Context: an optimization exercise on an open-source flow, tuned for small area, a short achievable clock period and few clock cycles. The choices shown serve that exercise and are no tape-out recipe. At most, simulation tests tie the RTL to the original design; equivalence was not proved. Not every run is shown, and edits may drop behaviour that the tests do not exercise. The RTL of runs 2 to 4, 11 and 12 was laid out without a check of its function.

Fig. 1: run 1, pin map
Drawn at 2 px/um. Pins as bars across the die edge, other pins in grey.
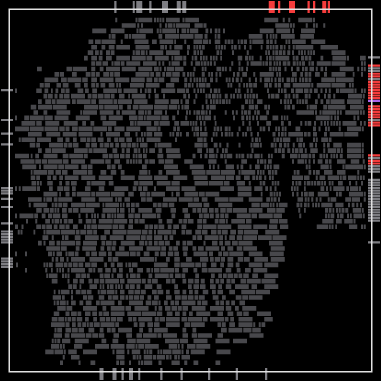
Fig. 2: run 1, clock wires, drivers and flops
Drawn at 2 px/um.
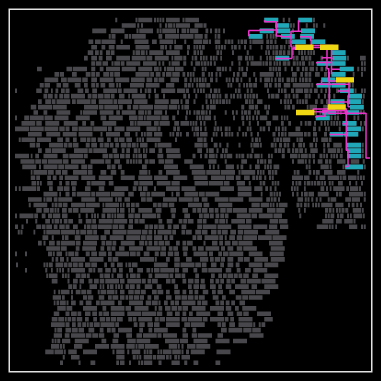
Fig. 3: run 1, the metal 2 layer
Drawn at 4 px/um. Cells faint in the background.
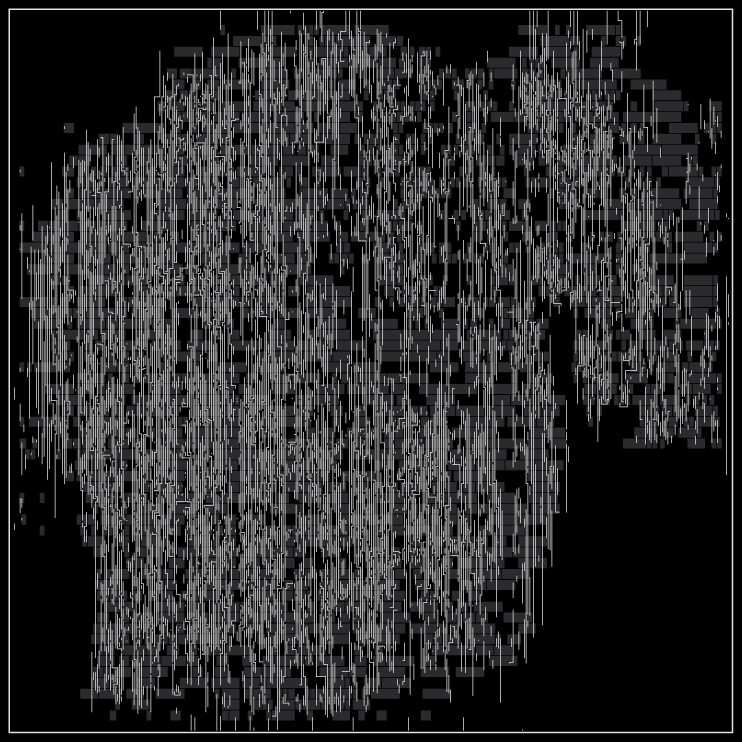
==> flow/design.v, too long to show whole: its modules and the start of the top module <==
// module ieee754multiplier: 1640 lines
// module fpmul_fa: 4 lines
// module fpmul_ha: 4 lines
module ieee754multiplier (
    input logic clk, rst_n,
    input logic [31:0] a_i,
    input logic [31:0] b_i,
    input logic start_i,
    output logic done_o,
    output logic nan_o,
    output logic inifinit_o,
    output logic overflow_o,
    output logic underflow_o,
    output logic [31:0] product_o
);
  // ...
==> flow/flow/run.sh <==
#!/bin/bash
# The standard layout (standard.sh: the standard synthesis and the
# ORFS steps to finish), except that the port buffers that global placement
# inserts are buf_1 cells instead of the tool's default pick.
set -euo pipefail
export BUFFER_PORTS_ARGS="-buffer_cell sky130_fd_sc_hd__buf_1"
bash standard.sh > standard.log 2>&1
==> flow/standard.sh <==
#!/bin/bash
# synth_recipe.tcl (not shown) runs the flow's synth.tcl, then flattens the netlist and writes it again
# the make line also repeats each setting of config.mk as NAME=value (left out here)
make -C /OpenROAD-flow-scripts/flow DESIGN_CONFIG=/design/flow/config.mk WORK_HOME=/design/flow/orfs CLKGATE_MAP_FILE= SYNTH_SCRIPT=/design/flow/synth_recipe.tcl "${@:-finish}"
==> flow/config.mk <==
export PLATFORM = sky130hd
export DESIGN_NAME = ieee754multiplier
export DESIGN_NICKNAME = ieee754multiplier
export VERILOG_FILES = /design/flow/design.v
export SDC_FILE = /design/flow/constraint.sdc
export NUM_CORES = 4
export LEC_CHECK = 0
export ABC_AREA = 1
export CAP_MARGIN = 20
export CORE_MARGIN = 2
export CORE_UTILIZATION = 50
export PLACE_DENSITY = 0.8
export SETUP_SLACK_MARGIN = 1
export SLEW_MARGIN = 20
export SYNTH_HIERARCHICAL = 1
==> flow/constraint.sdc <==
create_clock -name core_clock -period 9.0 [get_ports {clk}]
set_input_delay 1.8000 -clock core_clock [delete_from_list [all_inputs] [get_ports {clk}]]
set_output_delay 1.8000 -clock core_clock [all_outputs]
set_load 0.01 [all_outputs]
==> flow_metrics.env, run 1 <==
export IMPL_status="timing/DRC/antenna clean"
export IMPL_largest_reg_flops=32
export IMPL_syn_num_nets=2347
export IMPL_yosys_mux_area_fraction_pct=0
export IMPL_seq_cells=37
export IMPL_synth_common_cells="300 x nand2_1, 271 x xor2_1, 264 x fa_1"
export IMPL_hold_path_class="primary input to async pin"
export IMPL_synth_top_family_by_area="adder cells"
export IMPL_gr_usage_met3_pct=6.95
export IMPL_grt_max_degree=45
export IMPL_synthAdderAreaFrac_pct=40.5
export IMPL_period_needed_ps=7780
export IMPL_synth_area_leader_cell="fa_1"
export IMPL_worst_path_buf_inv=3
export IMPL_path_common_cell="nand2_1"
export IMPL_gp_congestion=1.00
export IMPL_final_common_cell="nand2_1"
export IMPL_slew_headroom_pct=41.2
export IMPL_final_seq_area_um2=746
export IMPL_h_tree_depth=2
export IMPL_final_cells=2389
export IMPL_yosysTopAreaCellShare_pct=33.9
export IMPL_ys_seq_area_share_pct=4.79
export IMPL_core_region_area_um2=30600
export IMPL_crit_path_end_kind="register"
export IMPL_place_ws_ps=410
export IMPL_cpPeakStageDelay_ps=670
export IMPL_clkbuf_count=6
export IMPL_grt_pass1_wl_mm=82.7
export IMPL_rsz0062_at_grt="no"
export IMPL_cts_resized=12
export IMPL_placed_area_um2=16400
export IMPL_clock_path_buffers=2
export IMPL_clockRootBuffer="clkbuf_16"
export IMPL_synth_xor_area_share_pct=16.3
export IMPL_fmax_mhz=128
export IMPL_holdBufCountCts=0
export IMPL_crit_required_ps=9220
export IMPL_drtAntennaViolNets=0
export IMPL_initial_core_util_pct=50.9
export IMPL_synth_simple_area_share_pct=13.7
export IMPL_worstMarginPinSlew_ps=881
export IMPL_synth_main_ff_cell="dfxtp_1"
export IMPL_postSynth_asyncResetShare_pct=2.70
export IMPL_wl_met2_mm=23.6
export IMPL_maxCapViolCount=0
export IMPL_clockNetworkAreaShare_pct=0.815
export IMPL_synth_compound_area_share_pct=16.8
export IMPL_bufAreaShareNonClock_pct=6.50
export IMPL_hold_violations=0
export IMPL_dp_cells=2358
export IMPL_layout_setup_ws_ps=1220
export IMPL_drt_met1_wl_mm=20.3
export IMPL_crit_cells=26
export IMPL_clock_sinks=37
export IMPL_path_delay_family="adder cells"
export IMPL_drc=0
export IMPL_fin_setup_tns_ps=0
export IMPL_tritoncts="yes"
export IMPL_yosysWarnings=7
export IMPL_final_nets=2403
export IMPL_num_tap_cells=396
export IMPL_yosysMostFrequentCell="nand2_1"
export IMPL_overflow=0
export IMPL_crit_arrival_ps=8000
export IMPL_cp_slowest_cell="inv_1"
export IMPL_rows=64
export IMPL_antenna_found_initial=1
export IMPL_drive_gt1_share_pct=10.6
Testbench counts for the RTL of run 1, summed over its fixed seeds: cycles 3,208.
Notes on Fig. 1 above:
Red shows product_o, pins 32, direction output, edge 20 east, 12 north. Purple shows nan_o, pins 1, direction output, edge east.
All pins by edge: 47 east, 25 north, 19 west, 13 south.

Notes on Fig. 2 above:
Magenta shows clock wires, length 382 um. Yellow shows clock drivers, count 5. Cyan shows flip-flops, count 37.
Position of the flops: north-east. There are 6 routed clock nets.

Notes on Fig. 3 above:
The layer holds 44% of the routed length. The wires run mostly vertical. 2050 nets have wire on it. The longest straight run is 72.8 um. The layer carries 23.6 mm of wire.
Via Count: 15200
GR Util met2: 50.1%
DRT Wirelength: 53.7 mm

Fig. 4: run 1, M3 wires
Drawn at 2 px/um.
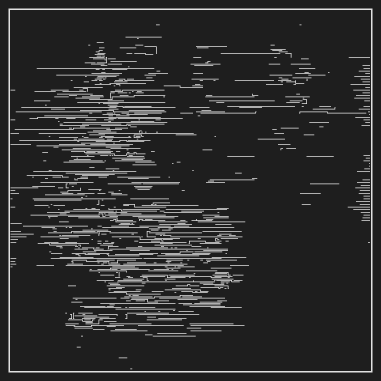

--- run 2 (diff from run 1) ---
--- a/flow/design.v
+++ b/flow/design.v
@@ -12,4 +12,5 @@
 );
 logic [47:0] m;
+logic        mhi_min;    
 logic        zero, sign, norm;
 logic [9:0]  esum, e0, e1;
@@ -1591,7 +1592,6 @@
 assign rx = {ci893, c889, c885, c880, c874, c867, c859, c850, c840, c829, c817, c804, c790, c775, c759, c742, c724, c705, c685, c664, c642, c619, c596, c574, c552, c531, c511, c491, s488, c455, c439, c423, c409, c395, s392, c371, c361, s358, s348, c335, s332, s326, s320, s316, c313, pp3, pp2, neg0};
 assign ry = {c892, s891, s888, s884, s879, s873, s866, s858, s849, s839, s828, s816, s803, s789, s774, s758, s741, s723, s704, s684, s663, s641, s618, s595, s573, s551, s530, s510, s490, s472, s454, s438, s422, s408, s394, s382, s370, s360, s350, s342, s334, s328, s322, s318, s314, s312, 1'b0, pp1};
-logic [16:0] mlo;
-assign mlo = {1'b0, rx[15:0]} + {1'b0, ry[15:0]};
-assign m = {rx[47:16] + ry[47:16] + {31'd0, mlo[16]}, mlo[15:0]};
+assign m = rx + ry;
+assign mhi_min = ~m[24] & ~(((rx[25] ^ ry[25])) ^ (rx[24] | ry[24])) & ~(((rx[26] ^ ry[26])) ^ (rx[25] | ry[25])) & ~(((rx[27] ^ ry[27])) ^ (rx[26] | ry[26])) & ~(((rx[28] ^ ry[28])) ^ (rx[27] | ry[27])) & ~(((rx[29] ^ ry[29])) ^ (rx[28] | ry[28])) & ~(((rx[30] ^ ry[30])) ^ (rx[29] | ry[29])) & ~(((rx[31] ^ ry[31])) ^ (rx[30] | ry[30])) & ~(((rx[32] ^ ry[32])) ^ (rx[31] | ry[31])) & ~(((rx[33] ^ ry[33])) ^ (rx[32] | ry[32])) & ~(((rx[34] ^ ry[34])) ^ (rx[33] | ry[33])) & ~(((rx[35] ^ ry[35])) ^ (rx[34] | ry[34])) & ~(((rx[36] ^ ry[36])) ^ (rx[35] | ry[35])) & ~(((rx[37] ^ ry[37])) ^ (rx[36] | ry[36])) & ~(((rx[38] ^ ry[38])) ^ (rx[37] | ry[37])) & ~(((rx[39] ^ ry[39])) ^ (rx[38] | ry[38])) & ~(((rx[40] ^ ry[40])) ^ (rx[39] | ry[39])) & ~(((rx[41] ^ ry[41])) ^ (rx[40] | ry[40])) & ~(((rx[42] ^ ry[42])) ^ (rx[41] | ry[41])) & ~(((rx[43] ^ ry[43])) ^ (rx[42] | ry[42])) & ~(((rx[44] ^ ry[44])) ^ (rx[43] | ry[43])) & ~(((rx[45] ^ ry[45])) ^ (rx[44] | ry[44])) & ~(((rx[46] ^ ry[46])) ^ (rx[45] | ry[45])) & ~(((rx[47] ^ ry[47]) ^ 1'b1) ^ (rx[46] | ry[46]));
 assign sign = a_i[31] ^ b_i[31];
 assign zero = (a_i[22:0] == 23'd0) || (b_i[22:0] == 23'd0);
@@ -1614,5 +1614,5 @@
 assign keep1 = !eff1 && !ovf1 && !unf1;
 assign exp1  = (ovf1 || eff1) ? 8'hFF : (keep1 ? e1[7:0] : 8'h00);
-assign nz1   = (m[46:24] != 23'd0);
+assign nz1   = !mhi_min;    
 logic        nan_d, inf_d, ovf_d, unf_d, sign_d;
 logic [7:0]  exp_d;
==> flow/flow/run.sh (replaced) <==
#!/bin/bash
# The standard layout (standard.sh: the standard synthesis and the
# ORFS steps to finish), except that the port buffers that global placement
# inserts are buf_2 cells instead of the tool's default pick.
set -euo pipefail
export BUFFER_PORTS_ARGS="-buffer_cell sky130_fd_sc_hd__buf_2"
bash standard.sh > standard.log 2>&1
--- a/flow/config.mk
+++ b/flow/config.mk
@@ -10,5 +10,4 @@
 export CORE_MARGIN = 2
 export CORE_UTILIZATION = 50
-export PLACE_DENSITY = 0.8
 export SETUP_SLACK_MARGIN = 1
 export SLEW_MARGIN = 20
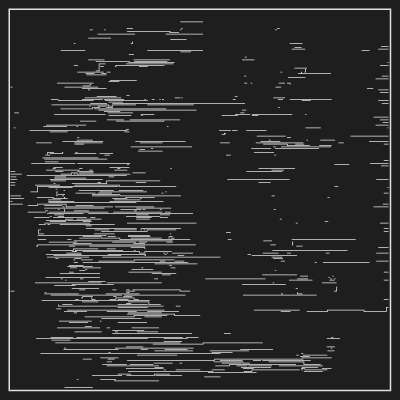
Fig. 5. M3 wires (run 2).
Drawn at 2 px/um.
The layer holds 10% of the routed length. The layer carries 6490 um of wire. The wires run mostly horizontal. The longest straight run is 89.7 um. 346 nets have wire on it.
DRT Wirelength: 62.6 mm
met3 GRT Util: 7.84%

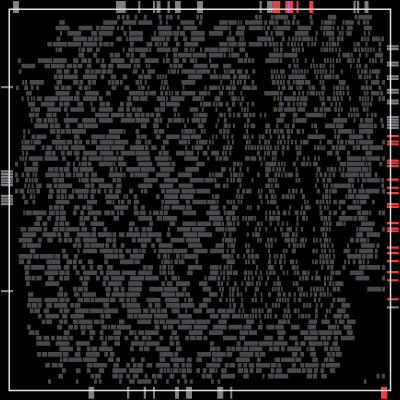
Fig. 6. Pin map (run 2).
Drawn at 2 px/um. Pins as bars across the die edge, other pins in grey.
Purple shows nan_o, pins 1, direction output, edge north. Red shows product_o, pins 32, direction output, edge 20 east, 9 north, 3 south.
All pins by edge: 38 north, 36 east, 18 south, 12 west.

==> flow_metrics.env, run 2 <==
export IMPL_final_cells=2713
export IMPL_ys_seq_area_share_pct=4.32
export IMPL_yosysWarnings=7
export IMPL_final_common_cell="nand2_1"
export IMPL_crit_required_ps=9230
export IMPL_synth_xor_area_share_pct=14.9
export IMPL_yosysTopAreaCellShare_pct=30.6
export IMPL_worstMarginPinSlew_ps=816
export IMPL_num_tap_cells=455
export IMPL_layout_setup_ws_ps=1170
export IMPL_syn_num_nets=2661
export IMPL_synth_compound_area_share_pct=14.7
export IMPL_cts_resized=8
export IMPL_status="timing/DRC/antenna clean"
export IMPL_period_needed_ps=7830
export IMPL_largest_reg_flops=32
export IMPL_dp_cells=2698
export IMPL_synth_main_ff_cell="dfxtp_1"
export IMPL_worst_path_buf_inv=5
export IMPL_crit_arrival_ps=8060
export IMPL_crit_path_end_kind="register"
export IMPL_synthAdderAreaFrac_pct=38.1
export IMPL_clock_path_buffers=2
export IMPL_h_tree_depth=2
export IMPL_grt_max_degree=32
export IMPL_hold_path_class="primary input to async pin"
export IMPL_path_common_cell="fa_1"
export IMPL_postSynth_asyncResetShare_pct=2.70
export IMPL_holdBufCountCts=0
export IMPL_final_nets=2692
export IMPL_tritoncts="yes"
export IMPL_fmax_mhz=128
export IMPL_final_seq_area_um2=746
export IMPL_synth_area_leader_cell="fa_1"
export IMPL_drt_met1_wl_mm=25.2
export IMPL_crit_cells=26
export IMPL_grt_pass1_wl_mm=94.3
export IMPL_hold_violations=0
export IMPL_drive_gt1_share_pct=12.8
export IMPL_seq_cells=37
export IMPL_synthToLayoutAreaGrowth_pct=7.07
export IMPL_antenna_found_initial=2
export IMPL_yosys_mux_area_fraction_pct=0
export IMPL_synth_common_cells="365 x nand2_1, 279 x xor2_1, 264 x fa_1"
export IMPL_overflow=0
export IMPL_clock_sinks=37
export IMPL_place_ws_ps=346
export IMPL_cpPeakStageDelay_ps=630
export IMPL_core_region_area_um2=34300
export IMPL_wl_met2_mm=27.9
export IMPL_clockRootBuffer="clkbuf_16"
export IMPL_grtUsageMet2_pct=54.1
export IMPL_synth_simple_area_share_pct=19.0
export IMPL_yosysMostFrequentCell="nand2_1"
export IMPL_synth_top_family_by_area="adder cells"
export IMPL_dominant_cells="multi-input combinational cells"
export IMPL_drc=0
export IMPL_cp_slowest_cell="clkinv_1"
export IMPL_drtAntennaViolNets=0
export IMPL_bufAreaShareNonClock_pct=5.40
export IMPL_clkbuf_count=5
export IMPL_gp_congestion=1.01
Fig. 7: run 2, clock wires, drivers and flops
Drawn at 2 px/um.
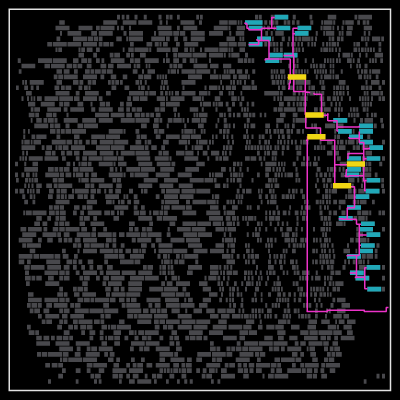

--- run 3 (diff from run 2) ---
--- a/flow/design.v
+++ b/flow/design.v
@@ -1592,5 +1592,10 @@
 assign rx = {ci893, c889, c885, c880, c874, c867, c859, c850, c840, c829, c817, c804, c790, c775, c759, c742, c724, c705, c685, c664, c642, c619, c596, c574, c552, c531, c511, c491, s488, c455, c439, c423, c409, c395, s392, c371, c361, s358, s348, c335, s332, s326, s320, s316, c313, pp3, pp2, neg0};
 assign ry = {c892, s891, s888, s884, s879, s873, s866, s858, s849, s839, s828, s816, s803, s789, s774, s758, s741, s723, s704, s684, s663, s641, s618, s595, s573, s551, s530, s510, s490, s472, s454, s438, s422, s408, s394, s382, s370, s360, s350, s342, s334, s328, s322, s318, s314, s312, 1'b0, pp1};
-assign m = rx + ry;
+logic [16:0] mseg0;
+assign mseg0 = {1'b0, rx[15:0]} + {1'b0, ry[15:0]};
+assign m[15:0] = mseg0[15:0];
+logic [32:0] mseg1;
+assign mseg1 = {1'b0, rx[47:16]} + {1'b0, ry[47:16]} + {32'd0, mseg0[16]};
+assign m[47:16] = mseg1[31:0];
 assign mhi_min = ~m[24] & ~(((rx[25] ^ ry[25])) ^ (rx[24] | ry[24])) & ~(((rx[26] ^ ry[26])) ^ (rx[25] | ry[25])) & ~(((rx[27] ^ ry[27])) ^ (rx[26] | ry[26])) & ~(((rx[28] ^ ry[28])) ^ (rx[27] | ry[27])) & ~(((rx[29] ^ ry[29])) ^ (rx[28] | ry[28])) & ~(((rx[30] ^ ry[30])) ^ (rx[29] | ry[29])) & ~(((rx[31] ^ ry[31])) ^ (rx[30] | ry[30])) & ~(((rx[32] ^ ry[32])) ^ (rx[31] | ry[31])) & ~(((rx[33] ^ ry[33])) ^ (rx[32] | ry[32])) & ~(((rx[34] ^ ry[34])) ^ (rx[33] | ry[33])) & ~(((rx[35] ^ ry[35])) ^ (rx[34] | ry[34])) & ~(((rx[36] ^ ry[36])) ^ (rx[35] | ry[35])) & ~(((rx[37] ^ ry[37])) ^ (rx[36] | ry[36])) & ~(((rx[38] ^ ry[38])) ^ (rx[37] | ry[37])) & ~(((rx[39] ^ ry[39])) ^ (rx[38] | ry[38])) & ~(((rx[40] ^ ry[40])) ^ (rx[39] | ry[39])) & ~(((rx[41] ^ ry[41])) ^ (rx[40] | ry[40])) & ~(((rx[42] ^ ry[42])) ^ (rx[41] | ry[41])) & ~(((rx[43] ^ ry[43])) ^ (rx[42] | ry[42])) & ~(((rx[44] ^ ry[44])) ^ (rx[43] | ry[43])) & ~(((rx[45] ^ ry[45])) ^ (rx[44] | ry[44])) & ~(((rx[46] ^ ry[46])) ^ (rx[45] | ry[45])) & ~(((rx[47] ^ ry[47]) ^ 1'b1) ^ (rx[46] | ry[46]));
 assign sign = a_i[31] ^ b_i[31];
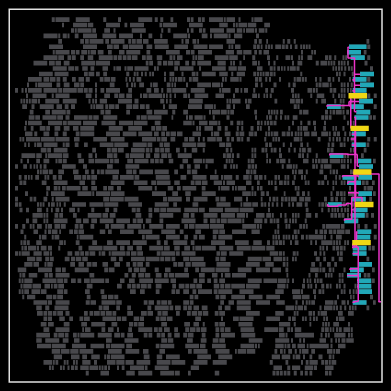
Fig. 8. Clock wires, drivers and flops (run 3).
Drawn at 2 px/um.
Yellow shows clock drivers, count 5. Magenta shows clock wires, length 419 um. Cyan shows flip-flops, count 37.
There are 6 routed clock nets.

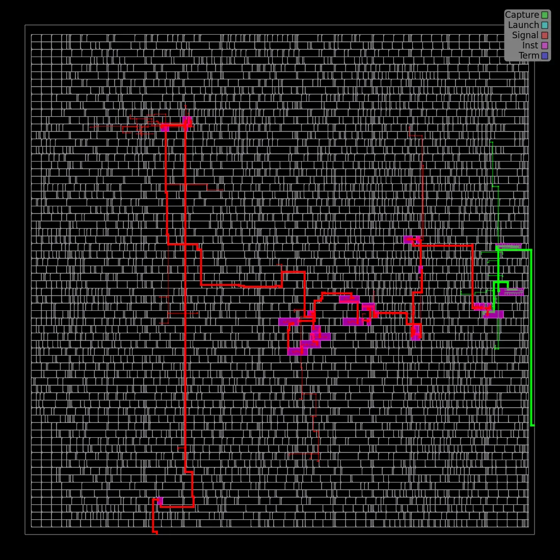
Fig. 9. The worst timing path (run 3).
Layout Utilization: 54.1%
fin worst setup slack: 1290 ps
Final min period: 7710 ps
setup_tns: 0 ps

==> flow_metrics.env, run 3 <==
export IMPL_num_tap_cells=442
export IMPL_avgRoutedWirePerCell_um=22.0
export IMPL_crit_arrival_ps=7880
export IMPL_wirelength_mm=55.8
export IMPL_dieWidth_um=186
export IMPL_crit_path_end_kind="register"
export IMPL_yosys_mux_area_fraction_pct=0
export IMPL_hold_worst_slack_ps=1290
export IMPL_grtUsageMet2_pct=53.5
export IMPL_clockRootBuffer="clkbuf_16"
export IMPL_yosysWarnings=7
export IMPL_highest_layer="met5"
export IMPL_grt_pass1_wl_mm=87.0
export IMPL_yosys_cell_types_count=49
export IMPL_rows=66
export IMPL_yosys_top_cells_area="fa_1 32%, xor2_1 15%, o22ai_1 10%, nand2_1 7.9%, ha_1 7.9%"
export IMPL_worst_path_buf_inv=4
export IMPL_drtIter0Drc=1323
export IMPL_drtAntennaViolNets=0
export IMPL_via_per_inst=6.01
export IMPL_fmax_mhz=130
export IMPL_sh_seq_area_pct=4.24
export IMPL_place_ws_ps=887
export IMPL_dp_cells=2522
export IMPL_multi_input_area_share_pct=81.6
export IMPL_ys_seq_area_share_pct=4.52
export IMPL_syn_num_nets=2507
export IMPL_synth_common_cells="349 x nand2_1, 278 x xor2_1, 264 x fa_1"
export IMPL_synth_top_family_by_area="adder cells"
export IMPL_synthAdderAreaFrac_pct=39.9
export IMPL_yosysTopAreaCellShare_pct=32.0
export IMPL_seq_cells=37
export IMPL_postSynth_asyncResetShare_pct=2.70
export IMPL_bufAreaShareNonClock_pct=5.59
export IMPL_gp_congestion=0.927
export IMPL_io_buffers=103
export IMPL_dr_pass1_iters=7
export IMPL_first_global_vias=15500
export IMPL_wl_met2_mm=25.3
export IMPL_grt_max_degree=28
export IMPL_holdBufCountCts=0
export IMPL_synth_main_ff_cell="dfxtp_1"
export IMPL_antenna_found_initial=1
export IMPL_die_h_um=186
export IMPL_setup_violations=0
export IMPL_path_delay_family="adder cells"
export IMPL_hpwl_mm=43.0
export IMPL_rsz0062_at_grt="no"
export IMPL_cts_setup_buffers=0
export IMPL_synth_simple_area_share_pct=15.8
export IMPL_gr_usage_met3_pct=5.18
export IMPL_synth_area_leader_cell="fa_1"
export IMPL_signal_buffers=160
export IMPL_final_cells=2531
export IMPL_core_region_area_um2=32500
export IMPL_hold_violations=0
export IMPL_h_tree_depth=2
export IMPL_wl_met3_mm=5.21
export IMPL_cts_resized=0
export IMPL_largest_reg_flops=32
export IMPL_slew_viol_final=0
export IMPL_final_seq_area_um2=746
export IMPL_hold_path_class="primary input to async pin"
export IMPL_inverters=211
export IMPL_synth_xor_area_share_pct=16.0
export IMPL_clock_path_buffers=2
export IMPL_synth_compound_area_share_pct=15.0
export IMPL_design_area_um2=17600
export IMPL_nMultiInputCombCells=1673
export IMPL_initial_core_util_pct=50.7
export IMPL_cp_slowest_cell="fa_1"
export IMPL_final_common_cell="nand2_1"
export IMPL_path_common_cell="fa_1"
export IMPL_tritoncts="yes"
export IMPL_num_vias=15200
export IMPL_syn_area_um2=16500
export IMPL_drc=0
export IMPL_clkbuf_count=7
export IMPL_crit_fanout=17
export IMPL_worstMarginPinSlew_ps=901
export IMPL_cpPeakStageDelay_ps=510
export IMPL_clock_sinks=37
export IMPL_drt_met1_wl_mm=23.0
export IMPL_synthToLayoutAreaGrowth_pct=6.63
export IMPL_crit_cells=25
export IMPL_overflow=0
export IMPL_drive_gt1_share_pct=11.8
export IMPL_clockNetworkAreaShare_pct=0.853
export IMPL_cts_buffers=5
export IMPL_placed_area_um2=17300
export IMPL_antenna_cells=0
export IMPL_num_io_pins=104
export IMPL_start_kind="primary input"
export IMPL_grt_usage_pct=32.8
export IMPL_clkTransAtPathRegs_ps=50
export IMPL_final_nets=2523
export IMPL_use_met1_pct=43.9
export IMPL_ys_ff_latch=37
export IMPL_yosysMostFrequentCell="nand2_1"
export IMPL_fin_crit_sh_pct=85.7
export IMPL_multi_input_area_um2=14400
export IMPL_final_cell_mix="342 x nand2_1, 278 x xor2_1, 264 x fa_1, 263 x o22ai_1, 179 x inv_1"
export IMPL_status="timing/DRC/antenna clean"
export IMPL_path_class="primary input to register"
export IMPL_crit_required_ps=9170
export IMPL_slew_headroom_pct=39.9
export IMPL_dominant_cells="multi-input combinational cells"
Fig. 10: run 3, pin map
Drawn at 2 px/um. Pins as bars across the die edge, other pins in grey.
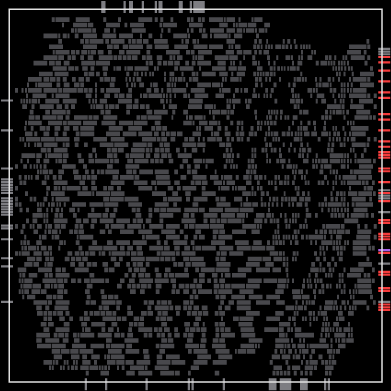

--- run 4 (diff from run 3) ---
--- a/flow/design.v
+++ b/flow/design.v
@@ -12,5 +12,4 @@
 );
 logic [47:0] m;
-logic        mhi_min;    
 logic        zero, sign, norm;
 logic [9:0]  esum, e0, e1;
@@ -1592,11 +1591,364 @@
 assign rx = {ci893, c889, c885, c880, c874, c867, c859, c850, c840, c829, c817, c804, c790, c775, c759, c742, c724, c705, c685, c664, c642, c619, c596, c574, c552, c531, c511, c491, s488, c455, c439, c423, c409, c395, s392, c371, c361, s358, s348, c335, s332, s326, s320, s316, c313, pp3, pp2, neg0};
 assign ry = {c892, s891, s888, s884, s879, s873, s866, s858, s849, s839, s828, s816, s803, s789, s774, s758, s741, s723, s704, s684, s663, s641, s618, s595, s573, s551, s530, s510, s490, s472, s454, s438, s422, s408, s394, s382, s370, s360, s350, s342, s334, s328, s322, s318, s314, s312, 1'b0, pp1};
-logic [16:0] mseg0;
-assign mseg0 = {1'b0, rx[15:0]} + {1'b0, ry[15:0]};
-assign m[15:0] = mseg0[15:0];
-logic [32:0] mseg1;
-assign mseg1 = {1'b0, rx[47:16]} + {1'b0, ry[47:16]} + {32'd0, mseg0[16]};
-assign m[47:16] = mseg1[31:0];
-assign mhi_min = ~m[24] & ~(((rx[25] ^ ry[25])) ^ (rx[24] | ry[24])) & ~(((rx[26] ^ ry[26])) ^ (rx[25] | ry[25])) & ~(((rx[27] ^ ry[27])) ^ (rx[26] | ry[26])) & ~(((rx[28] ^ ry[28])) ^ (rx[27] | ry[27])) & ~(((rx[29] ^ ry[29])) ^ (rx[28] | ry[28])) & ~(((rx[30] ^ ry[30])) ^ (rx[29] | ry[29])) & ~(((rx[31] ^ ry[31])) ^ (rx[30] | ry[30])) & ~(((rx[32] ^ ry[32])) ^ (rx[31] | ry[31])) & ~(((rx[33] ^ ry[33])) ^ (rx[32] | ry[32])) & ~(((rx[34] ^ ry[34])) ^ (rx[33] | ry[33])) & ~(((rx[35] ^ ry[35])) ^ (rx[34] | ry[34])) & ~(((rx[36] ^ ry[36])) ^ (rx[35] | ry[35])) & ~(((rx[37] ^ ry[37])) ^ (rx[36] | ry[36])) & ~(((rx[38] ^ ry[38])) ^ (rx[37] | ry[37])) & ~(((rx[39] ^ ry[39])) ^ (rx[38] | ry[38])) & ~(((rx[40] ^ ry[40])) ^ (rx[39] | ry[39])) & ~(((rx[41] ^ ry[41])) ^ (rx[40] | ry[40])) & ~(((rx[42] ^ ry[42])) ^ (rx[41] | ry[41])) & ~(((rx[43] ^ ry[43])) ^ (rx[42] | ry[42])) & ~(((rx[44] ^ ry[44])) ^ (rx[43] | ry[43])) & ~(((rx[45] ^ ry[45])) ^ (rx[44] | ry[44])) & ~(((rx[46] ^ ry[46])) ^ (rx[45] | ry[45])) & ~(((rx[47] ^ ry[47]) ^ 1'b1) ^ (rx[46] | ry[46]));
+logic [47:0] pg, pp_, pt;
+assign pg = rx & ry;
+assign pp_ = rx ^ ry;
+assign pt = rx | ry;      
+logic gg1_0;
+assign gg1_0 = pg[1] | (pt[1] & pg[0]);
+logic gg3_2;
+assign gg3_2 = pg[3] | (pt[3] & pg[2]);
+logic gp3_2;
+assign gp3_2 = pt[3] & pt[2];
+logic gg5_4;
+assign gg5_4 = pg[5] | (pt[5] & pg[4]);
+logic gp5_4;
+assign gp5_4 = pt[5] & pt[4];
+logic gg7_6;
+assign gg7_6 = pg[7] | (pt[7] & pg[6]);
+logic gp7_6;
+assign gp7_6 = pt[7] & pt[6];
+logic gg9_8;
+assign gg9_8 = pg[9] | (pt[9] & pg[8]);
+logic gp9_8;
+assign gp9_8 = pt[9] & pt[8];
+logic gg11_10;
+assign gg11_10 = pg[11] | (pt[11] & pg[10]);
+logic gp11_10;
+assign gp11_10 = pt[11] & pt[10];
+logic gg13_12;
+assign gg13_12 = pg[13] | (pt[13] & pg[12]);
+logic gp13_12;
+assign gp13_12 = pt[13] & pt[12];
+logic gg15_14;
+assign gg15_14 = pg[15] | (pt[15] & pg[14]);
+logic gp15_14;
+assign gp15_14 = pt[15] & pt[14];
+logic gg17_16;
+assign gg17_16 = pg[17] | (pt[17] & pg[16]);
+logic gp17_16;
+assign gp17_16 = pt[17] & pt[16];
+logic gg19_18;
+assign gg19_18 = pg[19] | (pt[19] & pg[18]);
+logic gp19_18;
+assign gp19_18 = pt[19] & pt[18];
+logic gg21_20;
+assign gg21_20 = pg[21] | (pt[21] & pg[20]);
+logic gp21_20;
+assign gp21_20 = pt[21] & pt[20];
+logic gg23_22;
+assign gg23_22 = pg[23] | (pt[23] & pg[22]);
+logic gp23_22;
+assign gp23_22 = pt[23] & pt[22];
+logic gg25_24;
+assign gg25_24 = pg[25] | (pt[25] & pg[24]);
+logic gp25_24;
+assign gp25_24 = pt[25] & pt[24];
+logic gg27_26;
+assign gg27_26 = pg[27] | (pt[27] & pg[26]);
+logic gp27_26;
+assign gp27_26 = pt[27] & pt[26];
+logic gg29_28;
+assign gg29_28 = pg[29] | (pt[29] & pg[28]);
+logic gp29_28;
+assign gp29_28 = pt[29] & pt[28];
+logic gg31_30;
+assign gg31_30 = pg[31] | (pt[31] & pg[30]);
+logic gp31_30;
+assign gp31_30 = pt[31] & pt[30];
+logic gg33_32;
+assign gg33_32 = pg[33] | (pt[33] & pg[32]);
+logic gp33_32;
+assign gp33_32 = pt[33] & pt[32];
+logic gg35_34;
+assign gg35_34 = pg[35] | (pt[35] & pg[34]);
+logic gp35_34;
+assign gp35_34 = pt[35] & pt[34];
+logic gg37_36;
+assign gg37_36 = pg[37] | (pt[37] & pg[36]);
+logic gp37_36;
+assign gp37_36 = pt[37] & pt[36];
+logic gg39_38;
+assign gg39_38 = pg[39] | (pt[39] & pg[38]);
+logic gp39_38;
+assign gp39_38 = pt[39] & pt[38];
+logic gg41_40;
+assign gg41_40 = pg[41] | (pt[41] & pg[40]);
+logic gp41_40;
+assign gp41_40 = pt[41] & pt[40];
+logic gg43_42;
+assign gg43_42 = pg[43] | (pt[43] & pg[42]);
+logic gp43_42;
+assign gp43_42 = pt[43] & pt[42];
+logic gg45_44;
+assign gg45_44 = pg[45] | (pt[45] & pg[44]);
+logic gp45_44;
+assign gp45_44 = pt[45] & pt[44];
+logic gg3_0;
+assign gg3_0 = gg3_2 | (gp3_2 & gg1_0);
+logic gg7_4;
+assign gg7_4 = gg7_6 | (gp7_6 & gg5_4);
+logic gp7_4;
+assign gp7_4 = gp7_6 & gp5_4;
+logic gg11_8;
+assign gg11_8 = gg11_10 | (gp11_10 & gg9_8);
+logic gp11_8;
+assign gp11_8 = gp11_10 & gp9_8;
+logic gg15_12;
+assign gg15_12 = gg15_14 | (gp15_14 & gg13_12);
+logic gp15_12;
+assign gp15_12 = gp15_14 & gp13_12;
+logic gg19_16;
+assign gg19_16 = gg19_18 | (gp19_18 & gg17_16);
+logic gp19_16;
+assign gp19_16 = gp19_18 & gp17_16;
+logic gg22_20;
+assign gg22_20 = pg[22] | (pt[22] & gg21_20);
+logic gp22_20;
+assign gp22_20 = pt[22] & gp21_20;
+logic gg23_20;
+assign gg23_20 = gg23_22 | (gp23_22 & gg21_20);
+logic gp23_20;
+assign gp23_20 = gp23_22 & gp21_20;
+logic gg26_24;
+assign gg26_24 = pg[26] | (pt[26] & gg25_24);
+logic gp26_24;
+assign gp26_24 = pt[26] & gp25_24;
+logic gg27_24;
+assign gg27_24 = gg27_26 | (gp27_26 & gg25_24);
+logic gp27_24;
+assign gp27_24 = gp27_26 & gp25_24;
+logic gg30_28;
+assign gg30_28 = pg[30] | (pt[30] & gg29_28);
+logic gp30_28;
+assign gp30_28 = pt[30] & gp29_28;
+logic gg31_28;
+assign gg31_28 = gg31_30 | (gp31_30 & gg29_28);
+logic gp31_28;
+assign gp31_28 = gp31_30 & gp29_28;
+logic gg34_32;
+assign gg34_32 = pg[34] | (pt[34] & gg33_32);
+logic gp34_32;
+assign gp34_32 = pt[34] & gp33_32;
+logic gg35_32;
+assign gg35_32 = gg35_34 | (gp35_34 & gg33_32);
+logic gp35_32;
+assign gp35_32 = gp35_34 & gp33_32;
+logic gg38_36;
+assign gg38_36 = pg[38] | (pt[38] & gg37_36);
+logic gp38_36;
+assign gp38_36 = pt[38] & gp37_36;
+logic gg39_36;
+assign gg39_36 = gg39_38 | (gp39_38 & gg37_36);
+logic gp39_36;
+assign gp39_36 = gp39_38 & gp37_36;
+logic gg42_40;
+assign gg42_40 = pg[42] | (pt[42] & gg41_40);
+logic gp42_40;
+assign gp42_40 = pt[42] & gp41_40;
+logic gg43_40;
+assign gg43_40 = gg43_42 | (gp43_42 & gg41_40);
+logic gp43_40;
+assign gp43_40 = gp43_42 & gp41_40;
+logic gg46_44;
+assign gg46_44 = pg[46] | (pt[46] & gg45_44);
+logic gp46_44;
+assign gp46_44 = pt[46] & gp45_44;
+logic gg7_0;
+assign gg7_0 = gg7_4 | (gp7_4 & gg3_0);
+logic gg15_8;
+assign gg15_8 = gg15_12 | (gp15_12 & gg11_8);
+logic gp15_8;
+assign gp15_8 = gp15_12 & gp11_8;
+logic gg22_16;
+assign gg22_16 = gg22_20 | (gp22_20 & gg19_16);
+logic gp22_16;
+assign gp22_16 = gp22_20 & gp19_16;
+logic gg23_16;
+assign gg23_16 = gg23_20 | (gp23_20 & gg19_16);
+logic gp23_16;
+assign gp23_16 = gp23_20 & gp19_16;
+logic gg28_24;
+assign gg28_24 = pg[28] | (pt[28] & gg27_24);
+logic gp28_24;
+assign gp28_24 = pt[28] & gp27_24;
+logic gg29_24;
+assign gg29_24 = gg29_28 | (gp29_28 & gg27_24);
+logic gp29_24;
+assign gp29_24 = gp29_28 & gp27_24;
+logic gg30_24;
+assign gg30_24 = gg30_28 | (gp30_28 & gg27_24);
+logic gp30_24;
+assign gp30_24 = gp30_28 & gp27_24;
+logic gg31_24;
+assign gg31_24 = gg31_28 | (gp31_28 & gg27_24);
+logic gp31_24;
+assign gp31_24 = gp31_28 & gp27_24;
+logic gg36_32;
+assign gg36_32 = pg[36] | (pt[36] & gg35_32);
+logic gp36_32;
+assign gp36_32 = pt[36] & gp35_32;
+logic gg37_32;
+assign gg37_32 = gg37_36 | (gp37_36 & gg35_32);
+logic gp37_32;
+assign gp37_32 = gp37_36 & gp35_32;
+logic gg38_32;
+assign gg38_32 = gg38_36 | (gp38_36 & gg35_32);
+logic gp38_32;
+assign gp38_32 = gp38_36 & gp35_32;
+logic gg39_32;
+assign gg39_32 = gg39_36 | (gp39_36 & gg35_32);
+logic gp39_32;
+assign gp39_32 = gp39_36 & gp35_32;
+logic gg44_40;
+assign gg44_40 = pg[44] | (pt[44] & gg43_40);
+logic gp44_40;
+assign gp44_40 = pt[44] & gp43_40;
+logic gg45_40;
+assign gg45_40 = gg45_44 | (gp45_44 & gg43_40);
+logic gp45_40;
+assign gp45_40 = gp45_44 & gp43_40;
+logic gg46_40;
+assign gg46_40 = gg46_44 | (gp46_44 & gg43_40);
+logic gp46_40;
+assign gp46_40 = gp46_44 & gp43_40;
+logic gg15_0;
+assign gg15_0 = gg15_8 | (gp15_8 & gg7_0);
+logic gg24_16;
+assign gg24_16 = pg[24] | (pt[24] & gg23_16);
+logic gp24_16;
+assign gp24_16 = pt[24] & gp23_16;
+logic gg25_16;
+assign gg25_16 = gg25_24 | (gp25_24 & gg23_16);
+logic gp25_16;
+assign gp25_16 = gp25_24 & gp23_16;
+logic gg26_16;
+assign gg26_16 = gg26_24 | (gp26_24 & gg23_16);
+logic gp26_16;
+assign gp26_16 = gp26_24 & gp23_16;
+logic gg27_16;
+assign gg27_16 = gg27_24 | (gp27_24 & gg23_16);
+logic gp27_16;
+assign gp27_16 = gp27_24 & gp23_16;
+logic gg28_16;
+assign gg28_16 = gg28_24 | (gp28_24 & gg23_16);
+logic gp28_16;
+assign gp28_16 = gp28_24 & gp23_16;
+logic gg29_16;
+assign gg29_16 = gg29_24 | (gp29_24 & gg23_16);
+logic gp29_16;
+assign gp29_16 = gp29_24 & gp23_16;
+logic gg30_16;
+assign gg30_16 = gg30_24 | (gp30_24 & gg23_16);
+logic gp30_16;
+assign gp30_16 = gp30_24 & gp23_16;
+logic gg31_16;
+assign gg31_16 = gg31_24 | (gp31_24 & gg23_16);
+logic gp31_16;
+assign gp31_16 = gp31_24 & gp23_16;
+logic gg40_32;
+assign gg40_32 = pg[40] | (pt[40] & gg39_32);
+logic gp40_32;
+assign gp40_32 = pt[40] & gp39_32;
+logic gg41_32;
+assign gg41_32 = gg41_40 | (gp41_40 & gg39_32);
+logic gp41_32;
+assign gp41_32 = gp41_40 & gp39_32;
+logic gg42_32;
+assign gg42_32 = gg42_40 | (gp42_40 & gg39_32);
+logic gp42_32;
+assign gp42_32 = gp42_40 & gp39_32;
+logic gg43_32;
+assign gg43_32 = gg43_40 | (gp43_40 & gg39_32);
+logic gp43_32;
+assign gp43_32 = gp43_40 & gp39_32;
+logic gg44_32;
+assign gg44_32 = gg44_40 | (gp44_40 & gg39_32);
+logic gp44_32;
+assign gp44_32 = gp44_40 & gp39_32;
+logic gg45_32;
+assign gg45_32 = gg45_40 | (gp45_40 & gg39_32);
+logic gp45_32;
+assign gp45_32 = gp45_40 & gp39_32;
+logic gg46_32;
+assign gg46_32 = gg46_40 | (gp46_40 & gg39_32);
+logic gp46_32;
+assign gp46_32 = gp46_40 & gp39_32;
+logic gg22_0;
+assign gg22_0 = gg22_16 | (gp22_16 & gg15_0);
+logic gg23_0;
+assign gg23_0 = gg23_16 | (gp23_16 & gg15_0);
+logic gg24_0;
+assign gg24_0 = gg24_16 | (gp24_16 & gg15_0);
+logic gg25_0;
+assign gg25_0 = gg25_16 | (gp25_16 & gg15_0);
+logic gg26_0;
+assign gg26_0 = gg26_16 | (gp26_16 & gg15_0);
+logic gg27_0;
+assign gg27_0 = gg27_16 | (gp27_16 & gg15_0);
+logic gg28_0;
+assign gg28_0 = gg28_16 | (gp28_16 & gg15_0);
+logic gg29_0;
+assign gg29_0 = gg29_16 | (gp29_16 & gg15_0);
+logic gg30_0;
+assign gg30_0 = gg30_16 | (gp30_16 & gg15_0);
+logic gg31_0;
+assign gg31_0 = gg31_16 | (gp31_16 & gg15_0);
+logic gg32_0;
+assign gg32_0 = pg[32] | (pt[32] & gg31_0);
+logic gg33_0;
+assign gg33_0 = gg33_32 | (gp33_32 & gg31_0);
+logic gg34_0;
+assign gg34_0 = gg34_32 | (gp34_32 & gg31_0);
+logic gg35_0;
+assign gg35_0 = gg35_32 | (gp35_32 & gg31_0);
+logic gg36_0;
+assign gg36_0 = gg36_32 | (gp36_32 & gg31_0);
+logic gg37_0;
+assign gg37_0 = gg37_32 | (gp37_32 & gg31_0);
+logic gg38_0;
+assign gg38_0 = gg38_32 | (gp38_32 & gg31_0);
+logic gg39_0;
+assign gg39_0 = gg39_32 | (gp39_32 & gg31_0);
+logic gg40_0;
+assign gg40_0 = gg40_32 | (gp40_32 & gg31_0);
+logic gg41_0;
+assign gg41_0 = gg41_32 | (gp41_32 & gg31_0);
+logic gg42_0;
+assign gg42_0 = gg42_32 | (gp42_32 & gg31_0);
+logic gg43_0;
+assign gg43_0 = gg43_32 | (gp43_32 & gg31_0);
+logic gg44_0;
+assign gg44_0 = gg44_32 | (gp44_32 & gg31_0);
+logic gg45_0;
+assign gg45_0 = gg45_32 | (gp45_32 & gg31_0);
+logic gg46_0;
+assign gg46_0 = gg46_32 | (gp46_32 & gg31_0);
+assign m[22:0] = '0;    
+assign m[23] = pp_[23] ^ gg22_0;
+assign m[24] = pp_[24] ^ gg23_0;
+assign m[25] = pp_[25] ^ gg24_0;
+assign m[26] = pp_[26] ^ gg25_0;
+assign m[27] = pp_[27] ^ gg26_0;
+assign m[28] = pp_[28] ^ gg27_0;
+assign m[29] = pp_[29] ^ gg28_0;
+assign m[30] = pp_[30] ^ gg29_0;
+assign m[31] = pp_[31] ^ gg30_0;
+assign m[32] = pp_[32] ^ gg31_0;
+assign m[33] = pp_[33] ^ gg32_0;
+assign m[34] = pp_[34] ^ gg33_0;
+assign m[35] = pp_[35] ^ gg34_0;
+assign m[36] = pp_[36] ^ gg35_0;
+assign m[37] = pp_[37] ^ gg36_0;
+assign m[38] = pp_[38] ^ gg37_0;
+assign m[39] = pp_[39] ^ gg38_0;
+assign m[40] = pp_[40] ^ gg39_0;
+assign m[41] = pp_[41] ^ gg40_0;
+assign m[42] = pp_[42] ^ gg41_0;
+assign m[43] = pp_[43] ^ gg42_0;
+assign m[44] = pp_[44] ^ gg43_0;
+assign m[45] = pp_[45] ^ gg44_0;
+assign m[46] = pp_[46] ^ gg45_0;
+assign m[47] = pp_[47] ^ gg46_0;
 assign sign = a_i[31] ^ b_i[31];
 assign zero = (a_i[22:0] == 23'd0) || (b_i[22:0] == 23'd0);
@@ -1619,5 +1971,5 @@
 assign keep1 = !eff1 && !ovf1 && !unf1;
 assign exp1  = (ovf1 || eff1) ? 8'hFF : (keep1 ? e1[7:0] : 8'h00);
-assign nz1   = !mhi_min;    
+assign nz1   = (m[46:24] != 23'd0);
 logic        nan_d, inf_d, ovf_d, unf_d, sign_d;
 logic [7:0]  exp_d;
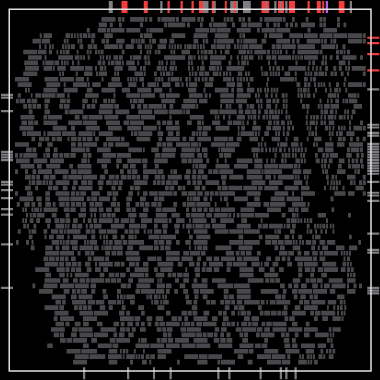
Fig. 11. Pin map (run 4).
Drawn at 2 px/um. Pins as bars across the die edge, other pins in grey.
Red shows product_o, pins 32, direction output, edge 28 north, 4 east. Purple shows nan_o, pins 1, direction output, edge north.

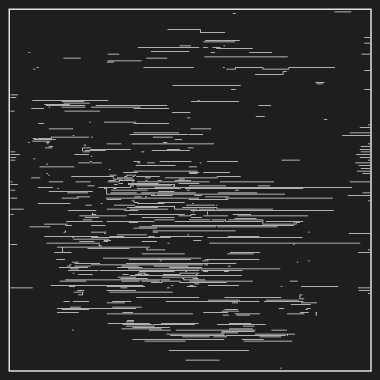
Fig. 12. M3 wires (run 4).
Drawn at 2 px/um.
The layer holds 10% of the routed length. The layer carries 5480 um of wire.

==> flow_metrics.env, run 4 <==
export IMPL_yosys_mux_area_fraction_pct=0
export IMPL_cpPeakStageDelay_ps=610
export IMPL_yosysTopAreaCellShare_pct=34.2
export IMPL_path_class="primary input to register"
export IMPL_grtUsageMet2_pct=51.4
export IMPL_clock_sinks=37
export IMPL_crit_arrival_ps=8030
export IMPL_clock_path_buffers=2
export IMPL_grt_usage_pct=32.8
export IMPL_num_tap_cells=396
export IMPL_slew_viol_final=0
export IMPL_fin_setup_tns_ps=0
export IMPL_slew_headroom_pct=51.1
export IMPL_wirelength_mm=53.4
export IMPL_cp_slowest_cell="fa_1"
export IMPL_crit_path_end_kind="register"
export IMPL_bufAreaShareNonClock_pct=10.1
export IMPL_worst_path_buf_inv=8
export IMPL_place_ws_ps=284
export IMPL_design_area_um2=18100
export IMPL_antenna_found_initial=0
export IMPL_largest_reg_flops=32
export IMPL_drtAntennaViolNets=0
export IMPL_synth_top_family_by_area="adder cells"
export IMPL_hold_violations=0
export IMPL_rsz0062_at_grt="yes"
export IMPL_clockRootBuffer="clkbuf_16"
export IMPL_antenna_cells=0
export IMPL_core_region_area_um2=30600
export IMPL_dp_cells=2343
export IMPL_nMultiInputCombCells=1520
export IMPL_maxCapViolCount=0
export IMPL_io_buffers=103
export IMPL_hold_worst_slack_ps=1280
export IMPL_overflow=0
export IMPL_first_global_vias=14500
export IMPL_final_seq_area_um2=746
export IMPL_synthAdderAreaFrac_pct=41.0
export IMPL_grt_max_degree=28
export IMPL_ys_seq_area_share_pct=4.81
export IMPL_grt_busiest_layer="met2"
export IMPL_worstMarginPinSlew_ps=726
export IMPL_avgRoutedWirePerCell_um=22.2
export IMPL_gr_usage_met3_pct=7.28
export IMPL_layout_setup_ws_ps=1200
export IMPL_crit_fanout=17
export IMPL_ys_ff_latch=37
export IMPL_cts_setup_buffers=8
export IMPL_final_cell_mix="258 x xor2_1, 243 x o22ai_1, 242 x fa_1, 241 x nand2_1, 168 x inv_1"
export IMPL_cts_resized=45
export IMPL_crit_required_ps=9220
export IMPL_die_h_um=180
export IMPL_h_tree_depth=2
export IMPL_yosys_cell_types_count=47
export IMPL_postSynth_asyncResetShare_pct=2.70
export IMPL_yosys_top_cells_area="fa_1 34%, xor2_1 15%, o22ai_1 11%, ha_1 6.8%, nand2_1 6.7%"
export IMPL_sh_seq_area_pct=4.12
export IMPL_fin_crit_sh_pct=86.7
export IMPL_placed_area_um2=16600
export IMPL_die_area_um2=32400
export IMPL_grt_pass1_wl_mm=83.3
export IMPL_synth_simple_area_share_pct=15.2
export IMPL_clockNetworkAreaShare_pct=1.07
export IMPL_num_io_pins=104
export IMPL_dr_pass1_iters=7
export IMPL_cts_buffers=5
export IMPL_rows=64
export IMPL_synth_main_ff_cell="dfxtp_1"
export IMPL_drtIter0Drc=1553
export IMPL_status="timing/DRC/antenna clean"
export IMPL_setup_violations=0
export IMPL_synthToLayoutAreaGrowth_pct=16.7
export IMPL_seq_cells=37
export IMPL_final_common_cell="xor2_1"
export IMPL_drive_gt1_share_pct=22.5
export IMPL_start_kind="primary input"
export IMPL_hold_path_class="primary input to async pin"
export IMPL_nFillCells=2806
export IMPL_dominant_cells="multi-input combinational cells"
export IMPL_inverters=206
export IMPL_synth_xor_area_share_pct=15.4
export IMPL_synth_cells=1897
export IMPL_clkbuf_count=5
export IMPL_yosysMostFrequentCell="nand2_1"
export IMPL_fmax_mhz=128
export IMPL_drt_met1_wl_mm=22.3
export IMPL_yosysWarnings=7
export IMPL_period_needed_ps=7800
export IMPL_holdBufCountCts=0
export IMPL_use_met1_pct=45.6
export IMPL_avgSynthCellArea_um2=8.18
export IMPL_synth_compound_area_share_pct=15.1
export IMPL_hpwl_mm=41.2
export IMPL_postLayoutCoreUtil_pct=59.2
export IMPL_num_vias=14300
export IMPL_drc=0
export IMPL_dieWidth_um=180
export IMPL_syn_area_um2=15500
export IMPL_initial_core_util_pct=50.7
export IMPL_wl_met3_mm=5.48
export IMPL_final_cells=2407
export IMPL_clkTransAtPathRegs_ps=60
export IMPL_multi_input_area_share_pct=77.5
export IMPL_highest_layer="met4"
export IMPL_gp_congestion=0.989
export IMPL_tritoncts="yes"
export IMPL_final_nets=2426
export IMPL_path_delay_family="adder cells"
export IMPL_multi_input_area_um2=14000
export IMPL_synth_edff_count=0
export IMPL_synth_area_leader_cell="fa_1"
export IMPL_crit_cells=33
export IMPL_wl_met2_mm=23.9
export IMPL_via_per_inst=5.95
export IMPL_synth_common_cells="278 x nand2_1, 266 x xor2_1, 265 x fa_1"
export IMPL_syn_num_nets=2313
export IMPL_signal_buffers=240
Fig. 13: run 4, the worst timing path
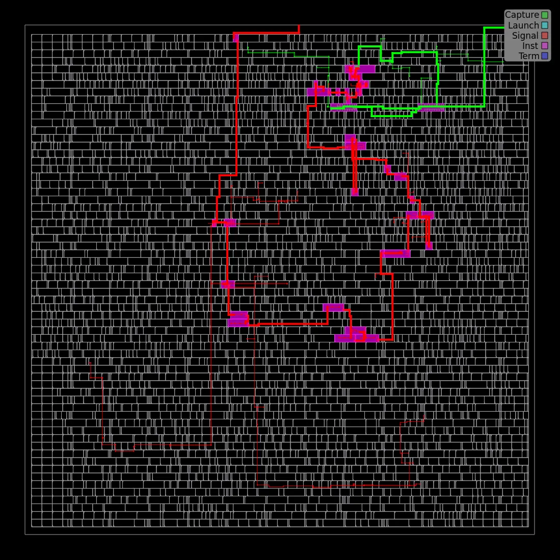

==> run 5: too many edits to list; what changed since run 4 <==
flow/design.v: 2005 -> 1651 lines; modules unchanged: 2
  ieee754multiplier: edited, 1997 -> 1643 lines
==> flow/flow/run.sh (replaced) <==
#!/bin/bash
# The standard layout (standard.sh: the standard synthesis and the
# ORFS steps to finish), except that the port buffers that global placement
# inserts are buf_1 cells instead of the tool's default pick.
set -euo pipefail
export BUFFER_PORTS_ARGS="-buffer_cell sky130_fd_sc_hd__buf_1"
bash standard.sh > standard.log 2>&1
--- a/flow/config.mk
+++ b/flow/config.mk
@@ -10,5 +10,5 @@
 export CORE_MARGIN = 2
 export CORE_UTILIZATION = 50
-export SETUP_SLACK_MARGIN = 1
+export SETUP_SLACK_MARGIN = 0.75
 export SLEW_MARGIN = 20
 export SYNTH_HIERARCHICAL = 1
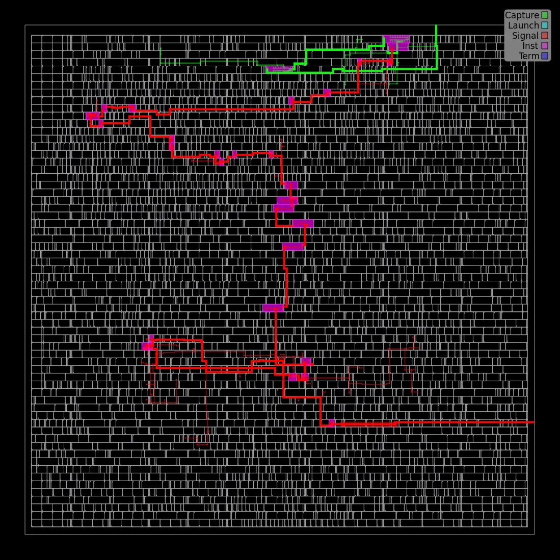
Fig. 14. The worst timing path (run 5).
fin worst setup slack: 1140 ps
Final min period: 7860 ps

==> flow_metrics.env, run 5 <==
export IMPL_hold_worst_slack_ps=1270
export IMPL_yosysMostFrequentCell="nand2_1"
export IMPL_synth_area_leader_cell="fa_1"
export IMPL_cts_buffers=5
export IMPL_overflow=0
export IMPL_drtIter0Drc=1519
export IMPL_syn_num_nets=2347
export IMPL_place_ws_ps=353
export IMPL_synth_xor_area_share_pct=16.3
export IMPL_h_tree_depth=2
export IMPL_ys_ff_latch=37
export IMPL_num_vias=14400
export IMPL_fmax_mhz=127
export IMPL_multi_input_area_um2=13700
export IMPL_dieWidth_um=180
export IMPL_fin_crit_sh_pct=87.4
export IMPL_bufAreaShareNonClock_pct=4.79
export IMPL_yosys_mux_area_fraction_pct=0
export IMPL_synth_edff_count=0
export IMPL_antenna_cells=0
export IMPL_final_common_cell="nand2_1"
export IMPL_clkTransAtPathRegs_ps=50
export IMPL_synth_top_family_by_area="adder cells"
export IMPL_grt_pass1_wl_mm=83.6
export IMPL_avgRoutedWirePerCell_um=22.2
export IMPL_setup_violations=0
export IMPL_via_per_inst=6.12
export IMPL_nFillCells=3012
export IMPL_clkbuf_count=7
export IMPL_path_delay_family="adder cells"
export IMPL_hpwl_mm=40.4
export IMPL_crit_required_ps=9220
export IMPL_slew_viol_final=0
export IMPL_final_seq_area_um2=746
export IMPL_final_cell_mix="289 x nand2_1, 270 x xor2_1, 264 x fa_1, 263 x o22ai_1, 157 x inv_1"
export IMPL_cp_slowest_cell="fa_1"
export IMPL_highest_layer="met5"
export IMPL_status="timing/DRC/antenna clean"
export IMPL_largest_reg_flops=32
export IMPL_yosysWarnings=7
export IMPL_drive_gt1_share_pct=7.26
export IMPL_core_region_area_um2=30600
export IMPL_clock_path_buffers=2
export IMPL_final_cells=2353
export IMPL_sh_seq_area_pct=4.51
export IMPL_signal_buffers=154
export IMPL_clockRootBuffer="clkbuf_16"
export IMPL_syn_area_um2=15600
export IMPL_wl_met3_mm=3.70
export IMPL_hold_path_class="primary input to async pin"
export IMPL_rsz0062_at_grt="no"
export IMPL_synth_simple_area_share_pct=13.7
export IMPL_gr_usage_met3_pct=4.32
export IMPL_crit_arrival_ps=8080
export IMPL_final_nets=2368
export IMPL_worst_path_buf_inv=4
export IMPL_wirelength_mm=52.1
export IMPL_synthToLayoutAreaGrowth_pct=6.23
export IMPL_cpPeakStageDelay_ps=530
export IMPL_drc=0
export IMPL_crit_cells=28
export IMPL_synth_main_ff_cell="dfxtp_1"
export IMPL_path_class="primary input to register"
export IMPL_worstMarginPinSlew_ps=1060
export IMPL_drt_met1_wl_mm=22.3
export IMPL_tritoncts="yes"
export IMPL_start_kind="primary input"
export IMPL_wl_met2_mm=23.8
export IMPL_postLayoutCoreUtil_pct=54.1
export IMPL_dr_pass1_iters=5
export IMPL_cts_resized=3
export IMPL_synth_compound_area_share_pct=16.8
export IMPL_first_global_vias=15000
export IMPL_synth_common_cells="300 x nand2_1, 271 x xor2_1, 264 x fa_1"
export IMPL_cts_setup_buffers=0
export IMPL_clockNetworkAreaShare_pct=0.953
export IMPL_crit_path_end_kind="register"
export IMPL_synth_cells=1935
export IMPL_rows=64
export IMPL_die_area_um2=32600
export IMPL_holdBufCountCts=0
export IMPL_inverters=181
export IMPL_design_area_um2=16500
export IMPL_io_buffers=103
export IMPL_dominant_cells="multi-input combinational cells"
export IMPL_maxCapViolCount=0
export IMPL_dp_cells=2345
export IMPL_nMultiInputCombCells=1577
export IMPL_avgSynthCellArea_um2=8.05
export IMPL_grt_max_degree=28
export IMPL_synthAdderAreaFrac_pct=40.5
export IMPL_placed_area_um2=16300
export IMPL_grt_usage_pct=32.5
export IMPL_yosys_top_cells_area="fa_1 34%, xor2_1 15%, o22ai_1 11%, nand2_1 7.2%, ha_1 6.5%"
export IMPL_gp_congestion=0.960
export IMPL_die_h_um=180
export IMPL_slew_headroom_pct=27.8
export IMPL_initial_core_util_pct=50.9
export IMPL_yosysTopAreaCellShare_pct=33.9
export IMPL_clock_sinks=37
export IMPL_yosys_cell_types_count=47
export IMPL_num_io_pins=104
export IMPL_postSynth_asyncResetShare_pct=2.70
export IMPL_antenna_found_initial=1
export IMPL_multi_input_area_share_pct=82.6
Testbench counts for the RTL of run 5, summed over its fixed seeds: cycles 3,208.
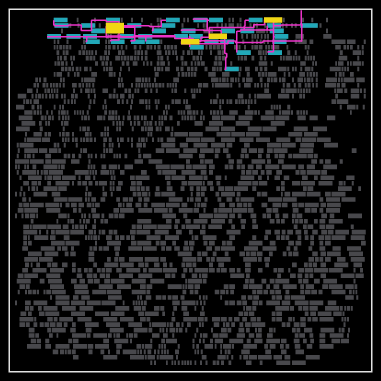
Fig. 15. Clock wires, drivers and flops (run 5).
Drawn at 2 px/um.
Magenta shows clock wires, length 502 um. Cyan shows flip-flops, count 37. Yellow shows clock drivers, count 5.
There are 6 routed clock nets.

Fig. 16: run 5, M3 wires
Drawn at 2 px/um.
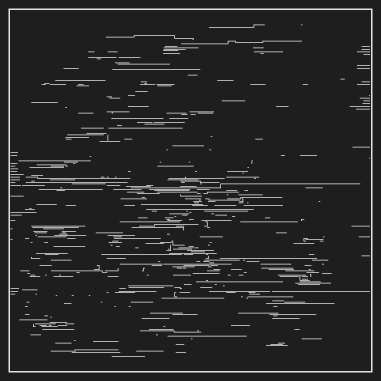

--- run 6 (diff from run 5) ---
--- a/flow/config.mk
+++ b/flow/config.mk
@@ -10,5 +10,5 @@
 export CORE_MARGIN = 2
 export CORE_UTILIZATION = 50
-export SETUP_SLACK_MARGIN = 0.75
+export SETUP_SLACK_MARGIN = 1.5
 export SLEW_MARGIN = 20
 export SYNTH_HIERARCHICAL = 1
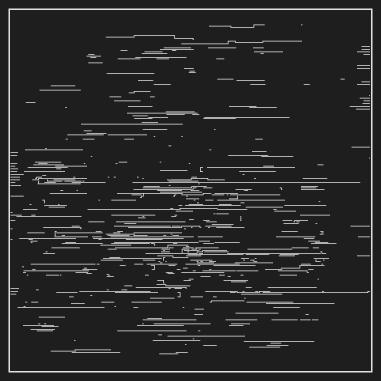
Fig. 17. M3 wires (run 6).
Drawn at 2 px/um.
The layer carries 4480 um of wire. The longest straight run is 114 um.
DRT Wirelength: 53.8 mm
Via Count: 14700

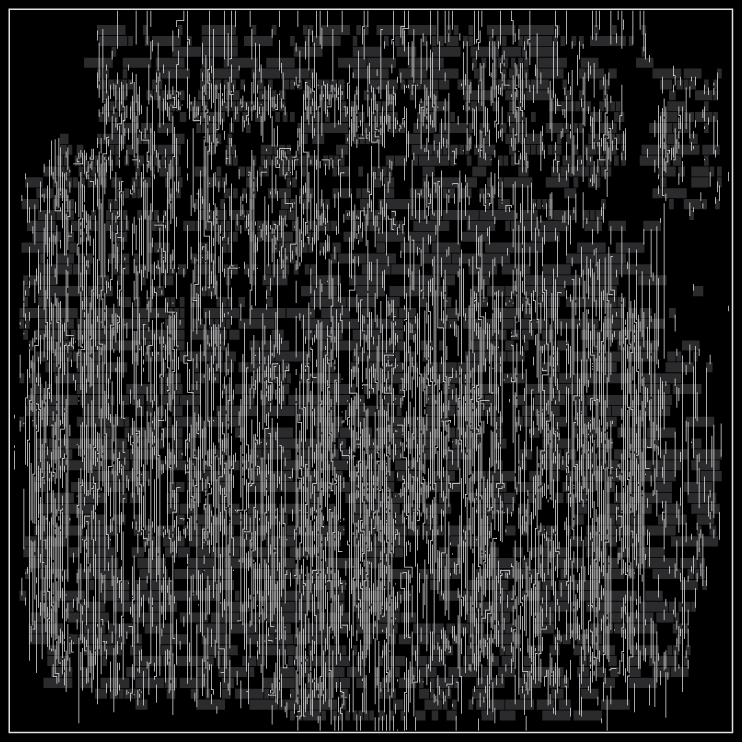
Fig. 18. The metal 2 layer (run 6).
Drawn at 4 px/um. Cells faint in the background.
The layer carries 24.3 mm of wire. The wires run mostly vertical.
GR Util met2: 52.0%

==> flow_metrics.env, run 6 <==
export IMPL_fmax_mhz=137
export IMPL_yosysMostFrequentCell="nand2_1"
export IMPL_drtAntennaViolNets=0
export IMPL_avgSynthCellArea_um2=8.05
export IMPL_highest_layer="met5"
export IMPL_design_area_um2=17600
export IMPL_place_ws_ps=353
export IMPL_ys_ff_latch=37
export IMPL_signal_buffers=191
export IMPL_ys_seq_area_share_pct=4.79
export IMPL_antenna_found_initial=1
export IMPL_final_cells=2392
export IMPL_num_tap_cells=396
export IMPL_crit_fanout=17
export IMPL_gr_usage_met3_pct=4.89
export IMPL_postLayoutCoreUtil_pct=57.7
export IMPL_overflow=0
export IMPL_dominant_cells="multi-input combinational cells"
export IMPL_yosysTopAreaCellShare_pct=33.9
export IMPL_synth_edff_count=0
export IMPL_multi_input_area_share_pct=81.3
export IMPL_grt_pass1_wl_mm=84.4
export IMPL_antenna_cells=0
export IMPL_grt_usage_pct=32.8
export IMPL_dr_pass1_iters=6
export IMPL_grt_max_degree=28
export IMPL_drive_gt1_share_pct=14.8
export IMPL_final_common_cell="nand2_1"
export IMPL_syn_num_nets=2347
export IMPL_yosys_cell_types_count=47
export IMPL_crit_path_end_kind="register"
export IMPL_clock_path_buffers=2
export IMPL_synth_top_family_by_area="adder cells"
export IMPL_first_global_vias=15100
export IMPL_largest_reg_flops=32
export IMPL_final_nets=2407
export IMPL_use_met1_pct=44.9
export IMPL_wl_met3_mm=4.48
export IMPL_worstMarginPinSlew_ps=673
export IMPL_fin_setup_tns_ps=0
export IMPL_clkTransAtPathRegs_ps=50
export IMPL_yosys_top_cells_area="fa_1 34%, xor2_1 15%, o22ai_1 11%, nand2_1 7.2%, ha_1 6.5%"
export IMPL_multi_input_area_um2=14300
export IMPL_postSynth_asyncResetShare_pct=2.70
export IMPL_hold_path_class="primary input to async pin"
export IMPL_placed_area_um2=16300
export IMPL_synth_xor_area_share_pct=16.3
export IMPL_grt_busiest_layer="met2"
export IMPL_holdBufCountCts=0
export IMPL_slew_headroom_pct=54.0
export IMPL_io_buffers=103
export IMPL_hold_violations=0
export IMPL_cpPeakStageDelay_ps=530
export IMPL_yosysWarnings=7
export IMPL_fin_crit_sh_pct=81.1
export IMPL_rows=64
export IMPL_yosys_mux_area_fraction_pct=0
export IMPL_bufAreaShareNonClock_pct=6.67
export IMPL_seq_cells=37
export IMPL_synth_cells=1935
export IMPL_die_area_um2=32600
export IMPL_inverters=181
export IMPL_dieWidth_um=180
export IMPL_syn_area_um2=15600
export IMPL_clock_sinks=37
export IMPL_die_h_um=180
export IMPL_path_class="primary input to register"
export IMPL_drc=0
export IMPL_hold_worst_slack_ps=1270
export IMPL_final_cell_mix="269 x nand2_1, 265 x xor2_1, 258 x fa_1, 249 x o22ai_1, 146 x inv_1"
export IMPL_synth_main_ff_cell="dfxtp_1"
export IMPL_path_common_cell="fa_1"
export IMPL_synthAdderAreaFrac_pct=40.5
export IMPL_drt_met1_wl_mm=22.3
export IMPL_wl_met2_mm=24.3
export IMPL_cts_setup_buffers=4
export IMPL_crit_cells=28
export IMPL_synth_compound_area_share_pct=16.8
export IMPL_clkbuf_count=7
export IMPL_hpwl_mm=40.4
export IMPL_num_io_pins=104
export IMPL_synthToLayoutAreaGrowth_pct=13.4
export IMPL_sh_seq_area_pct=4.23
export IMPL_clockNetworkAreaShare_pct=0.893
export IMPL_slew_viol_final=0
export IMPL_initial_core_util_pct=50.9
export IMPL_drtIter0Drc=1467
export IMPL_crit_arrival_ps=7520
export IMPL_start_kind="primary input"
export IMPL_synth_common_cells="300 x nand2_1, 271 x xor2_1, 264 x fa_1"
export IMPL_clockRootBuffer="clkbuf_16"
export IMPL_core_region_area_um2=30600
export IMPL_dp_cells=2345
export IMPL_cts_resized=75
export IMPL_synth_area_leader_cell="fa_1"
export IMPL_worst_path_buf_inv=3
export IMPL_avgRoutedWirePerCell_um=22.5
export IMPL_cts_buffers=5
export IMPL_synth_simple_area_share_pct=13.7
export IMPL_maxCapViolCount=0
export IMPL_nFillCells=2908
export IMPL_via_per_inst=6.16
export IMPL_h_tree_depth=2
export IMPL_tritoncts="yes"
export IMPL_layout_setup_ws_ps=1700
export IMPL_crit_required_ps=9220
export IMPL_final_seq_area_um2=746
export IMPL_status="timing/DRC/antenna clean"
export IMPL_rsz0062_at_grt="no"
export IMPL_nMultiInputCombCells=1579
export IMPL_cp_slowest_cell="fa_1"
export IMPL_path_delay_family="adder cells"
export IMPL_period_needed_ps=7300
export IMPL_gp_congestion=0.960
export IMPL_setup_violations=0
Fig. 19: run 6, clock wires, drivers and flops
Drawn at 2 px/um.
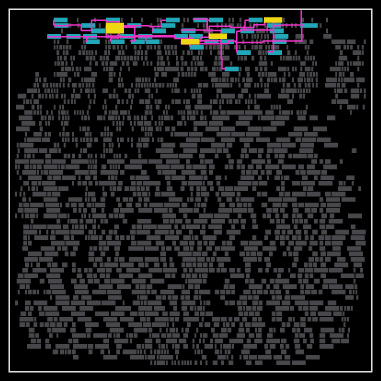

--- run 7 (diff from run 6) ---
--- a/flow/config.mk
+++ b/flow/config.mk
@@ -10,5 +10,5 @@
 export CORE_MARGIN = 2
 export CORE_UTILIZATION = 50
-export SETUP_SLACK_MARGIN = 1.5
+export SETUP_SLACK_MARGIN = 1
 export SLEW_MARGIN = 20
 export SYNTH_HIERARCHICAL = 1
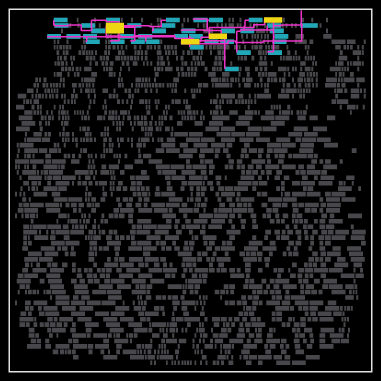
Fig. 20. Clock wires, drivers and flops (run 7).
Drawn at 2 px/um.
Magenta shows clock wires, length 500 um. Yellow shows clock drivers, count 5. Cyan shows flip-flops, count 37.
There are 6 routed clock nets.

==> flow_metrics.env, run 7 <==
export IMPL_status="timing/DRC/antenna clean"
export IMPL_multi_input_area_share_pct=82.6
export IMPL_signal_buffers=156
export IMPL_wl_met3_mm=4.09
export IMPL_slew_viol_final=0
export IMPL_antenna_cells=0
export IMPL_sh_seq_area_pct=4.47
export IMPL_clockNetworkAreaShare_pct=0.946
export IMPL_overflow=0
export IMPL_multi_input_area_um2=13800
export IMPL_cts_setup_buffers=0
export IMPL_drive_gt1_share_pct=8.17
export IMPL_synth_common_cells="300 x nand2_1, 271 x xor2_1, 264 x fa_1"
export IMPL_antenna_found_initial=1
export IMPL_design_area_um2=16700
export IMPL_synth_xor_area_share_pct=16.3
export IMPL_clkTransAtPathRegs_ps=50
export IMPL_postLayoutCoreUtil_pct=54.5
export IMPL_hold_worst_slack_ps=1270
export IMPL_yosysWarnings=7
export IMPL_crit_cells=30
export IMPL_fin_setup_tns_ps=0
export IMPL_io_buffers=103
export IMPL_h_tree_depth=2
export IMPL_placed_area_um2=16300
export IMPL_wl_met2_mm=23.8
export IMPL_cp_slowest_cell="fa_1"
export IMPL_path_delay_family="adder cells"
export IMPL_synthToLayoutAreaGrowth_pct=7.06
export IMPL_ys_seq_area_share_pct=4.79
export IMPL_yosysTopAreaCellShare_pct=33.9
export IMPL_grt_max_degree=28
export IMPL_yosys_cell_types_count=47
export IMPL_clockRootBuffer="clkbuf_16"
export IMPL_highest_layer="met5"
export IMPL_num_io_pins=104
export IMPL_syn_area_um2=15600
export IMPL_drt_met1_wl_mm=22.0
export IMPL_postSynth_asyncResetShare_pct=2.70
export IMPL_clkbuf_count=7
export IMPL_period_needed_ps=7770
export IMPL_ys_ff_latch=37
export IMPL_synth_cells=1935
export IMPL_avgRoutedWirePerCell_um=22.2
export IMPL_final_common_cell="nand2_1"
export IMPL_dr_pass1_iters=5
export IMPL_hold_path_class="primary input to async pin"
export IMPL_path_common_cell="nand2_1"
export IMPL_die_h_um=180
export IMPL_yosys_mux_area_fraction_pct=0
export IMPL_seq_cells=37
export IMPL_slew_headroom_pct=47.6
export IMPL_crit_fanout=17
export IMPL_yosys_top_cells_area="fa_1 34%, xor2_1 15%, o22ai_1 11%, nand2_1 7.2%, ha_1 6.5%"
export IMPL_final_seq_area_um2=746
export IMPL_gp_congestion=0.960
export IMPL_place_ws_ps=353
export IMPL_grt_pass1_wl_mm=83.6
export IMPL_setup_violations=0
export IMPL_final_cell_mix="287 x nand2_1, 270 x xor2_1, 263 x fa_1, 262 x o22ai_1, 156 x inv_1"
export IMPL_synth_area_leader_cell="fa_1"
export IMPL_holdBufCountCts=0
export IMPL_dp_cells=2345
export IMPL_path_class="primary input to register"
export IMPL_rows=64
export IMPL_fmax_mhz=129
export IMPL_layout_setup_ws_ps=1230
export IMPL_drtIter0Drc=1401
export IMPL_crit_required_ps=9220
export IMPL_nMultiInputCombCells=1577
export IMPL_fin_crit_sh_pct=86.4
export IMPL_grtUsageMet2_pct=51.5
export IMPL_cts_resized=16
export IMPL_clock_path_buffers=2
export IMPL_hold_violations=0
export IMPL_worst_path_buf_inv=3
export IMPL_avgSynthCellArea_um2=8.05
export IMPL_rsz0062_at_grt="no"
export IMPL_clock_sinks=37
export IMPL_yosysMostFrequentCell="nand2_1"
export IMPL_final_cells=2355
export IMPL_synth_main_ff_cell="dfxtp_1"
export IMPL_cts_buffers=5
export IMPL_hpwl_mm=40.4
export IMPL_synth_top_family_by_area="adder cells"
export IMPL_core_region_area_um2=30600
export IMPL_dieWidth_um=180
export IMPL_die_area_um2=32600
export IMPL_synthAdderAreaFrac_pct=40.5
export IMPL_drtAntennaViolNets=0
export IMPL_via_per_inst=6.15
export IMPL_tritoncts="yes"
export IMPL_grt_busiest_layer="met2"
export IMPL_num_tap_cells=396
export IMPL_grt_usage_pct=32.5
export IMPL_largest_reg_flops=32
export IMPL_synth_compound_area_share_pct=16.8
export IMPL_cpPeakStageDelay_ps=520
export IMPL_worstMarginPinSlew_ps=784
export IMPL_start_kind="primary input"
export IMPL_crit_arrival_ps=8000
export IMPL_first_global_vias=15000
export IMPL_bufAreaShareNonClock_pct=4.89
export IMPL_maxCapViolCount=0
export IMPL_dominant_cells="multi-input combinational cells"
export IMPL_syn_num_nets=2347
export IMPL_use_met1_pct=45.0
export IMPL_crit_path_end_kind="register"
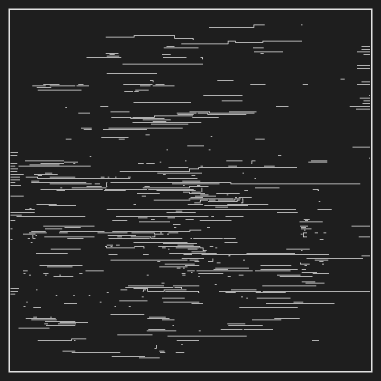
Fig. 21. M3 wires (run 7).
Drawn at 2 px/um.
274 nets have wire on it. The longest straight run is 94.3 um. The layer holds 7.8% of the routed length. The wires run mostly horizontal.
met3 GRT Util: 4.14%
DRT Wirelength: 52.4 mm
Via Count: 14500

Fig. 22: run 7, pin map
Drawn at 2 px/um. Pins as bars across the die edge, other pins in grey.
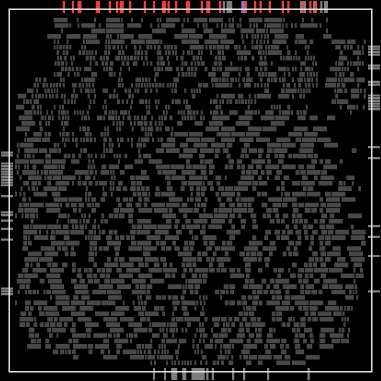

--- run 8 (diff from run 7) ---
--- a/flow/config.mk
+++ b/flow/config.mk
@@ -10,5 +10,5 @@
 export CORE_MARGIN = 2
 export CORE_UTILIZATION = 50
-export SETUP_SLACK_MARGIN = 1
+export SETUP_SLACK_MARGIN = 1.25
 export SLEW_MARGIN = 20
 export SYNTH_HIERARCHICAL = 1
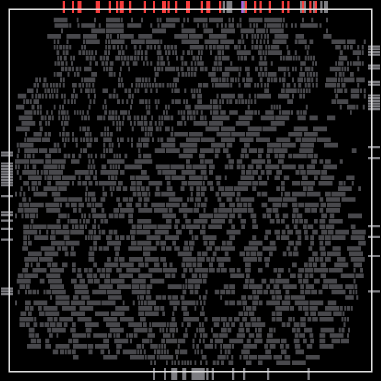
Fig. 23. Pin map (run 8).
Drawn at 2 px/um. Pins as bars across the die edge, other pins in grey.
Purple shows nan_o, pins 1, direction output, edge north. Red shows product_o, pins 32, direction output, edge north.
All pins by edge: 44 north, 20 south, 20 west, 20 east.
Die W: 180 um
input/output buffers: 103

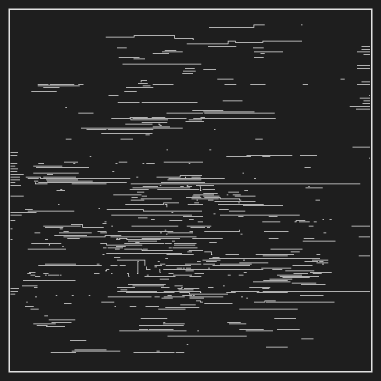
Fig. 24. M3 wires (run 8).
Drawn at 2 px/um.
The wires run mostly horizontal. The longest straight run is 115 um. 283 nets have wire on it. The layer carries 4260 um of wire.
DRT Wirelength: 52.5 mm
Via Count: 14500

==> flow_metrics.env, run 8 <==
export IMPL_fin_setup_tns_ps=0
export IMPL_grt_usage_pct=32.5
export IMPL_holdBufCountCts=0
export IMPL_synth_simple_area_share_pct=13.7
export IMPL_start_kind="primary input"
export IMPL_crit_cells=27
export IMPL_synth_main_ff_cell="dfxtp_1"
export IMPL_num_io_pins=104
export IMPL_dr_pass1_iters=6
export IMPL_hpwl_mm=40.4
export IMPL_highest_layer="met5"
export IMPL_die_area_um2=32600
export IMPL_dominant_cells="multi-input combinational cells"
export IMPL_yosys_mux_area_fraction_pct=0
export IMPL_dp_cells=2345
export IMPL_final_seq_area_um2=746
export IMPL_worst_path_buf_inv=3
export IMPL_via_per_inst=6.15
export IMPL_cts_buffers=5
export IMPL_first_global_vias=15000
export IMPL_tritoncts="yes"
export IMPL_cts_setup_buffers=0
export IMPL_initial_core_util_pct=50.9
export IMPL_crit_path_end_kind="register"
export IMPL_yosysTopAreaCellShare_pct=33.9
export IMPL_synthToLayoutAreaGrowth_pct=8.74
export IMPL_largest_reg_flops=32
export IMPL_path_delay_family="adder cells"
export IMPL_final_cells=2361
export IMPL_yosys_top_cells_area="fa_1 34%, xor2_1 15%, o22ai_1 11%, nand2_1 7.2%, ha_1 6.5%"
export IMPL_grt_busiest_layer="met2"
export IMPL_synthAdderAreaFrac_pct=40.5
export IMPL_status="timing/DRC/antenna clean"
export IMPL_antenna_found_initial=1
export IMPL_rows=64
export IMPL_synth_xor_area_share_pct=16.3
export IMPL_ys_seq_area_share_pct=4.79
export IMPL_drtAntennaViolNets=0
export IMPL_synth_compound_area_share_pct=16.8
export IMPL_clockRootBuffer="clkbuf_16"
export IMPL_signal_buffers=161
export IMPL_rsz0062_at_grt="yes"
export IMPL_place_ws_ps=353
export IMPL_postSynth_asyncResetShare_pct=2.70
export IMPL_wl_met3_mm=4.26
export IMPL_synth_area_leader_cell="fa_1"
export IMPL_multi_input_area_share_pct=82.5
export IMPL_yosysMostFrequentCell="nand2_1"
export IMPL_grt_pass1_wl_mm=83.8
export IMPL_clock_sinks=37
export IMPL_core_region_area_um2=30600
export IMPL_hold_violations=0
export IMPL_synth_common_cells="300 x nand2_1, 271 x xor2_1, 264 x fa_1"
export IMPL_period_needed_ps=7600
export IMPL_crit_arrival_ps=7820
export IMPL_worstMarginPinSlew_ps=784
export IMPL_crit_required_ps=9220
export IMPL_path_class="primary input to register"
export IMPL_drc=0
export IMPL_setup_violations=0
export IMPL_cp_slowest_cell="fa_1"
export IMPL_slew_viol_final=0
export IMPL_final_common_cell="nand2_1"
export IMPL_yosysWarnings=7
export IMPL_cpPeakStageDelay_ps=520
export IMPL_fin_crit_sh_pct=84.4
export IMPL_drive_gt1_share_pct=9.72
export IMPL_avgRoutedWirePerCell_um=22.2
export IMPL_postLayoutCoreUtil_pct=55.3
export IMPL_h_tree_depth=2
export IMPL_layout_setup_ws_ps=1400
export IMPL_drtIter0Drc=1539
export IMPL_placed_area_um2=16300
export IMPL_drt_met1_wl_mm=21.8
export IMPL_nMultiInputCombCells=1578
export IMPL_path_common_cell="nand2_1"
export IMPL_antenna_cells=0
export IMPL_clkbuf_count=7
export IMPL_bufAreaShareNonClock_pct=5.20
export IMPL_hold_path_class="primary input to async pin"
export IMPL_cts_resized=29
export IMPL_overflow=0
export IMPL_syn_num_nets=2347
export IMPL_num_tap_cells=396
export IMPL_synth_cells=1935
export IMPL_clkTransAtPathRegs_ps=50
export IMPL_final_cell_mix="279 x nand2_1, 270 x xor2_1, 263 x fa_1, 261 x o22ai_1, 156 x inv_1"
export IMPL_syn_area_um2=15600
export IMPL_gr_usage_met3_pct=4.30
Fig. 25: run 8, the worst timing path
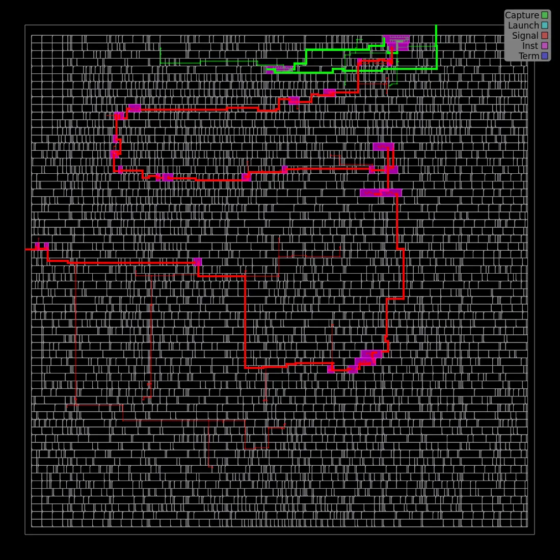

--- run 9 (diff from run 8) ---
--- a/flow/config.mk
+++ b/flow/config.mk
@@ -10,4 +10,5 @@
 export CORE_MARGIN = 2
 export CORE_UTILIZATION = 50
+export GPL_ROUTABILITY_DRIVEN = 0
 export SETUP_SLACK_MARGIN = 1.25
 export SLEW_MARGIN = 20
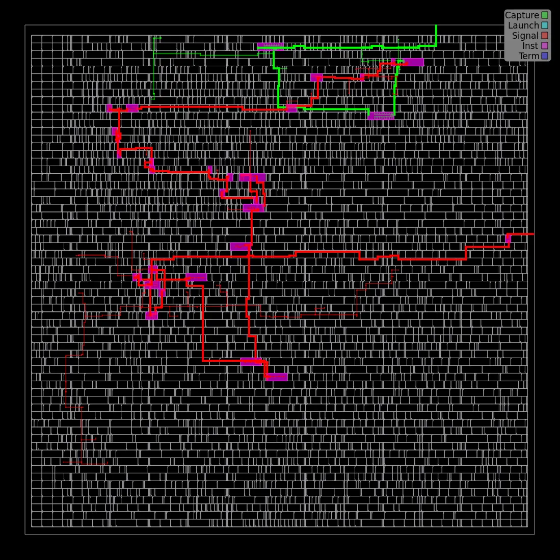
Fig. 26. The worst timing path (run 9).
Layout Utilization: 55.8%
fin worst setup slack: 1500 ps
Final min period: 7500 ps
fin cells: 2357

==> flow_metrics.env, run 9 <==
export IMPL_yosys_top_cells_area="fa_1 34%, xor2_1 15%, o22ai_1 11%, nand2_1 7.2%, ha_1 6.5%"
export IMPL_crit_arrival_ps=7730
export IMPL_syn_num_nets=2347
export IMPL_nFillCells=2935
export IMPL_clkTransAtPathRegs_ps=50
export IMPL_hold_worst_slack_ps=1270
export IMPL_use_met1_pct=44.8
export IMPL_slew_headroom_pct=49.8
export IMPL_nMultiInputCombCells=1577
export IMPL_ys_seq_area_share_pct=4.79
export IMPL_drtAntennaViolNets=0
export IMPL_dominant_cells="multi-input combinational cells"
export IMPL_worstMarginPinSlew_ps=734
export IMPL_core_region_area_um2=30600
export IMPL_avgSynthCellArea_um2=8.05
export IMPL_wl_met3_mm=4.20
export IMPL_synth_xor_area_share_pct=16.3
export IMPL_drc=0
export IMPL_crit_required_ps=9230
export IMPL_crit_path_end_kind="register"
export IMPL_largest_reg_flops=32
export IMPL_synth_top_family_by_area="adder cells"
export IMPL_rsz0062_at_grt="yes"
export IMPL_clockNetworkAreaShare_pct=0.814
export IMPL_synth_area_leader_cell="fa_1"
export IMPL_slew_viol_final=0
export IMPL_tritoncts="yes"
export IMPL_fin_crit_sh_pct=83.4
export IMPL_drt_met1_wl_mm=21.9
export IMPL_place_ws_ps=331
export IMPL_num_tap_cells=396
export IMPL_start_kind="primary input"
export IMPL_worst_path_buf_inv=3
export IMPL_seq_cells=37
export IMPL_grt_pass1_wl_mm=82.7
export IMPL_yosysMostFrequentCell="nand2_1"
export IMPL_h_tree_depth=2
export IMPL_grt_busiest_layer="met2"
export IMPL_hold_path_class="primary input to async pin"
export IMPL_clock_path_buffers=2
export IMPL_inverters=181
export IMPL_placed_area_um2=16300
export IMPL_multi_input_area_um2=14100
export IMPL_synth_edff_count=0
export IMPL_clockRootBuffer="clkbuf_16"
export IMPL_final_common_cell="nand2_1"
export IMPL_syn_area_um2=15600
export IMPL_final_nets=2372
export IMPL_clkbuf_count=6
export IMPL_yosys_cell_types_count=47
export IMPL_cts_setup_buffers=1
export IMPL_synth_main_ff_cell="dfxtp_1"
export IMPL_synth_common_cells="300 x nand2_1, 271 x xor2_1, 264 x fa_1"
export IMPL_maxCapViolCount=0
export IMPL_die_h_um=180
export IMPL_final_cell_mix="273 x nand2_1, 267 x xor2_1, 261 x fa_1, 257 x o22ai_1, 154 x inv_1"
export IMPL_crit_fanout=14
export IMPL_drive_gt1_share_pct=10.9
export IMPL_signal_buffers=158
export IMPL_hpwl_mm=40.1
export IMPL_fmax_mhz=133
export IMPL_hold_violations=0
export IMPL_synthToLayoutAreaGrowth_pct=9.55
export IMPL_antenna_cells=0
export IMPL_holdBufCountCts=0
export IMPL_status="timing/DRC/antenna clean"
export IMPL_path_common_cell="nand2_1"
export IMPL_highest_layer="met5"
export IMPL_first_global_vias=14800
export IMPL_antenna_found_initial=1
export IMPL_yosys_mux_area_fraction_pct=0
export IMPL_initial_core_util_pct=50.9
export IMPL_dr_pass1_iters=5
export IMPL_gr_usage_met3_pct=4.32
export IMPL_yosysWarnings=7
export IMPL_synthAdderAreaFrac_pct=40.5
export IMPL_crit_cells=28
export IMPL_rows=64
export IMPL_multi_input_area_share_pct=82.6
export IMPL_dp_cells=2345
export IMPL_synth_cells=1935
export IMPL_cts_buffers=5
export IMPL_fin_setup_tns_ps=0
export IMPL_cts_resized=31
export IMPL_grt_usage_pct=32.0
export IMPL_via_per_inst=6.17
export IMPL_path_class="primary input to register"
export IMPL_wirelength_mm=51.7
export IMPL_num_vias=14500
export IMPL_setup_violations=0
export IMPL_ys_ff_latch=37
export IMPL_die_area_um2=32600
export IMPL_postSynth_asyncResetShare_pct=2.70
export IMPL_bufAreaShareNonClock_pct=5.23
export IMPL_path_delay_family="adder cells"
export IMPL_final_seq_area_um2=746
export IMPL_drtIter0Drc=1396
export IMPL_num_io_pins=104
export IMPL_dieWidth_um=180
export IMPL_cp_slowest_cell="fa_1"
export IMPL_design_area_um2=17100
export IMPL_sh_seq_area_pct=4.37
export IMPL_grt_max_degree=27
export IMPL_clock_sinks=37
export IMPL_synth_simple_area_share_pct=13.7
export IMPL_synth_compound_area_share_pct=16.8
export IMPL_yosysTopAreaCellShare_pct=33.9
export IMPL_wl_met2_mm=23.6
export IMPL_avgRoutedWirePerCell_um=21.9
export IMPL_grtUsageMet2_pct=50.4
export IMPL_overflow=0
export IMPL_cpPeakStageDelay_ps=580
export IMPL_io_buffers=103
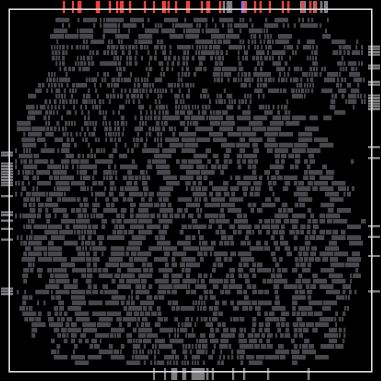
Fig. 27. Pin map (run 9).
Drawn at 2 px/um. Pins as bars across the die edge, other pins in grey.
Purple shows nan_o, pins 1, direction output, edge north. Red shows product_o, pins 32, direction output, edge north.
All pins by edge: 44 north, 20 south, 20 west, 20 east.

Fig. 28: run 9, the metal 2 layer
Drawn at 4 px/um. Cells faint in the background.
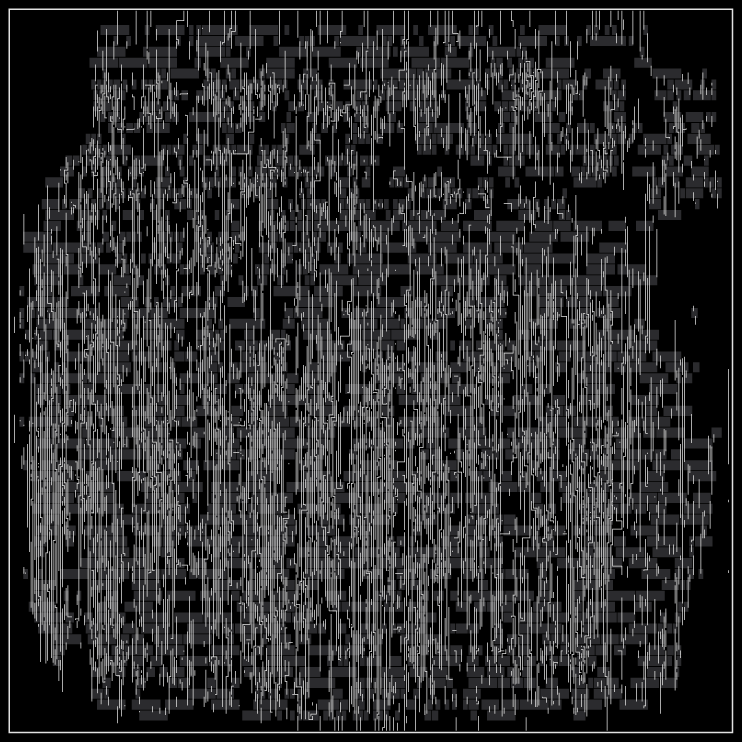

--- run 10 (diff from run 9) ---
--- a/flow/config.mk
+++ b/flow/config.mk
@@ -7,9 +7,8 @@
 export LEC_CHECK = 0
 export ABC_AREA = 1
-export CAP_MARGIN = 20
+export CAP_MARGIN = 5
 export CORE_MARGIN = 2
 export CORE_UTILIZATION = 50
-export GPL_ROUTABILITY_DRIVEN = 0
 export SETUP_SLACK_MARGIN = 1.25
-export SLEW_MARGIN = 20
+export SLEW_MARGIN = 5
 export SYNTH_HIERARCHICAL = 1
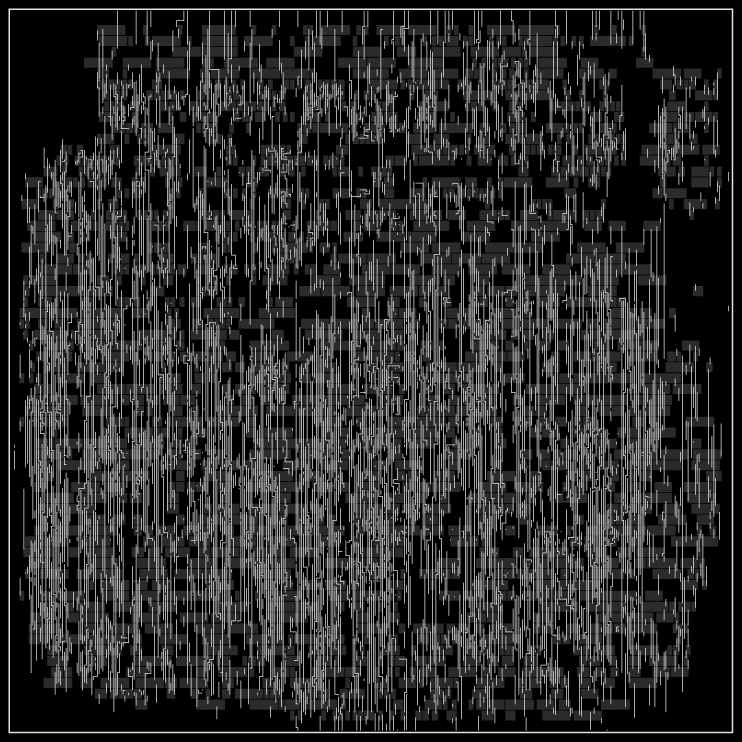
Fig. 29. The metal 2 layer (run 10).
Drawn at 4 px/um. Cells faint in the background.
The wires run mostly vertical. The layer holds 46% of the routed length.

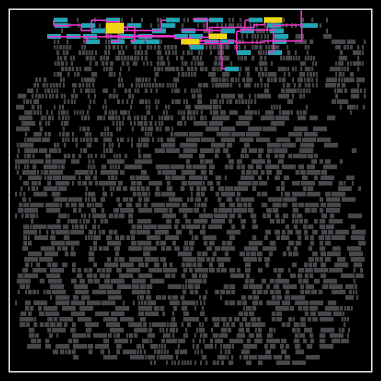
Fig. 30. Clock wires, drivers and flops (run 10).
Drawn at 2 px/um.
Cyan shows flip-flops, count 37. Magenta shows clock wires, length 501 um. Yellow shows clock drivers, count 5.
There are 6 routed clock nets.

==> flow_metrics.env, run 10 <==
export IMPL_synthToLayoutAreaGrowth_pct=8.74
export IMPL_multi_input_area_share_pct=82.5
export IMPL_final_common_cell="nand2_1"
export IMPL_tritoncts="yes"
export IMPL_dp_cells=2345
export IMPL_dr_pass1_iters=6
export IMPL_placed_area_um2=16300
export IMPL_seq_cells=37
export IMPL_drtIter0Drc=1539
export IMPL_start_kind="primary input"
export IMPL_num_vias=14500
export IMPL_synth_common_cells="300 x nand2_1, 271 x xor2_1, 264 x fa_1"
export IMPL_worstMarginPinSlew_ps=784
export IMPL_hold_path_class="primary input to async pin"
export IMPL_grtUsageMet2_pct=51.6
export IMPL_io_buffers=103
export IMPL_crit_fanout=11
export IMPL_clkTransAtPathRegs_ps=50
export IMPL_multi_input_area_um2=14000
export IMPL_num_io_pins=104
export IMPL_ys_ff_latch=37
export IMPL_synth_top_family_by_area="adder cells"
export IMPL_rows=64
export IMPL_design_area_um2=16900
export IMPL_slew_viol_final=0
export IMPL_antenna_found_initial=1
export IMPL_yosysMostFrequentCell="nand2_1"
export IMPL_crit_required_ps=9220
export IMPL_avgRoutedWirePerCell_um=22.2
export IMPL_crit_cells=27
export IMPL_drtAntennaViolNets=0
export IMPL_highest_layer="met5"
export IMPL_syn_area_um2=15600
export IMPL_antenna_cells=0
export IMPL_worst_path_buf_inv=3
export IMPL_yosys_top_cells_area="fa_1 34%, xor2_1 15%, o22ai_1 11%, nand2_1 7.2%, ha_1 6.5%"
export IMPL_signal_buffers=161
export IMPL_clkbuf_count=7
export IMPL_rsz0062_at_grt="yes"
export IMPL_hpwl_mm=40.4
export IMPL_clockNetworkAreaShare_pct=0.931
export IMPL_yosys_cell_types_count=47
export IMPL_first_global_vias=15000
export IMPL_gr_usage_met3_pct=4.30
export IMPL_status="timing/DRC/antenna clean"
export IMPL_yosysWarnings=7
export IMPL_sh_seq_area_pct=4.41
export IMPL_dieWidth_um=180
export IMPL_dominant_cells="multi-input combinational cells"
export IMPL_initial_core_util_pct=50.9
export IMPL_core_region_area_um2=30600
export IMPL_wl_met2_mm=24.0
export IMPL_yosys_mux_area_fraction_pct=0
export IMPL_synthAdderAreaFrac_pct=40.5
export IMPL_cts_setup_buffers=0
export IMPL_final_seq_area_um2=746
export IMPL_synth_area_leader_cell="fa_1"
export IMPL_use_met1_pct=44.9
export IMPL_die_area_um2=32600
export IMPL_wirelength_mm=52.5
export IMPL_via_per_inst=6.15
export IMPL_die_h_um=180
export IMPL_synth_cells=1935
--- run 11 (diff from run 10) ---
--- a/flow/design.v
+++ b/flow/design.v
@@ -1591,10 +1591,10 @@
 assign rx = {ci325, c891, s890, c887, c885, s884, s882, c879, c877, c875, s874, c871, c869, c867, c865, c863, c861, c859, c857, c855, c853, c851, c849, c847, c845, c843, c841, c839, c837, c835, c833, c831, c829, c827, c825, c823, c821, c819, c817, c815, c813, c811, c809, c807, c805, pp3, pp2, neg0};
 assign ry = {c893, s892, c889, s888, s886, c883, c881, s880, s878, s876, c873, s872, s870, s868, s866, s864, s862, s860, s858, s856, s854, s852, s850, s848, s846, s844, s842, s840, s838, s836, s834, s832, s830, s828, s826, s824, s822, s820, s818, s816, s814, s812, s810, s808, s806, s804, 1'b0, pp1};
-logic [16:0] mseg0;
-assign mseg0 = {1'b0, rx[15:0]} + {1'b0, ry[15:0]};
-assign m[15:0] = mseg0[15:0];
-logic [32:0] mseg1;
-assign mseg1 = {1'b0, rx[47:16]} + {1'b0, ry[47:16]} + {32'd0, mseg0[16]};
-assign m[47:16] = mseg1[31:0];
+logic [20:0] mseg0;
+assign mseg0 = {1'b0, rx[19:0]} + {1'b0, ry[19:0]};
+assign m[19:0] = mseg0[19:0];
+logic [28:0] mseg1;
+assign mseg1 = {1'b0, rx[47:20]} + {1'b0, ry[47:20]} + {28'd0, mseg0[20]};
+assign m[47:20] = mseg1[27:0];
 assign sign = a_i[31] ^ b_i[31];
 assign zero = (a_i[22:0] == 23'd0) || (b_i[22:0] == 23'd0);
--- a/flow/config.mk
+++ b/flow/config.mk
@@ -7,8 +7,8 @@
 export LEC_CHECK = 0
 export ABC_AREA = 1
-export CAP_MARGIN = 5
+export CAP_MARGIN = 20
 export CORE_MARGIN = 2
 export CORE_UTILIZATION = 50
 export SETUP_SLACK_MARGIN = 1.25
-export SLEW_MARGIN = 5
+export SLEW_MARGIN = 20
 export SYNTH_HIERARCHICAL = 1
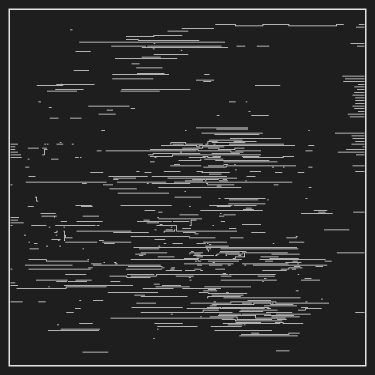
Fig. 31. M3 wires (run 11).
Drawn at 2 px/um.
The wires run mostly horizontal. The longest straight run is 81.4 um. The layer holds 9.4% of the routed length. 300 nets have wire on it. The layer carries 5000 um of wire.

==> flow_metrics.env, run 11 <==
export IMPL_status="timing/DRC/antenna clean"
export IMPL_wirelength_mm=53.3
export IMPL_synthAdderAreaFrac_pct=41.8
export IMPL_drtIter0Drc=1419
export IMPL_avgRoutedWirePerCell_um=22.8
export IMPL_die_area_um2=31500
export IMPL_num_vias=14300
export IMPL_synth_common_cells="274 x xor2_1, 264 x fa_1, 263 x o22ai_1"
export IMPL_design_area_um2=17500
export IMPL_wl_met2_mm=24.0
export IMPL_final_seq_area_um2=746
export IMPL_use_met1_pct=44.9
export IMPL_antenna_found_initial=0
export IMPL_via_per_inst=6.12
export IMPL_tritoncts="yes"
export IMPL_clockNetworkAreaShare_pct=0.979
export IMPL_die_h_um=178
export IMPL_worst_path_buf_inv=5
export IMPL_drtAntennaViolNets=0
export IMPL_yosys_cell_types_count=44
export IMPL_cts_setup_buffers=6
export IMPL_sh_seq_area_pct=4.26
export IMPL_grt_busiest_layer="met2"
export IMPL_antenna_cells=0
export IMPL_syn_area_um2=15100
export IMPL_dominant_cells="multi-input combinational cells"
export IMPL_first_global_vias=14300
export IMPL_synthToLayoutAreaGrowth_pct=16.3
export IMPL_gr_usage_met3_pct=5.98
export IMPL_final_common_cell="xor2_1"
export IMPL_synth_cells=1833
export IMPL_dr_pass1_iters=7
export IMPL_hpwl_mm=39.4
export IMPL_initial_core_util_pct=50.8
export IMPL_crit_required_ps=9210
export IMPL_hold_worst_slack_ps=1260
export IMPL_slew_viol_final=0
export IMPL_signal_buffers=234
export IMPL_hold_path_class="primary input to async pin"
export IMPL_clkbuf_count=5
export IMPL_dieWidth_um=178
export IMPL_synth_top_family_by_area="adder cells"
export IMPL_rsz0062_at_grt="no"
export IMPL_yosysWarnings=7
export IMPL_ys_ff_latch=37
export IMPL_placed_area_um2=15900
export IMPL_start_kind="primary input"
export IMPL_rows=63
export IMPL_dp_cells=2259
export IMPL_highest_layer="met4"
export IMPL_seq_cells=37
export IMPL_crit_fanout=9
export IMPL_core_region_area_um2=29600
export IMPL_synth_area_leader_cell="fa_1"
export IMPL_yosys_mux_area_fraction_pct=0
export IMPL_clkTransAtPathRegs_ps=60
export IMPL_yosysMostFrequentCell="xor2_1"
export IMPL_multi_input_area_um2=13700
export IMPL_num_io_pins=104
export IMPL_yosys_top_cells_area="fa_1 35%, xor2_1 16%, o22ai_1 11%, ha_1 6.7%, nand2_1 6.5%"
export IMPL_multi_input_area_share_pct=78.5
export IMPL_ys_seq_area_share_pct=4.95
export IMPL_drt_met1_wl_mm=21.8
export IMPL_io_buffers=103
export IMPL_grtUsageMet2_pct=52.8
export IMPL_crit_cells=34
export IMPL_worstMarginPinSlew_ps=1000
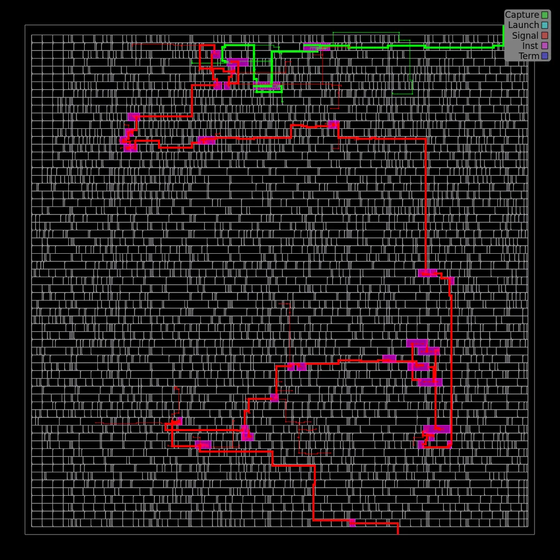
Fig. 32. The worst timing path (run 11).
fin cells: 2337
fin worst setup slack: 1450 ps
Layout Utilization: 59.1%
Final min period: 7550 ps

Fig. 33: run 11, the metal 2 layer
Drawn at 4 px/um. Cells faint in the background.
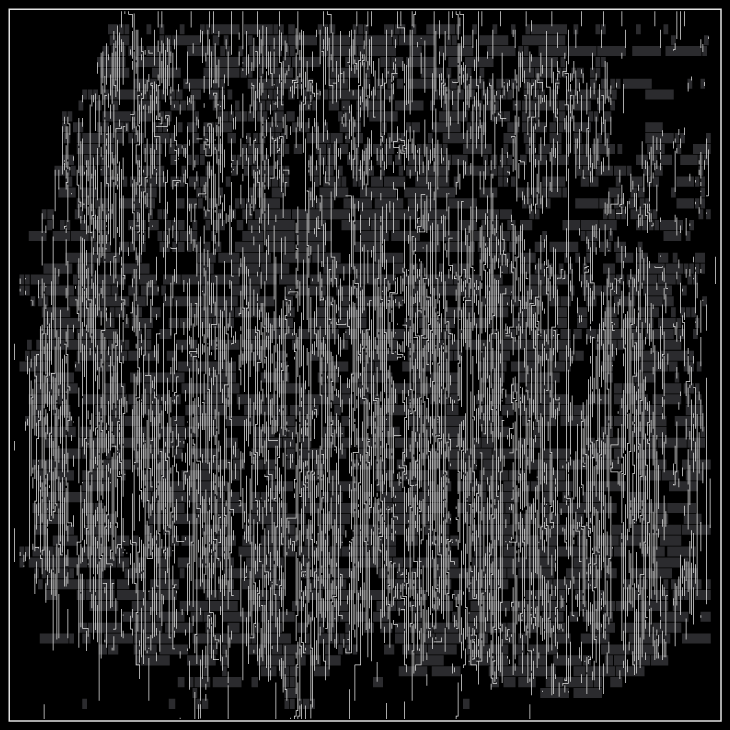

--- run 12 (diff from run 11) ---
--- a/flow/design.v
+++ b/flow/design.v
@@ -12,4 +12,5 @@
 );
 logic [47:0] m;
+logic        mhi_min;    
 logic        zero, sign, norm;
 logic [9:0]  esum, e0, e1;
@@ -1591,10 +1592,11 @@
 assign rx = {ci325, c891, s890, c887, c885, s884, s882, c879, c877, c875, s874, c871, c869, c867, c865, c863, c861, c859, c857, c855, c853, c851, c849, c847, c845, c843, c841, c839, c837, c835, c833, c831, c829, c827, c825, c823, c821, c819, c817, c815, c813, c811, c809, c807, c805, pp3, pp2, neg0};
 assign ry = {c893, s892, c889, s888, s886, c883, c881, s880, s878, s876, c873, s872, s870, s868, s866, s864, s862, s860, s858, s856, s854, s852, s850, s848, s846, s844, s842, s840, s838, s836, s834, s832, s830, s828, s826, s824, s822, s820, s818, s816, s814, s812, s810, s808, s806, s804, 1'b0, pp1};
-logic [20:0] mseg0;
-assign mseg0 = {1'b0, rx[19:0]} + {1'b0, ry[19:0]};
-assign m[19:0] = mseg0[19:0];
-logic [28:0] mseg1;
-assign mseg1 = {1'b0, rx[47:20]} + {1'b0, ry[47:20]} + {28'd0, mseg0[20]};
-assign m[47:20] = mseg1[27:0];
+logic [16:0] mseg0;
+assign mseg0 = {1'b0, rx[15:0]} + {1'b0, ry[15:0]};
+assign m[15:0] = mseg0[15:0];
+logic [32:0] mseg1;
+assign mseg1 = {1'b0, rx[47:16]} + {1'b0, ry[47:16]} + {32'd0, mseg0[16]};
+assign m[47:16] = mseg1[31:0];
+assign mhi_min = ~m[24] & ~(((rx[25] ^ ry[25])) ^ (rx[24] | ry[24])) & ~(((rx[26] ^ ry[26])) ^ (rx[25] | ry[25])) & ~(((rx[27] ^ ry[27])) ^ (rx[26] | ry[26])) & ~(((rx[28] ^ ry[28])) ^ (rx[27] | ry[27])) & ~(((rx[29] ^ ry[29])) ^ (rx[28] | ry[28])) & ~(((rx[30] ^ ry[30])) ^ (rx[29] | ry[29])) & ~(((rx[31] ^ ry[31])) ^ (rx[30] | ry[30])) & ~(((rx[32] ^ ry[32])) ^ (rx[31] | ry[31])) & ~(((rx[33] ^ ry[33])) ^ (rx[32] | ry[32])) & ~(((rx[34] ^ ry[34])) ^ (rx[33] | ry[33])) & ~(((rx[35] ^ ry[35])) ^ (rx[34] | ry[34])) & ~(((rx[36] ^ ry[36])) ^ (rx[35] | ry[35])) & ~(((rx[37] ^ ry[37])) ^ (rx[36] | ry[36])) & ~(((rx[38] ^ ry[38])) ^ (rx[37] | ry[37])) & ~(((rx[39] ^ ry[39])) ^ (rx[38] | ry[38])) & ~(((rx[40] ^ ry[40])) ^ (rx[39] | ry[39])) & ~(((rx[41] ^ ry[41])) ^ (rx[40] | ry[40])) & ~(((rx[42] ^ ry[42])) ^ (rx[41] | ry[41])) & ~(((rx[43] ^ ry[43])) ^ (rx[42] | ry[42])) & ~(((rx[44] ^ ry[44])) ^ (rx[43] | ry[43])) & ~(((rx[45] ^ ry[45])) ^ (rx[44] | ry[44])) & ~(((rx[46] ^ ry[46])) ^ (rx[45] | ry[45])) & ~(((rx[47] ^ ry[47]) ^ 1'b1) ^ (rx[46] | ry[46]));
 assign sign = a_i[31] ^ b_i[31];
 assign zero = (a_i[22:0] == 23'd0) || (b_i[22:0] == 23'd0);
@@ -1617,5 +1619,5 @@
 assign keep1 = !eff1 && !ovf1 && !unf1;
 assign exp1  = (ovf1 || eff1) ? 8'hFF : (keep1 ? e1[7:0] : 8'h00);
-assign nz1   = (m[46:24] != 23'd0);
+assign nz1   = !mhi_min;    
 logic        nan_d, inf_d, ovf_d, unf_d, sign_d;
 logic [7:0]  exp_d;
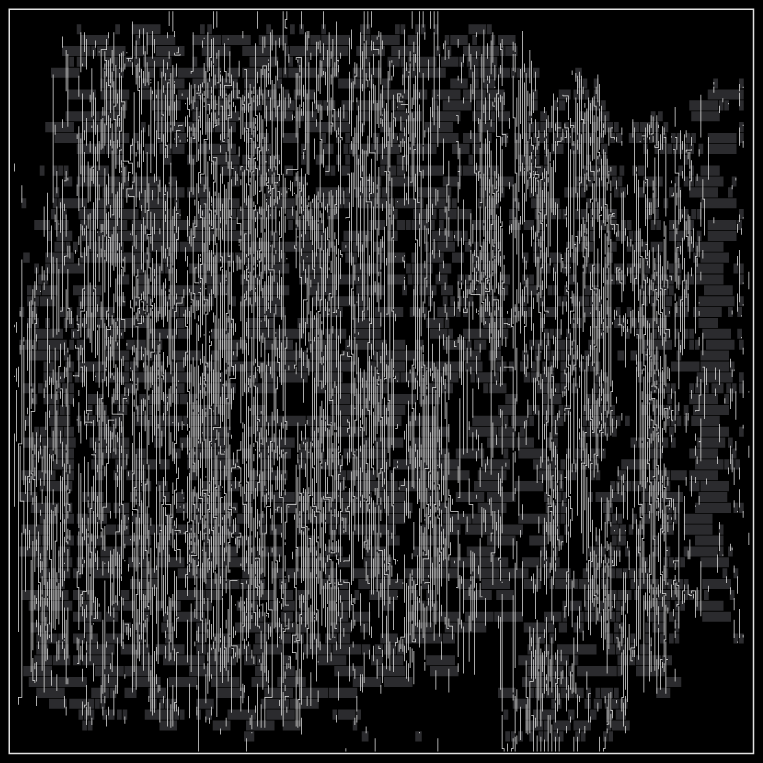
Fig. 34. The metal 2 layer (run 12).
Drawn at 4 px/um. Cells faint in the background.
The layer holds 46% of the routed length. 2058 nets have wire on it.
DRT Wirelength: 55.5 mm
Via Count: 15300
GR Util met2: 53.6%

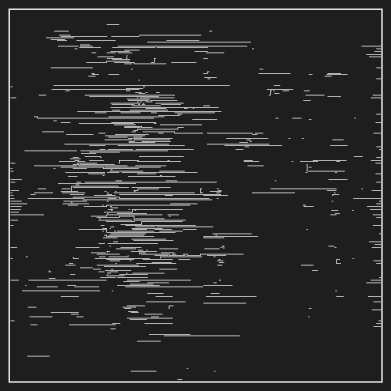
Fig. 35. M3 wires (run 12).
Drawn at 2 px/um.
The layer carries 5130 um of wire. 298 nets have wire on it. The layer holds 9.2% of the routed length.
met3 GRT Util: 5.42%

==> flow_metrics.env, run 12 <==
export IMPL_syn_num_nets=2507
export IMPL_synthAdderAreaFrac_pct=39.9
export IMPL_yosysTopAreaCellShare_pct=32.0
export IMPL_hold_path_class="primary input to async pin"
export IMPL_synth_cells=2072
export IMPL_num_io_pins=104
export IMPL_crit_fanout=31
export IMPL_synth_main_ff_cell="dfxtp_1"
export IMPL_dominant_cells="multi-input combinational cells"
export IMPL_design_area_um2=17600
export IMPL_status="timing/DRC/antenna clean"
export IMPL_crit_path_end_kind="register"
export IMPL_clock_path_buffers=2
export IMPL_drt_met1_wl_mm=22.6
export IMPL_fin_crit_sh_pct=83.7
export IMPL_synth_area_leader_cell="fa_1"
export IMPL_wl_met2_mm=25.5
export IMPL_largest_reg_flops=32
export IMPL_holdBufCountCts=0
export IMPL_bufAreaShareNonClock_pct=4.94
export IMPL_clockNetworkAreaShare_pct=0.895
export IMPL_grt_busiest_layer="met2"
export IMPL_maxCapViolCount=0
export IMPL_seq_cells=37
export IMPL_nMultiInputCombCells=1673
export IMPL_layout_setup_ws_ps=1470
export IMPL_wl_met3_mm=5.13
export IMPL_dr_pass1_iters=6
export IMPL_highest_layer="met4"
export IMPL_synth_top_family_by_area="adder cells"
export IMPL_tritoncts="yes"
export IMPL_synthToLayoutAreaGrowth_pct=6.75
export IMPL_yosys_top_cells_area="fa_1 32%, xor2_1 15%, o22ai_1 10%, nand2_1 7.9%, ha_1 7.9%"
export IMPL_final_cells=2526
export IMPL_sh_seq_area_pct=4.23
export IMPL_clockRootBuffer="clkbuf_16"
export IMPL_cts_resized=18
export IMPL_final_cell_mix="335 x nand2_1, 277 x xor2_1, 263 x o22ai_1, 263 x fa_1, 181 x inv_1"
export IMPL_placed_area_um2=17100
export IMPL_dp_cells=2509
export IMPL_rows=66
export IMPL_signal_buffers=153
export IMPL_drtAntennaViolNets=0
export IMPL_synth_compound_area_share_pct=15.0
export IMPL_hpwl_mm=42.1
export IMPL_crit_chain="clkbuf_2 > buf_4 > nand2_1 > nand2_2 > buf_4 > o22ai_1 > xor2_1 > fa_1 > fa_1 > fa_1 > fa_1 > inv_1 > ha_1 > a21oi_1 > o21a_1 > o21ai_0 > a31oi_1 > nand3_1 > nand2_8 > nor2_4 > nor2_1 > nand2_1"
export IMPL_fmax_mhz=133
export IMPL_nFillCells=3215
export IMPL_crit_cells=22
export IMPL_grt_usage_pct=32.3
export IMPL_slew_viol_final=0
export IMPL_worst_path_buf_inv=4
export IMPL_slew_headroom_pct=43.0
export IMPL_syn_area_um2=16500
export IMPL_grt_max_degree=32
export IMPL_num_tap_cells=442
export IMPL_h_tree_depth=2
export IMPL_start_kind="primary input"
export IMPL_final_seq_area_um2=746
export IMPL_drive_gt1_share_pct=8.02
export IMPL_path_class="primary input to register"
export IMPL_avgRoutedWirePerCell_um=22.0
export IMPL_drc=0
export IMPL_hold_worst_slack_ps=1280
export IMPL_path_delay_family="adder cells"
export IMPL_hold_violations=0
export IMPL_multi_input_area_share_pct=82.2
export IMPL_yosys_mux_area_fraction_pct=0
export IMPL_multi_input_area_um2=14500
export IMPL_postLayoutCoreUtil_pct=54.1
export IMPL_synth_common_cells="349 x nand2_1, 278 x xor2_1, 264 x fa_1"
export IMPL_place_ws_ps=527
export IMPL_setup_violations=0
export IMPL_antenna_found_initial=1
export IMPL_path_common_cell="fa_1"
export IMPL_postSynth_asyncResetShare_pct=2.70
export IMPL_overflow=0
export IMPL_period_needed_ps=7530
export IMPL_core_region_area_um2=32500
export IMPL_clkTransAtPathRegs_ps=50
export IMPL_gp_congestion=0.994
export IMPL_final_common_cell="nand2_1"
export IMPL_cts_setup_buffers=0
export IMPL_clock_sinks=37
export IMPL_antenna_cells=1
export IMPL_crit_arrival_ps=7690
export IMPL_grt_pass1_wl_mm=85.8
export IMPL_io_buffers=103
export IMPL_via_per_inst=6.05
export IMPL_yosys_cell_types_count=49
export IMPL_ys_ff_latch=37
export IMPL_final_nets=2517
export IMPL_synth_simple_area_share_pct=15.8
export IMPL_rsz0062_at_grt="no"
export IMPL_avgSynthCellArea_um2=7.96
export IMPL_dieWidth_um=186
export IMPL_cpPeakStageDelay_ps=660
export IMPL_worstMarginPinSlew_ps=854
export IMPL_first_global_vias=15400
export IMPL_synth_xor_area_share_pct=16.0
export IMPL_cts_buffers=5
export IMPL_drtIter0Drc=1464
export IMPL_yosysWarnings=7
export IMPL_inverters=212
export IMPL_cp_slowest_cell="fa_1"
export IMPL_initial_core_util_pct=50.7
export IMPL_crit_required_ps=9160
export IMPL_die_area_um2=34500
export IMPL_die_h_um=186
export IMPL_ys_seq_area_share_pct=4.52
export IMPL_use_met1_pct=42.4
export IMPL_clkbuf_count=7
export IMPL_fin_setup_tns_ps=0
export IMPL_synth_edff_count=0
export IMPL_yosysMostFrequentCell="nand2_1"

[afterwards: timing with drivers on the ports]
The results above use ideal ports. As a check the final layouts listed here were re-extracted and re-timed, cells and wires unchanged. Step 1 assumes that a clkbuf_16 drives the clock port and a buf_2 every other input. Step 2 also shifts input and output timing later by t, the mid clock arrival at the registers, as if the neighbouring blocks saw the same clock. a / b / c = ideal / step 1 / step 2; a / b = the first two.
| run | shift t [ns] | setup WS [ns] | slew at the worst register clock pin (ns) | worst slew at a driven data input, ns |
|---|---|---|---|---|
| run 1 | 0.302 | 1.215 / 1.165 / 0.863 | 0.05 / 0.05 | 0.14 |
| run 2 | 0.327 | 1.168 / 1.160 / 0.833 | 0.06 / 0.06 | 0.07 |
| run 3 | 0.305 | 1.286 / 1.293 / 0.988 | 0.05 / 0.05 | 0.04 |
| run 4 | 0.318 | 1.197 / 1.184 / 0.867 | 0.06 / 0.06 | 0.08 |
| run 5 | 0.310 | 1.138 / 1.093 / 0.783 | 0.05 / 0.05 | 0.08 |
| run 6 | 0.310 | 1.699 / 1.660 / 1.350 | 0.05 / 0.05 | 0.09 |
| run 7 | 0.311 | 1.226 / 1.238 / 0.927 | 0.05 / 0.05 | 0.08 |
| run 8 | 0.310 | 1.403 / 1.416 / 1.105 | 0.05 / 0.05 | 0.08 |
| run 9 | 0.315 | 1.497 / 1.458 / 1.144 | 0.05 / 0.05 | 0.11 |
| run 10 | 0.310 | 1.403 / 1.416 / 1.105 | 0.05 / 0.05 | 0.08 |
| run 11 | 0.320 | 1.447 / 1.451 / 1.131 | 0.06 / 0.06 | 0.07 |
| run 12 | 0.303 | 1.470 / 1.468 / 1.165 | 0.05 / 0.05 | 0.14 |
After both steps setup and hold are still met in every run listed. The setup slack of run 5, which loses most, moves by -0.045 ns with the drivers and by -0.355 ns with both steps.
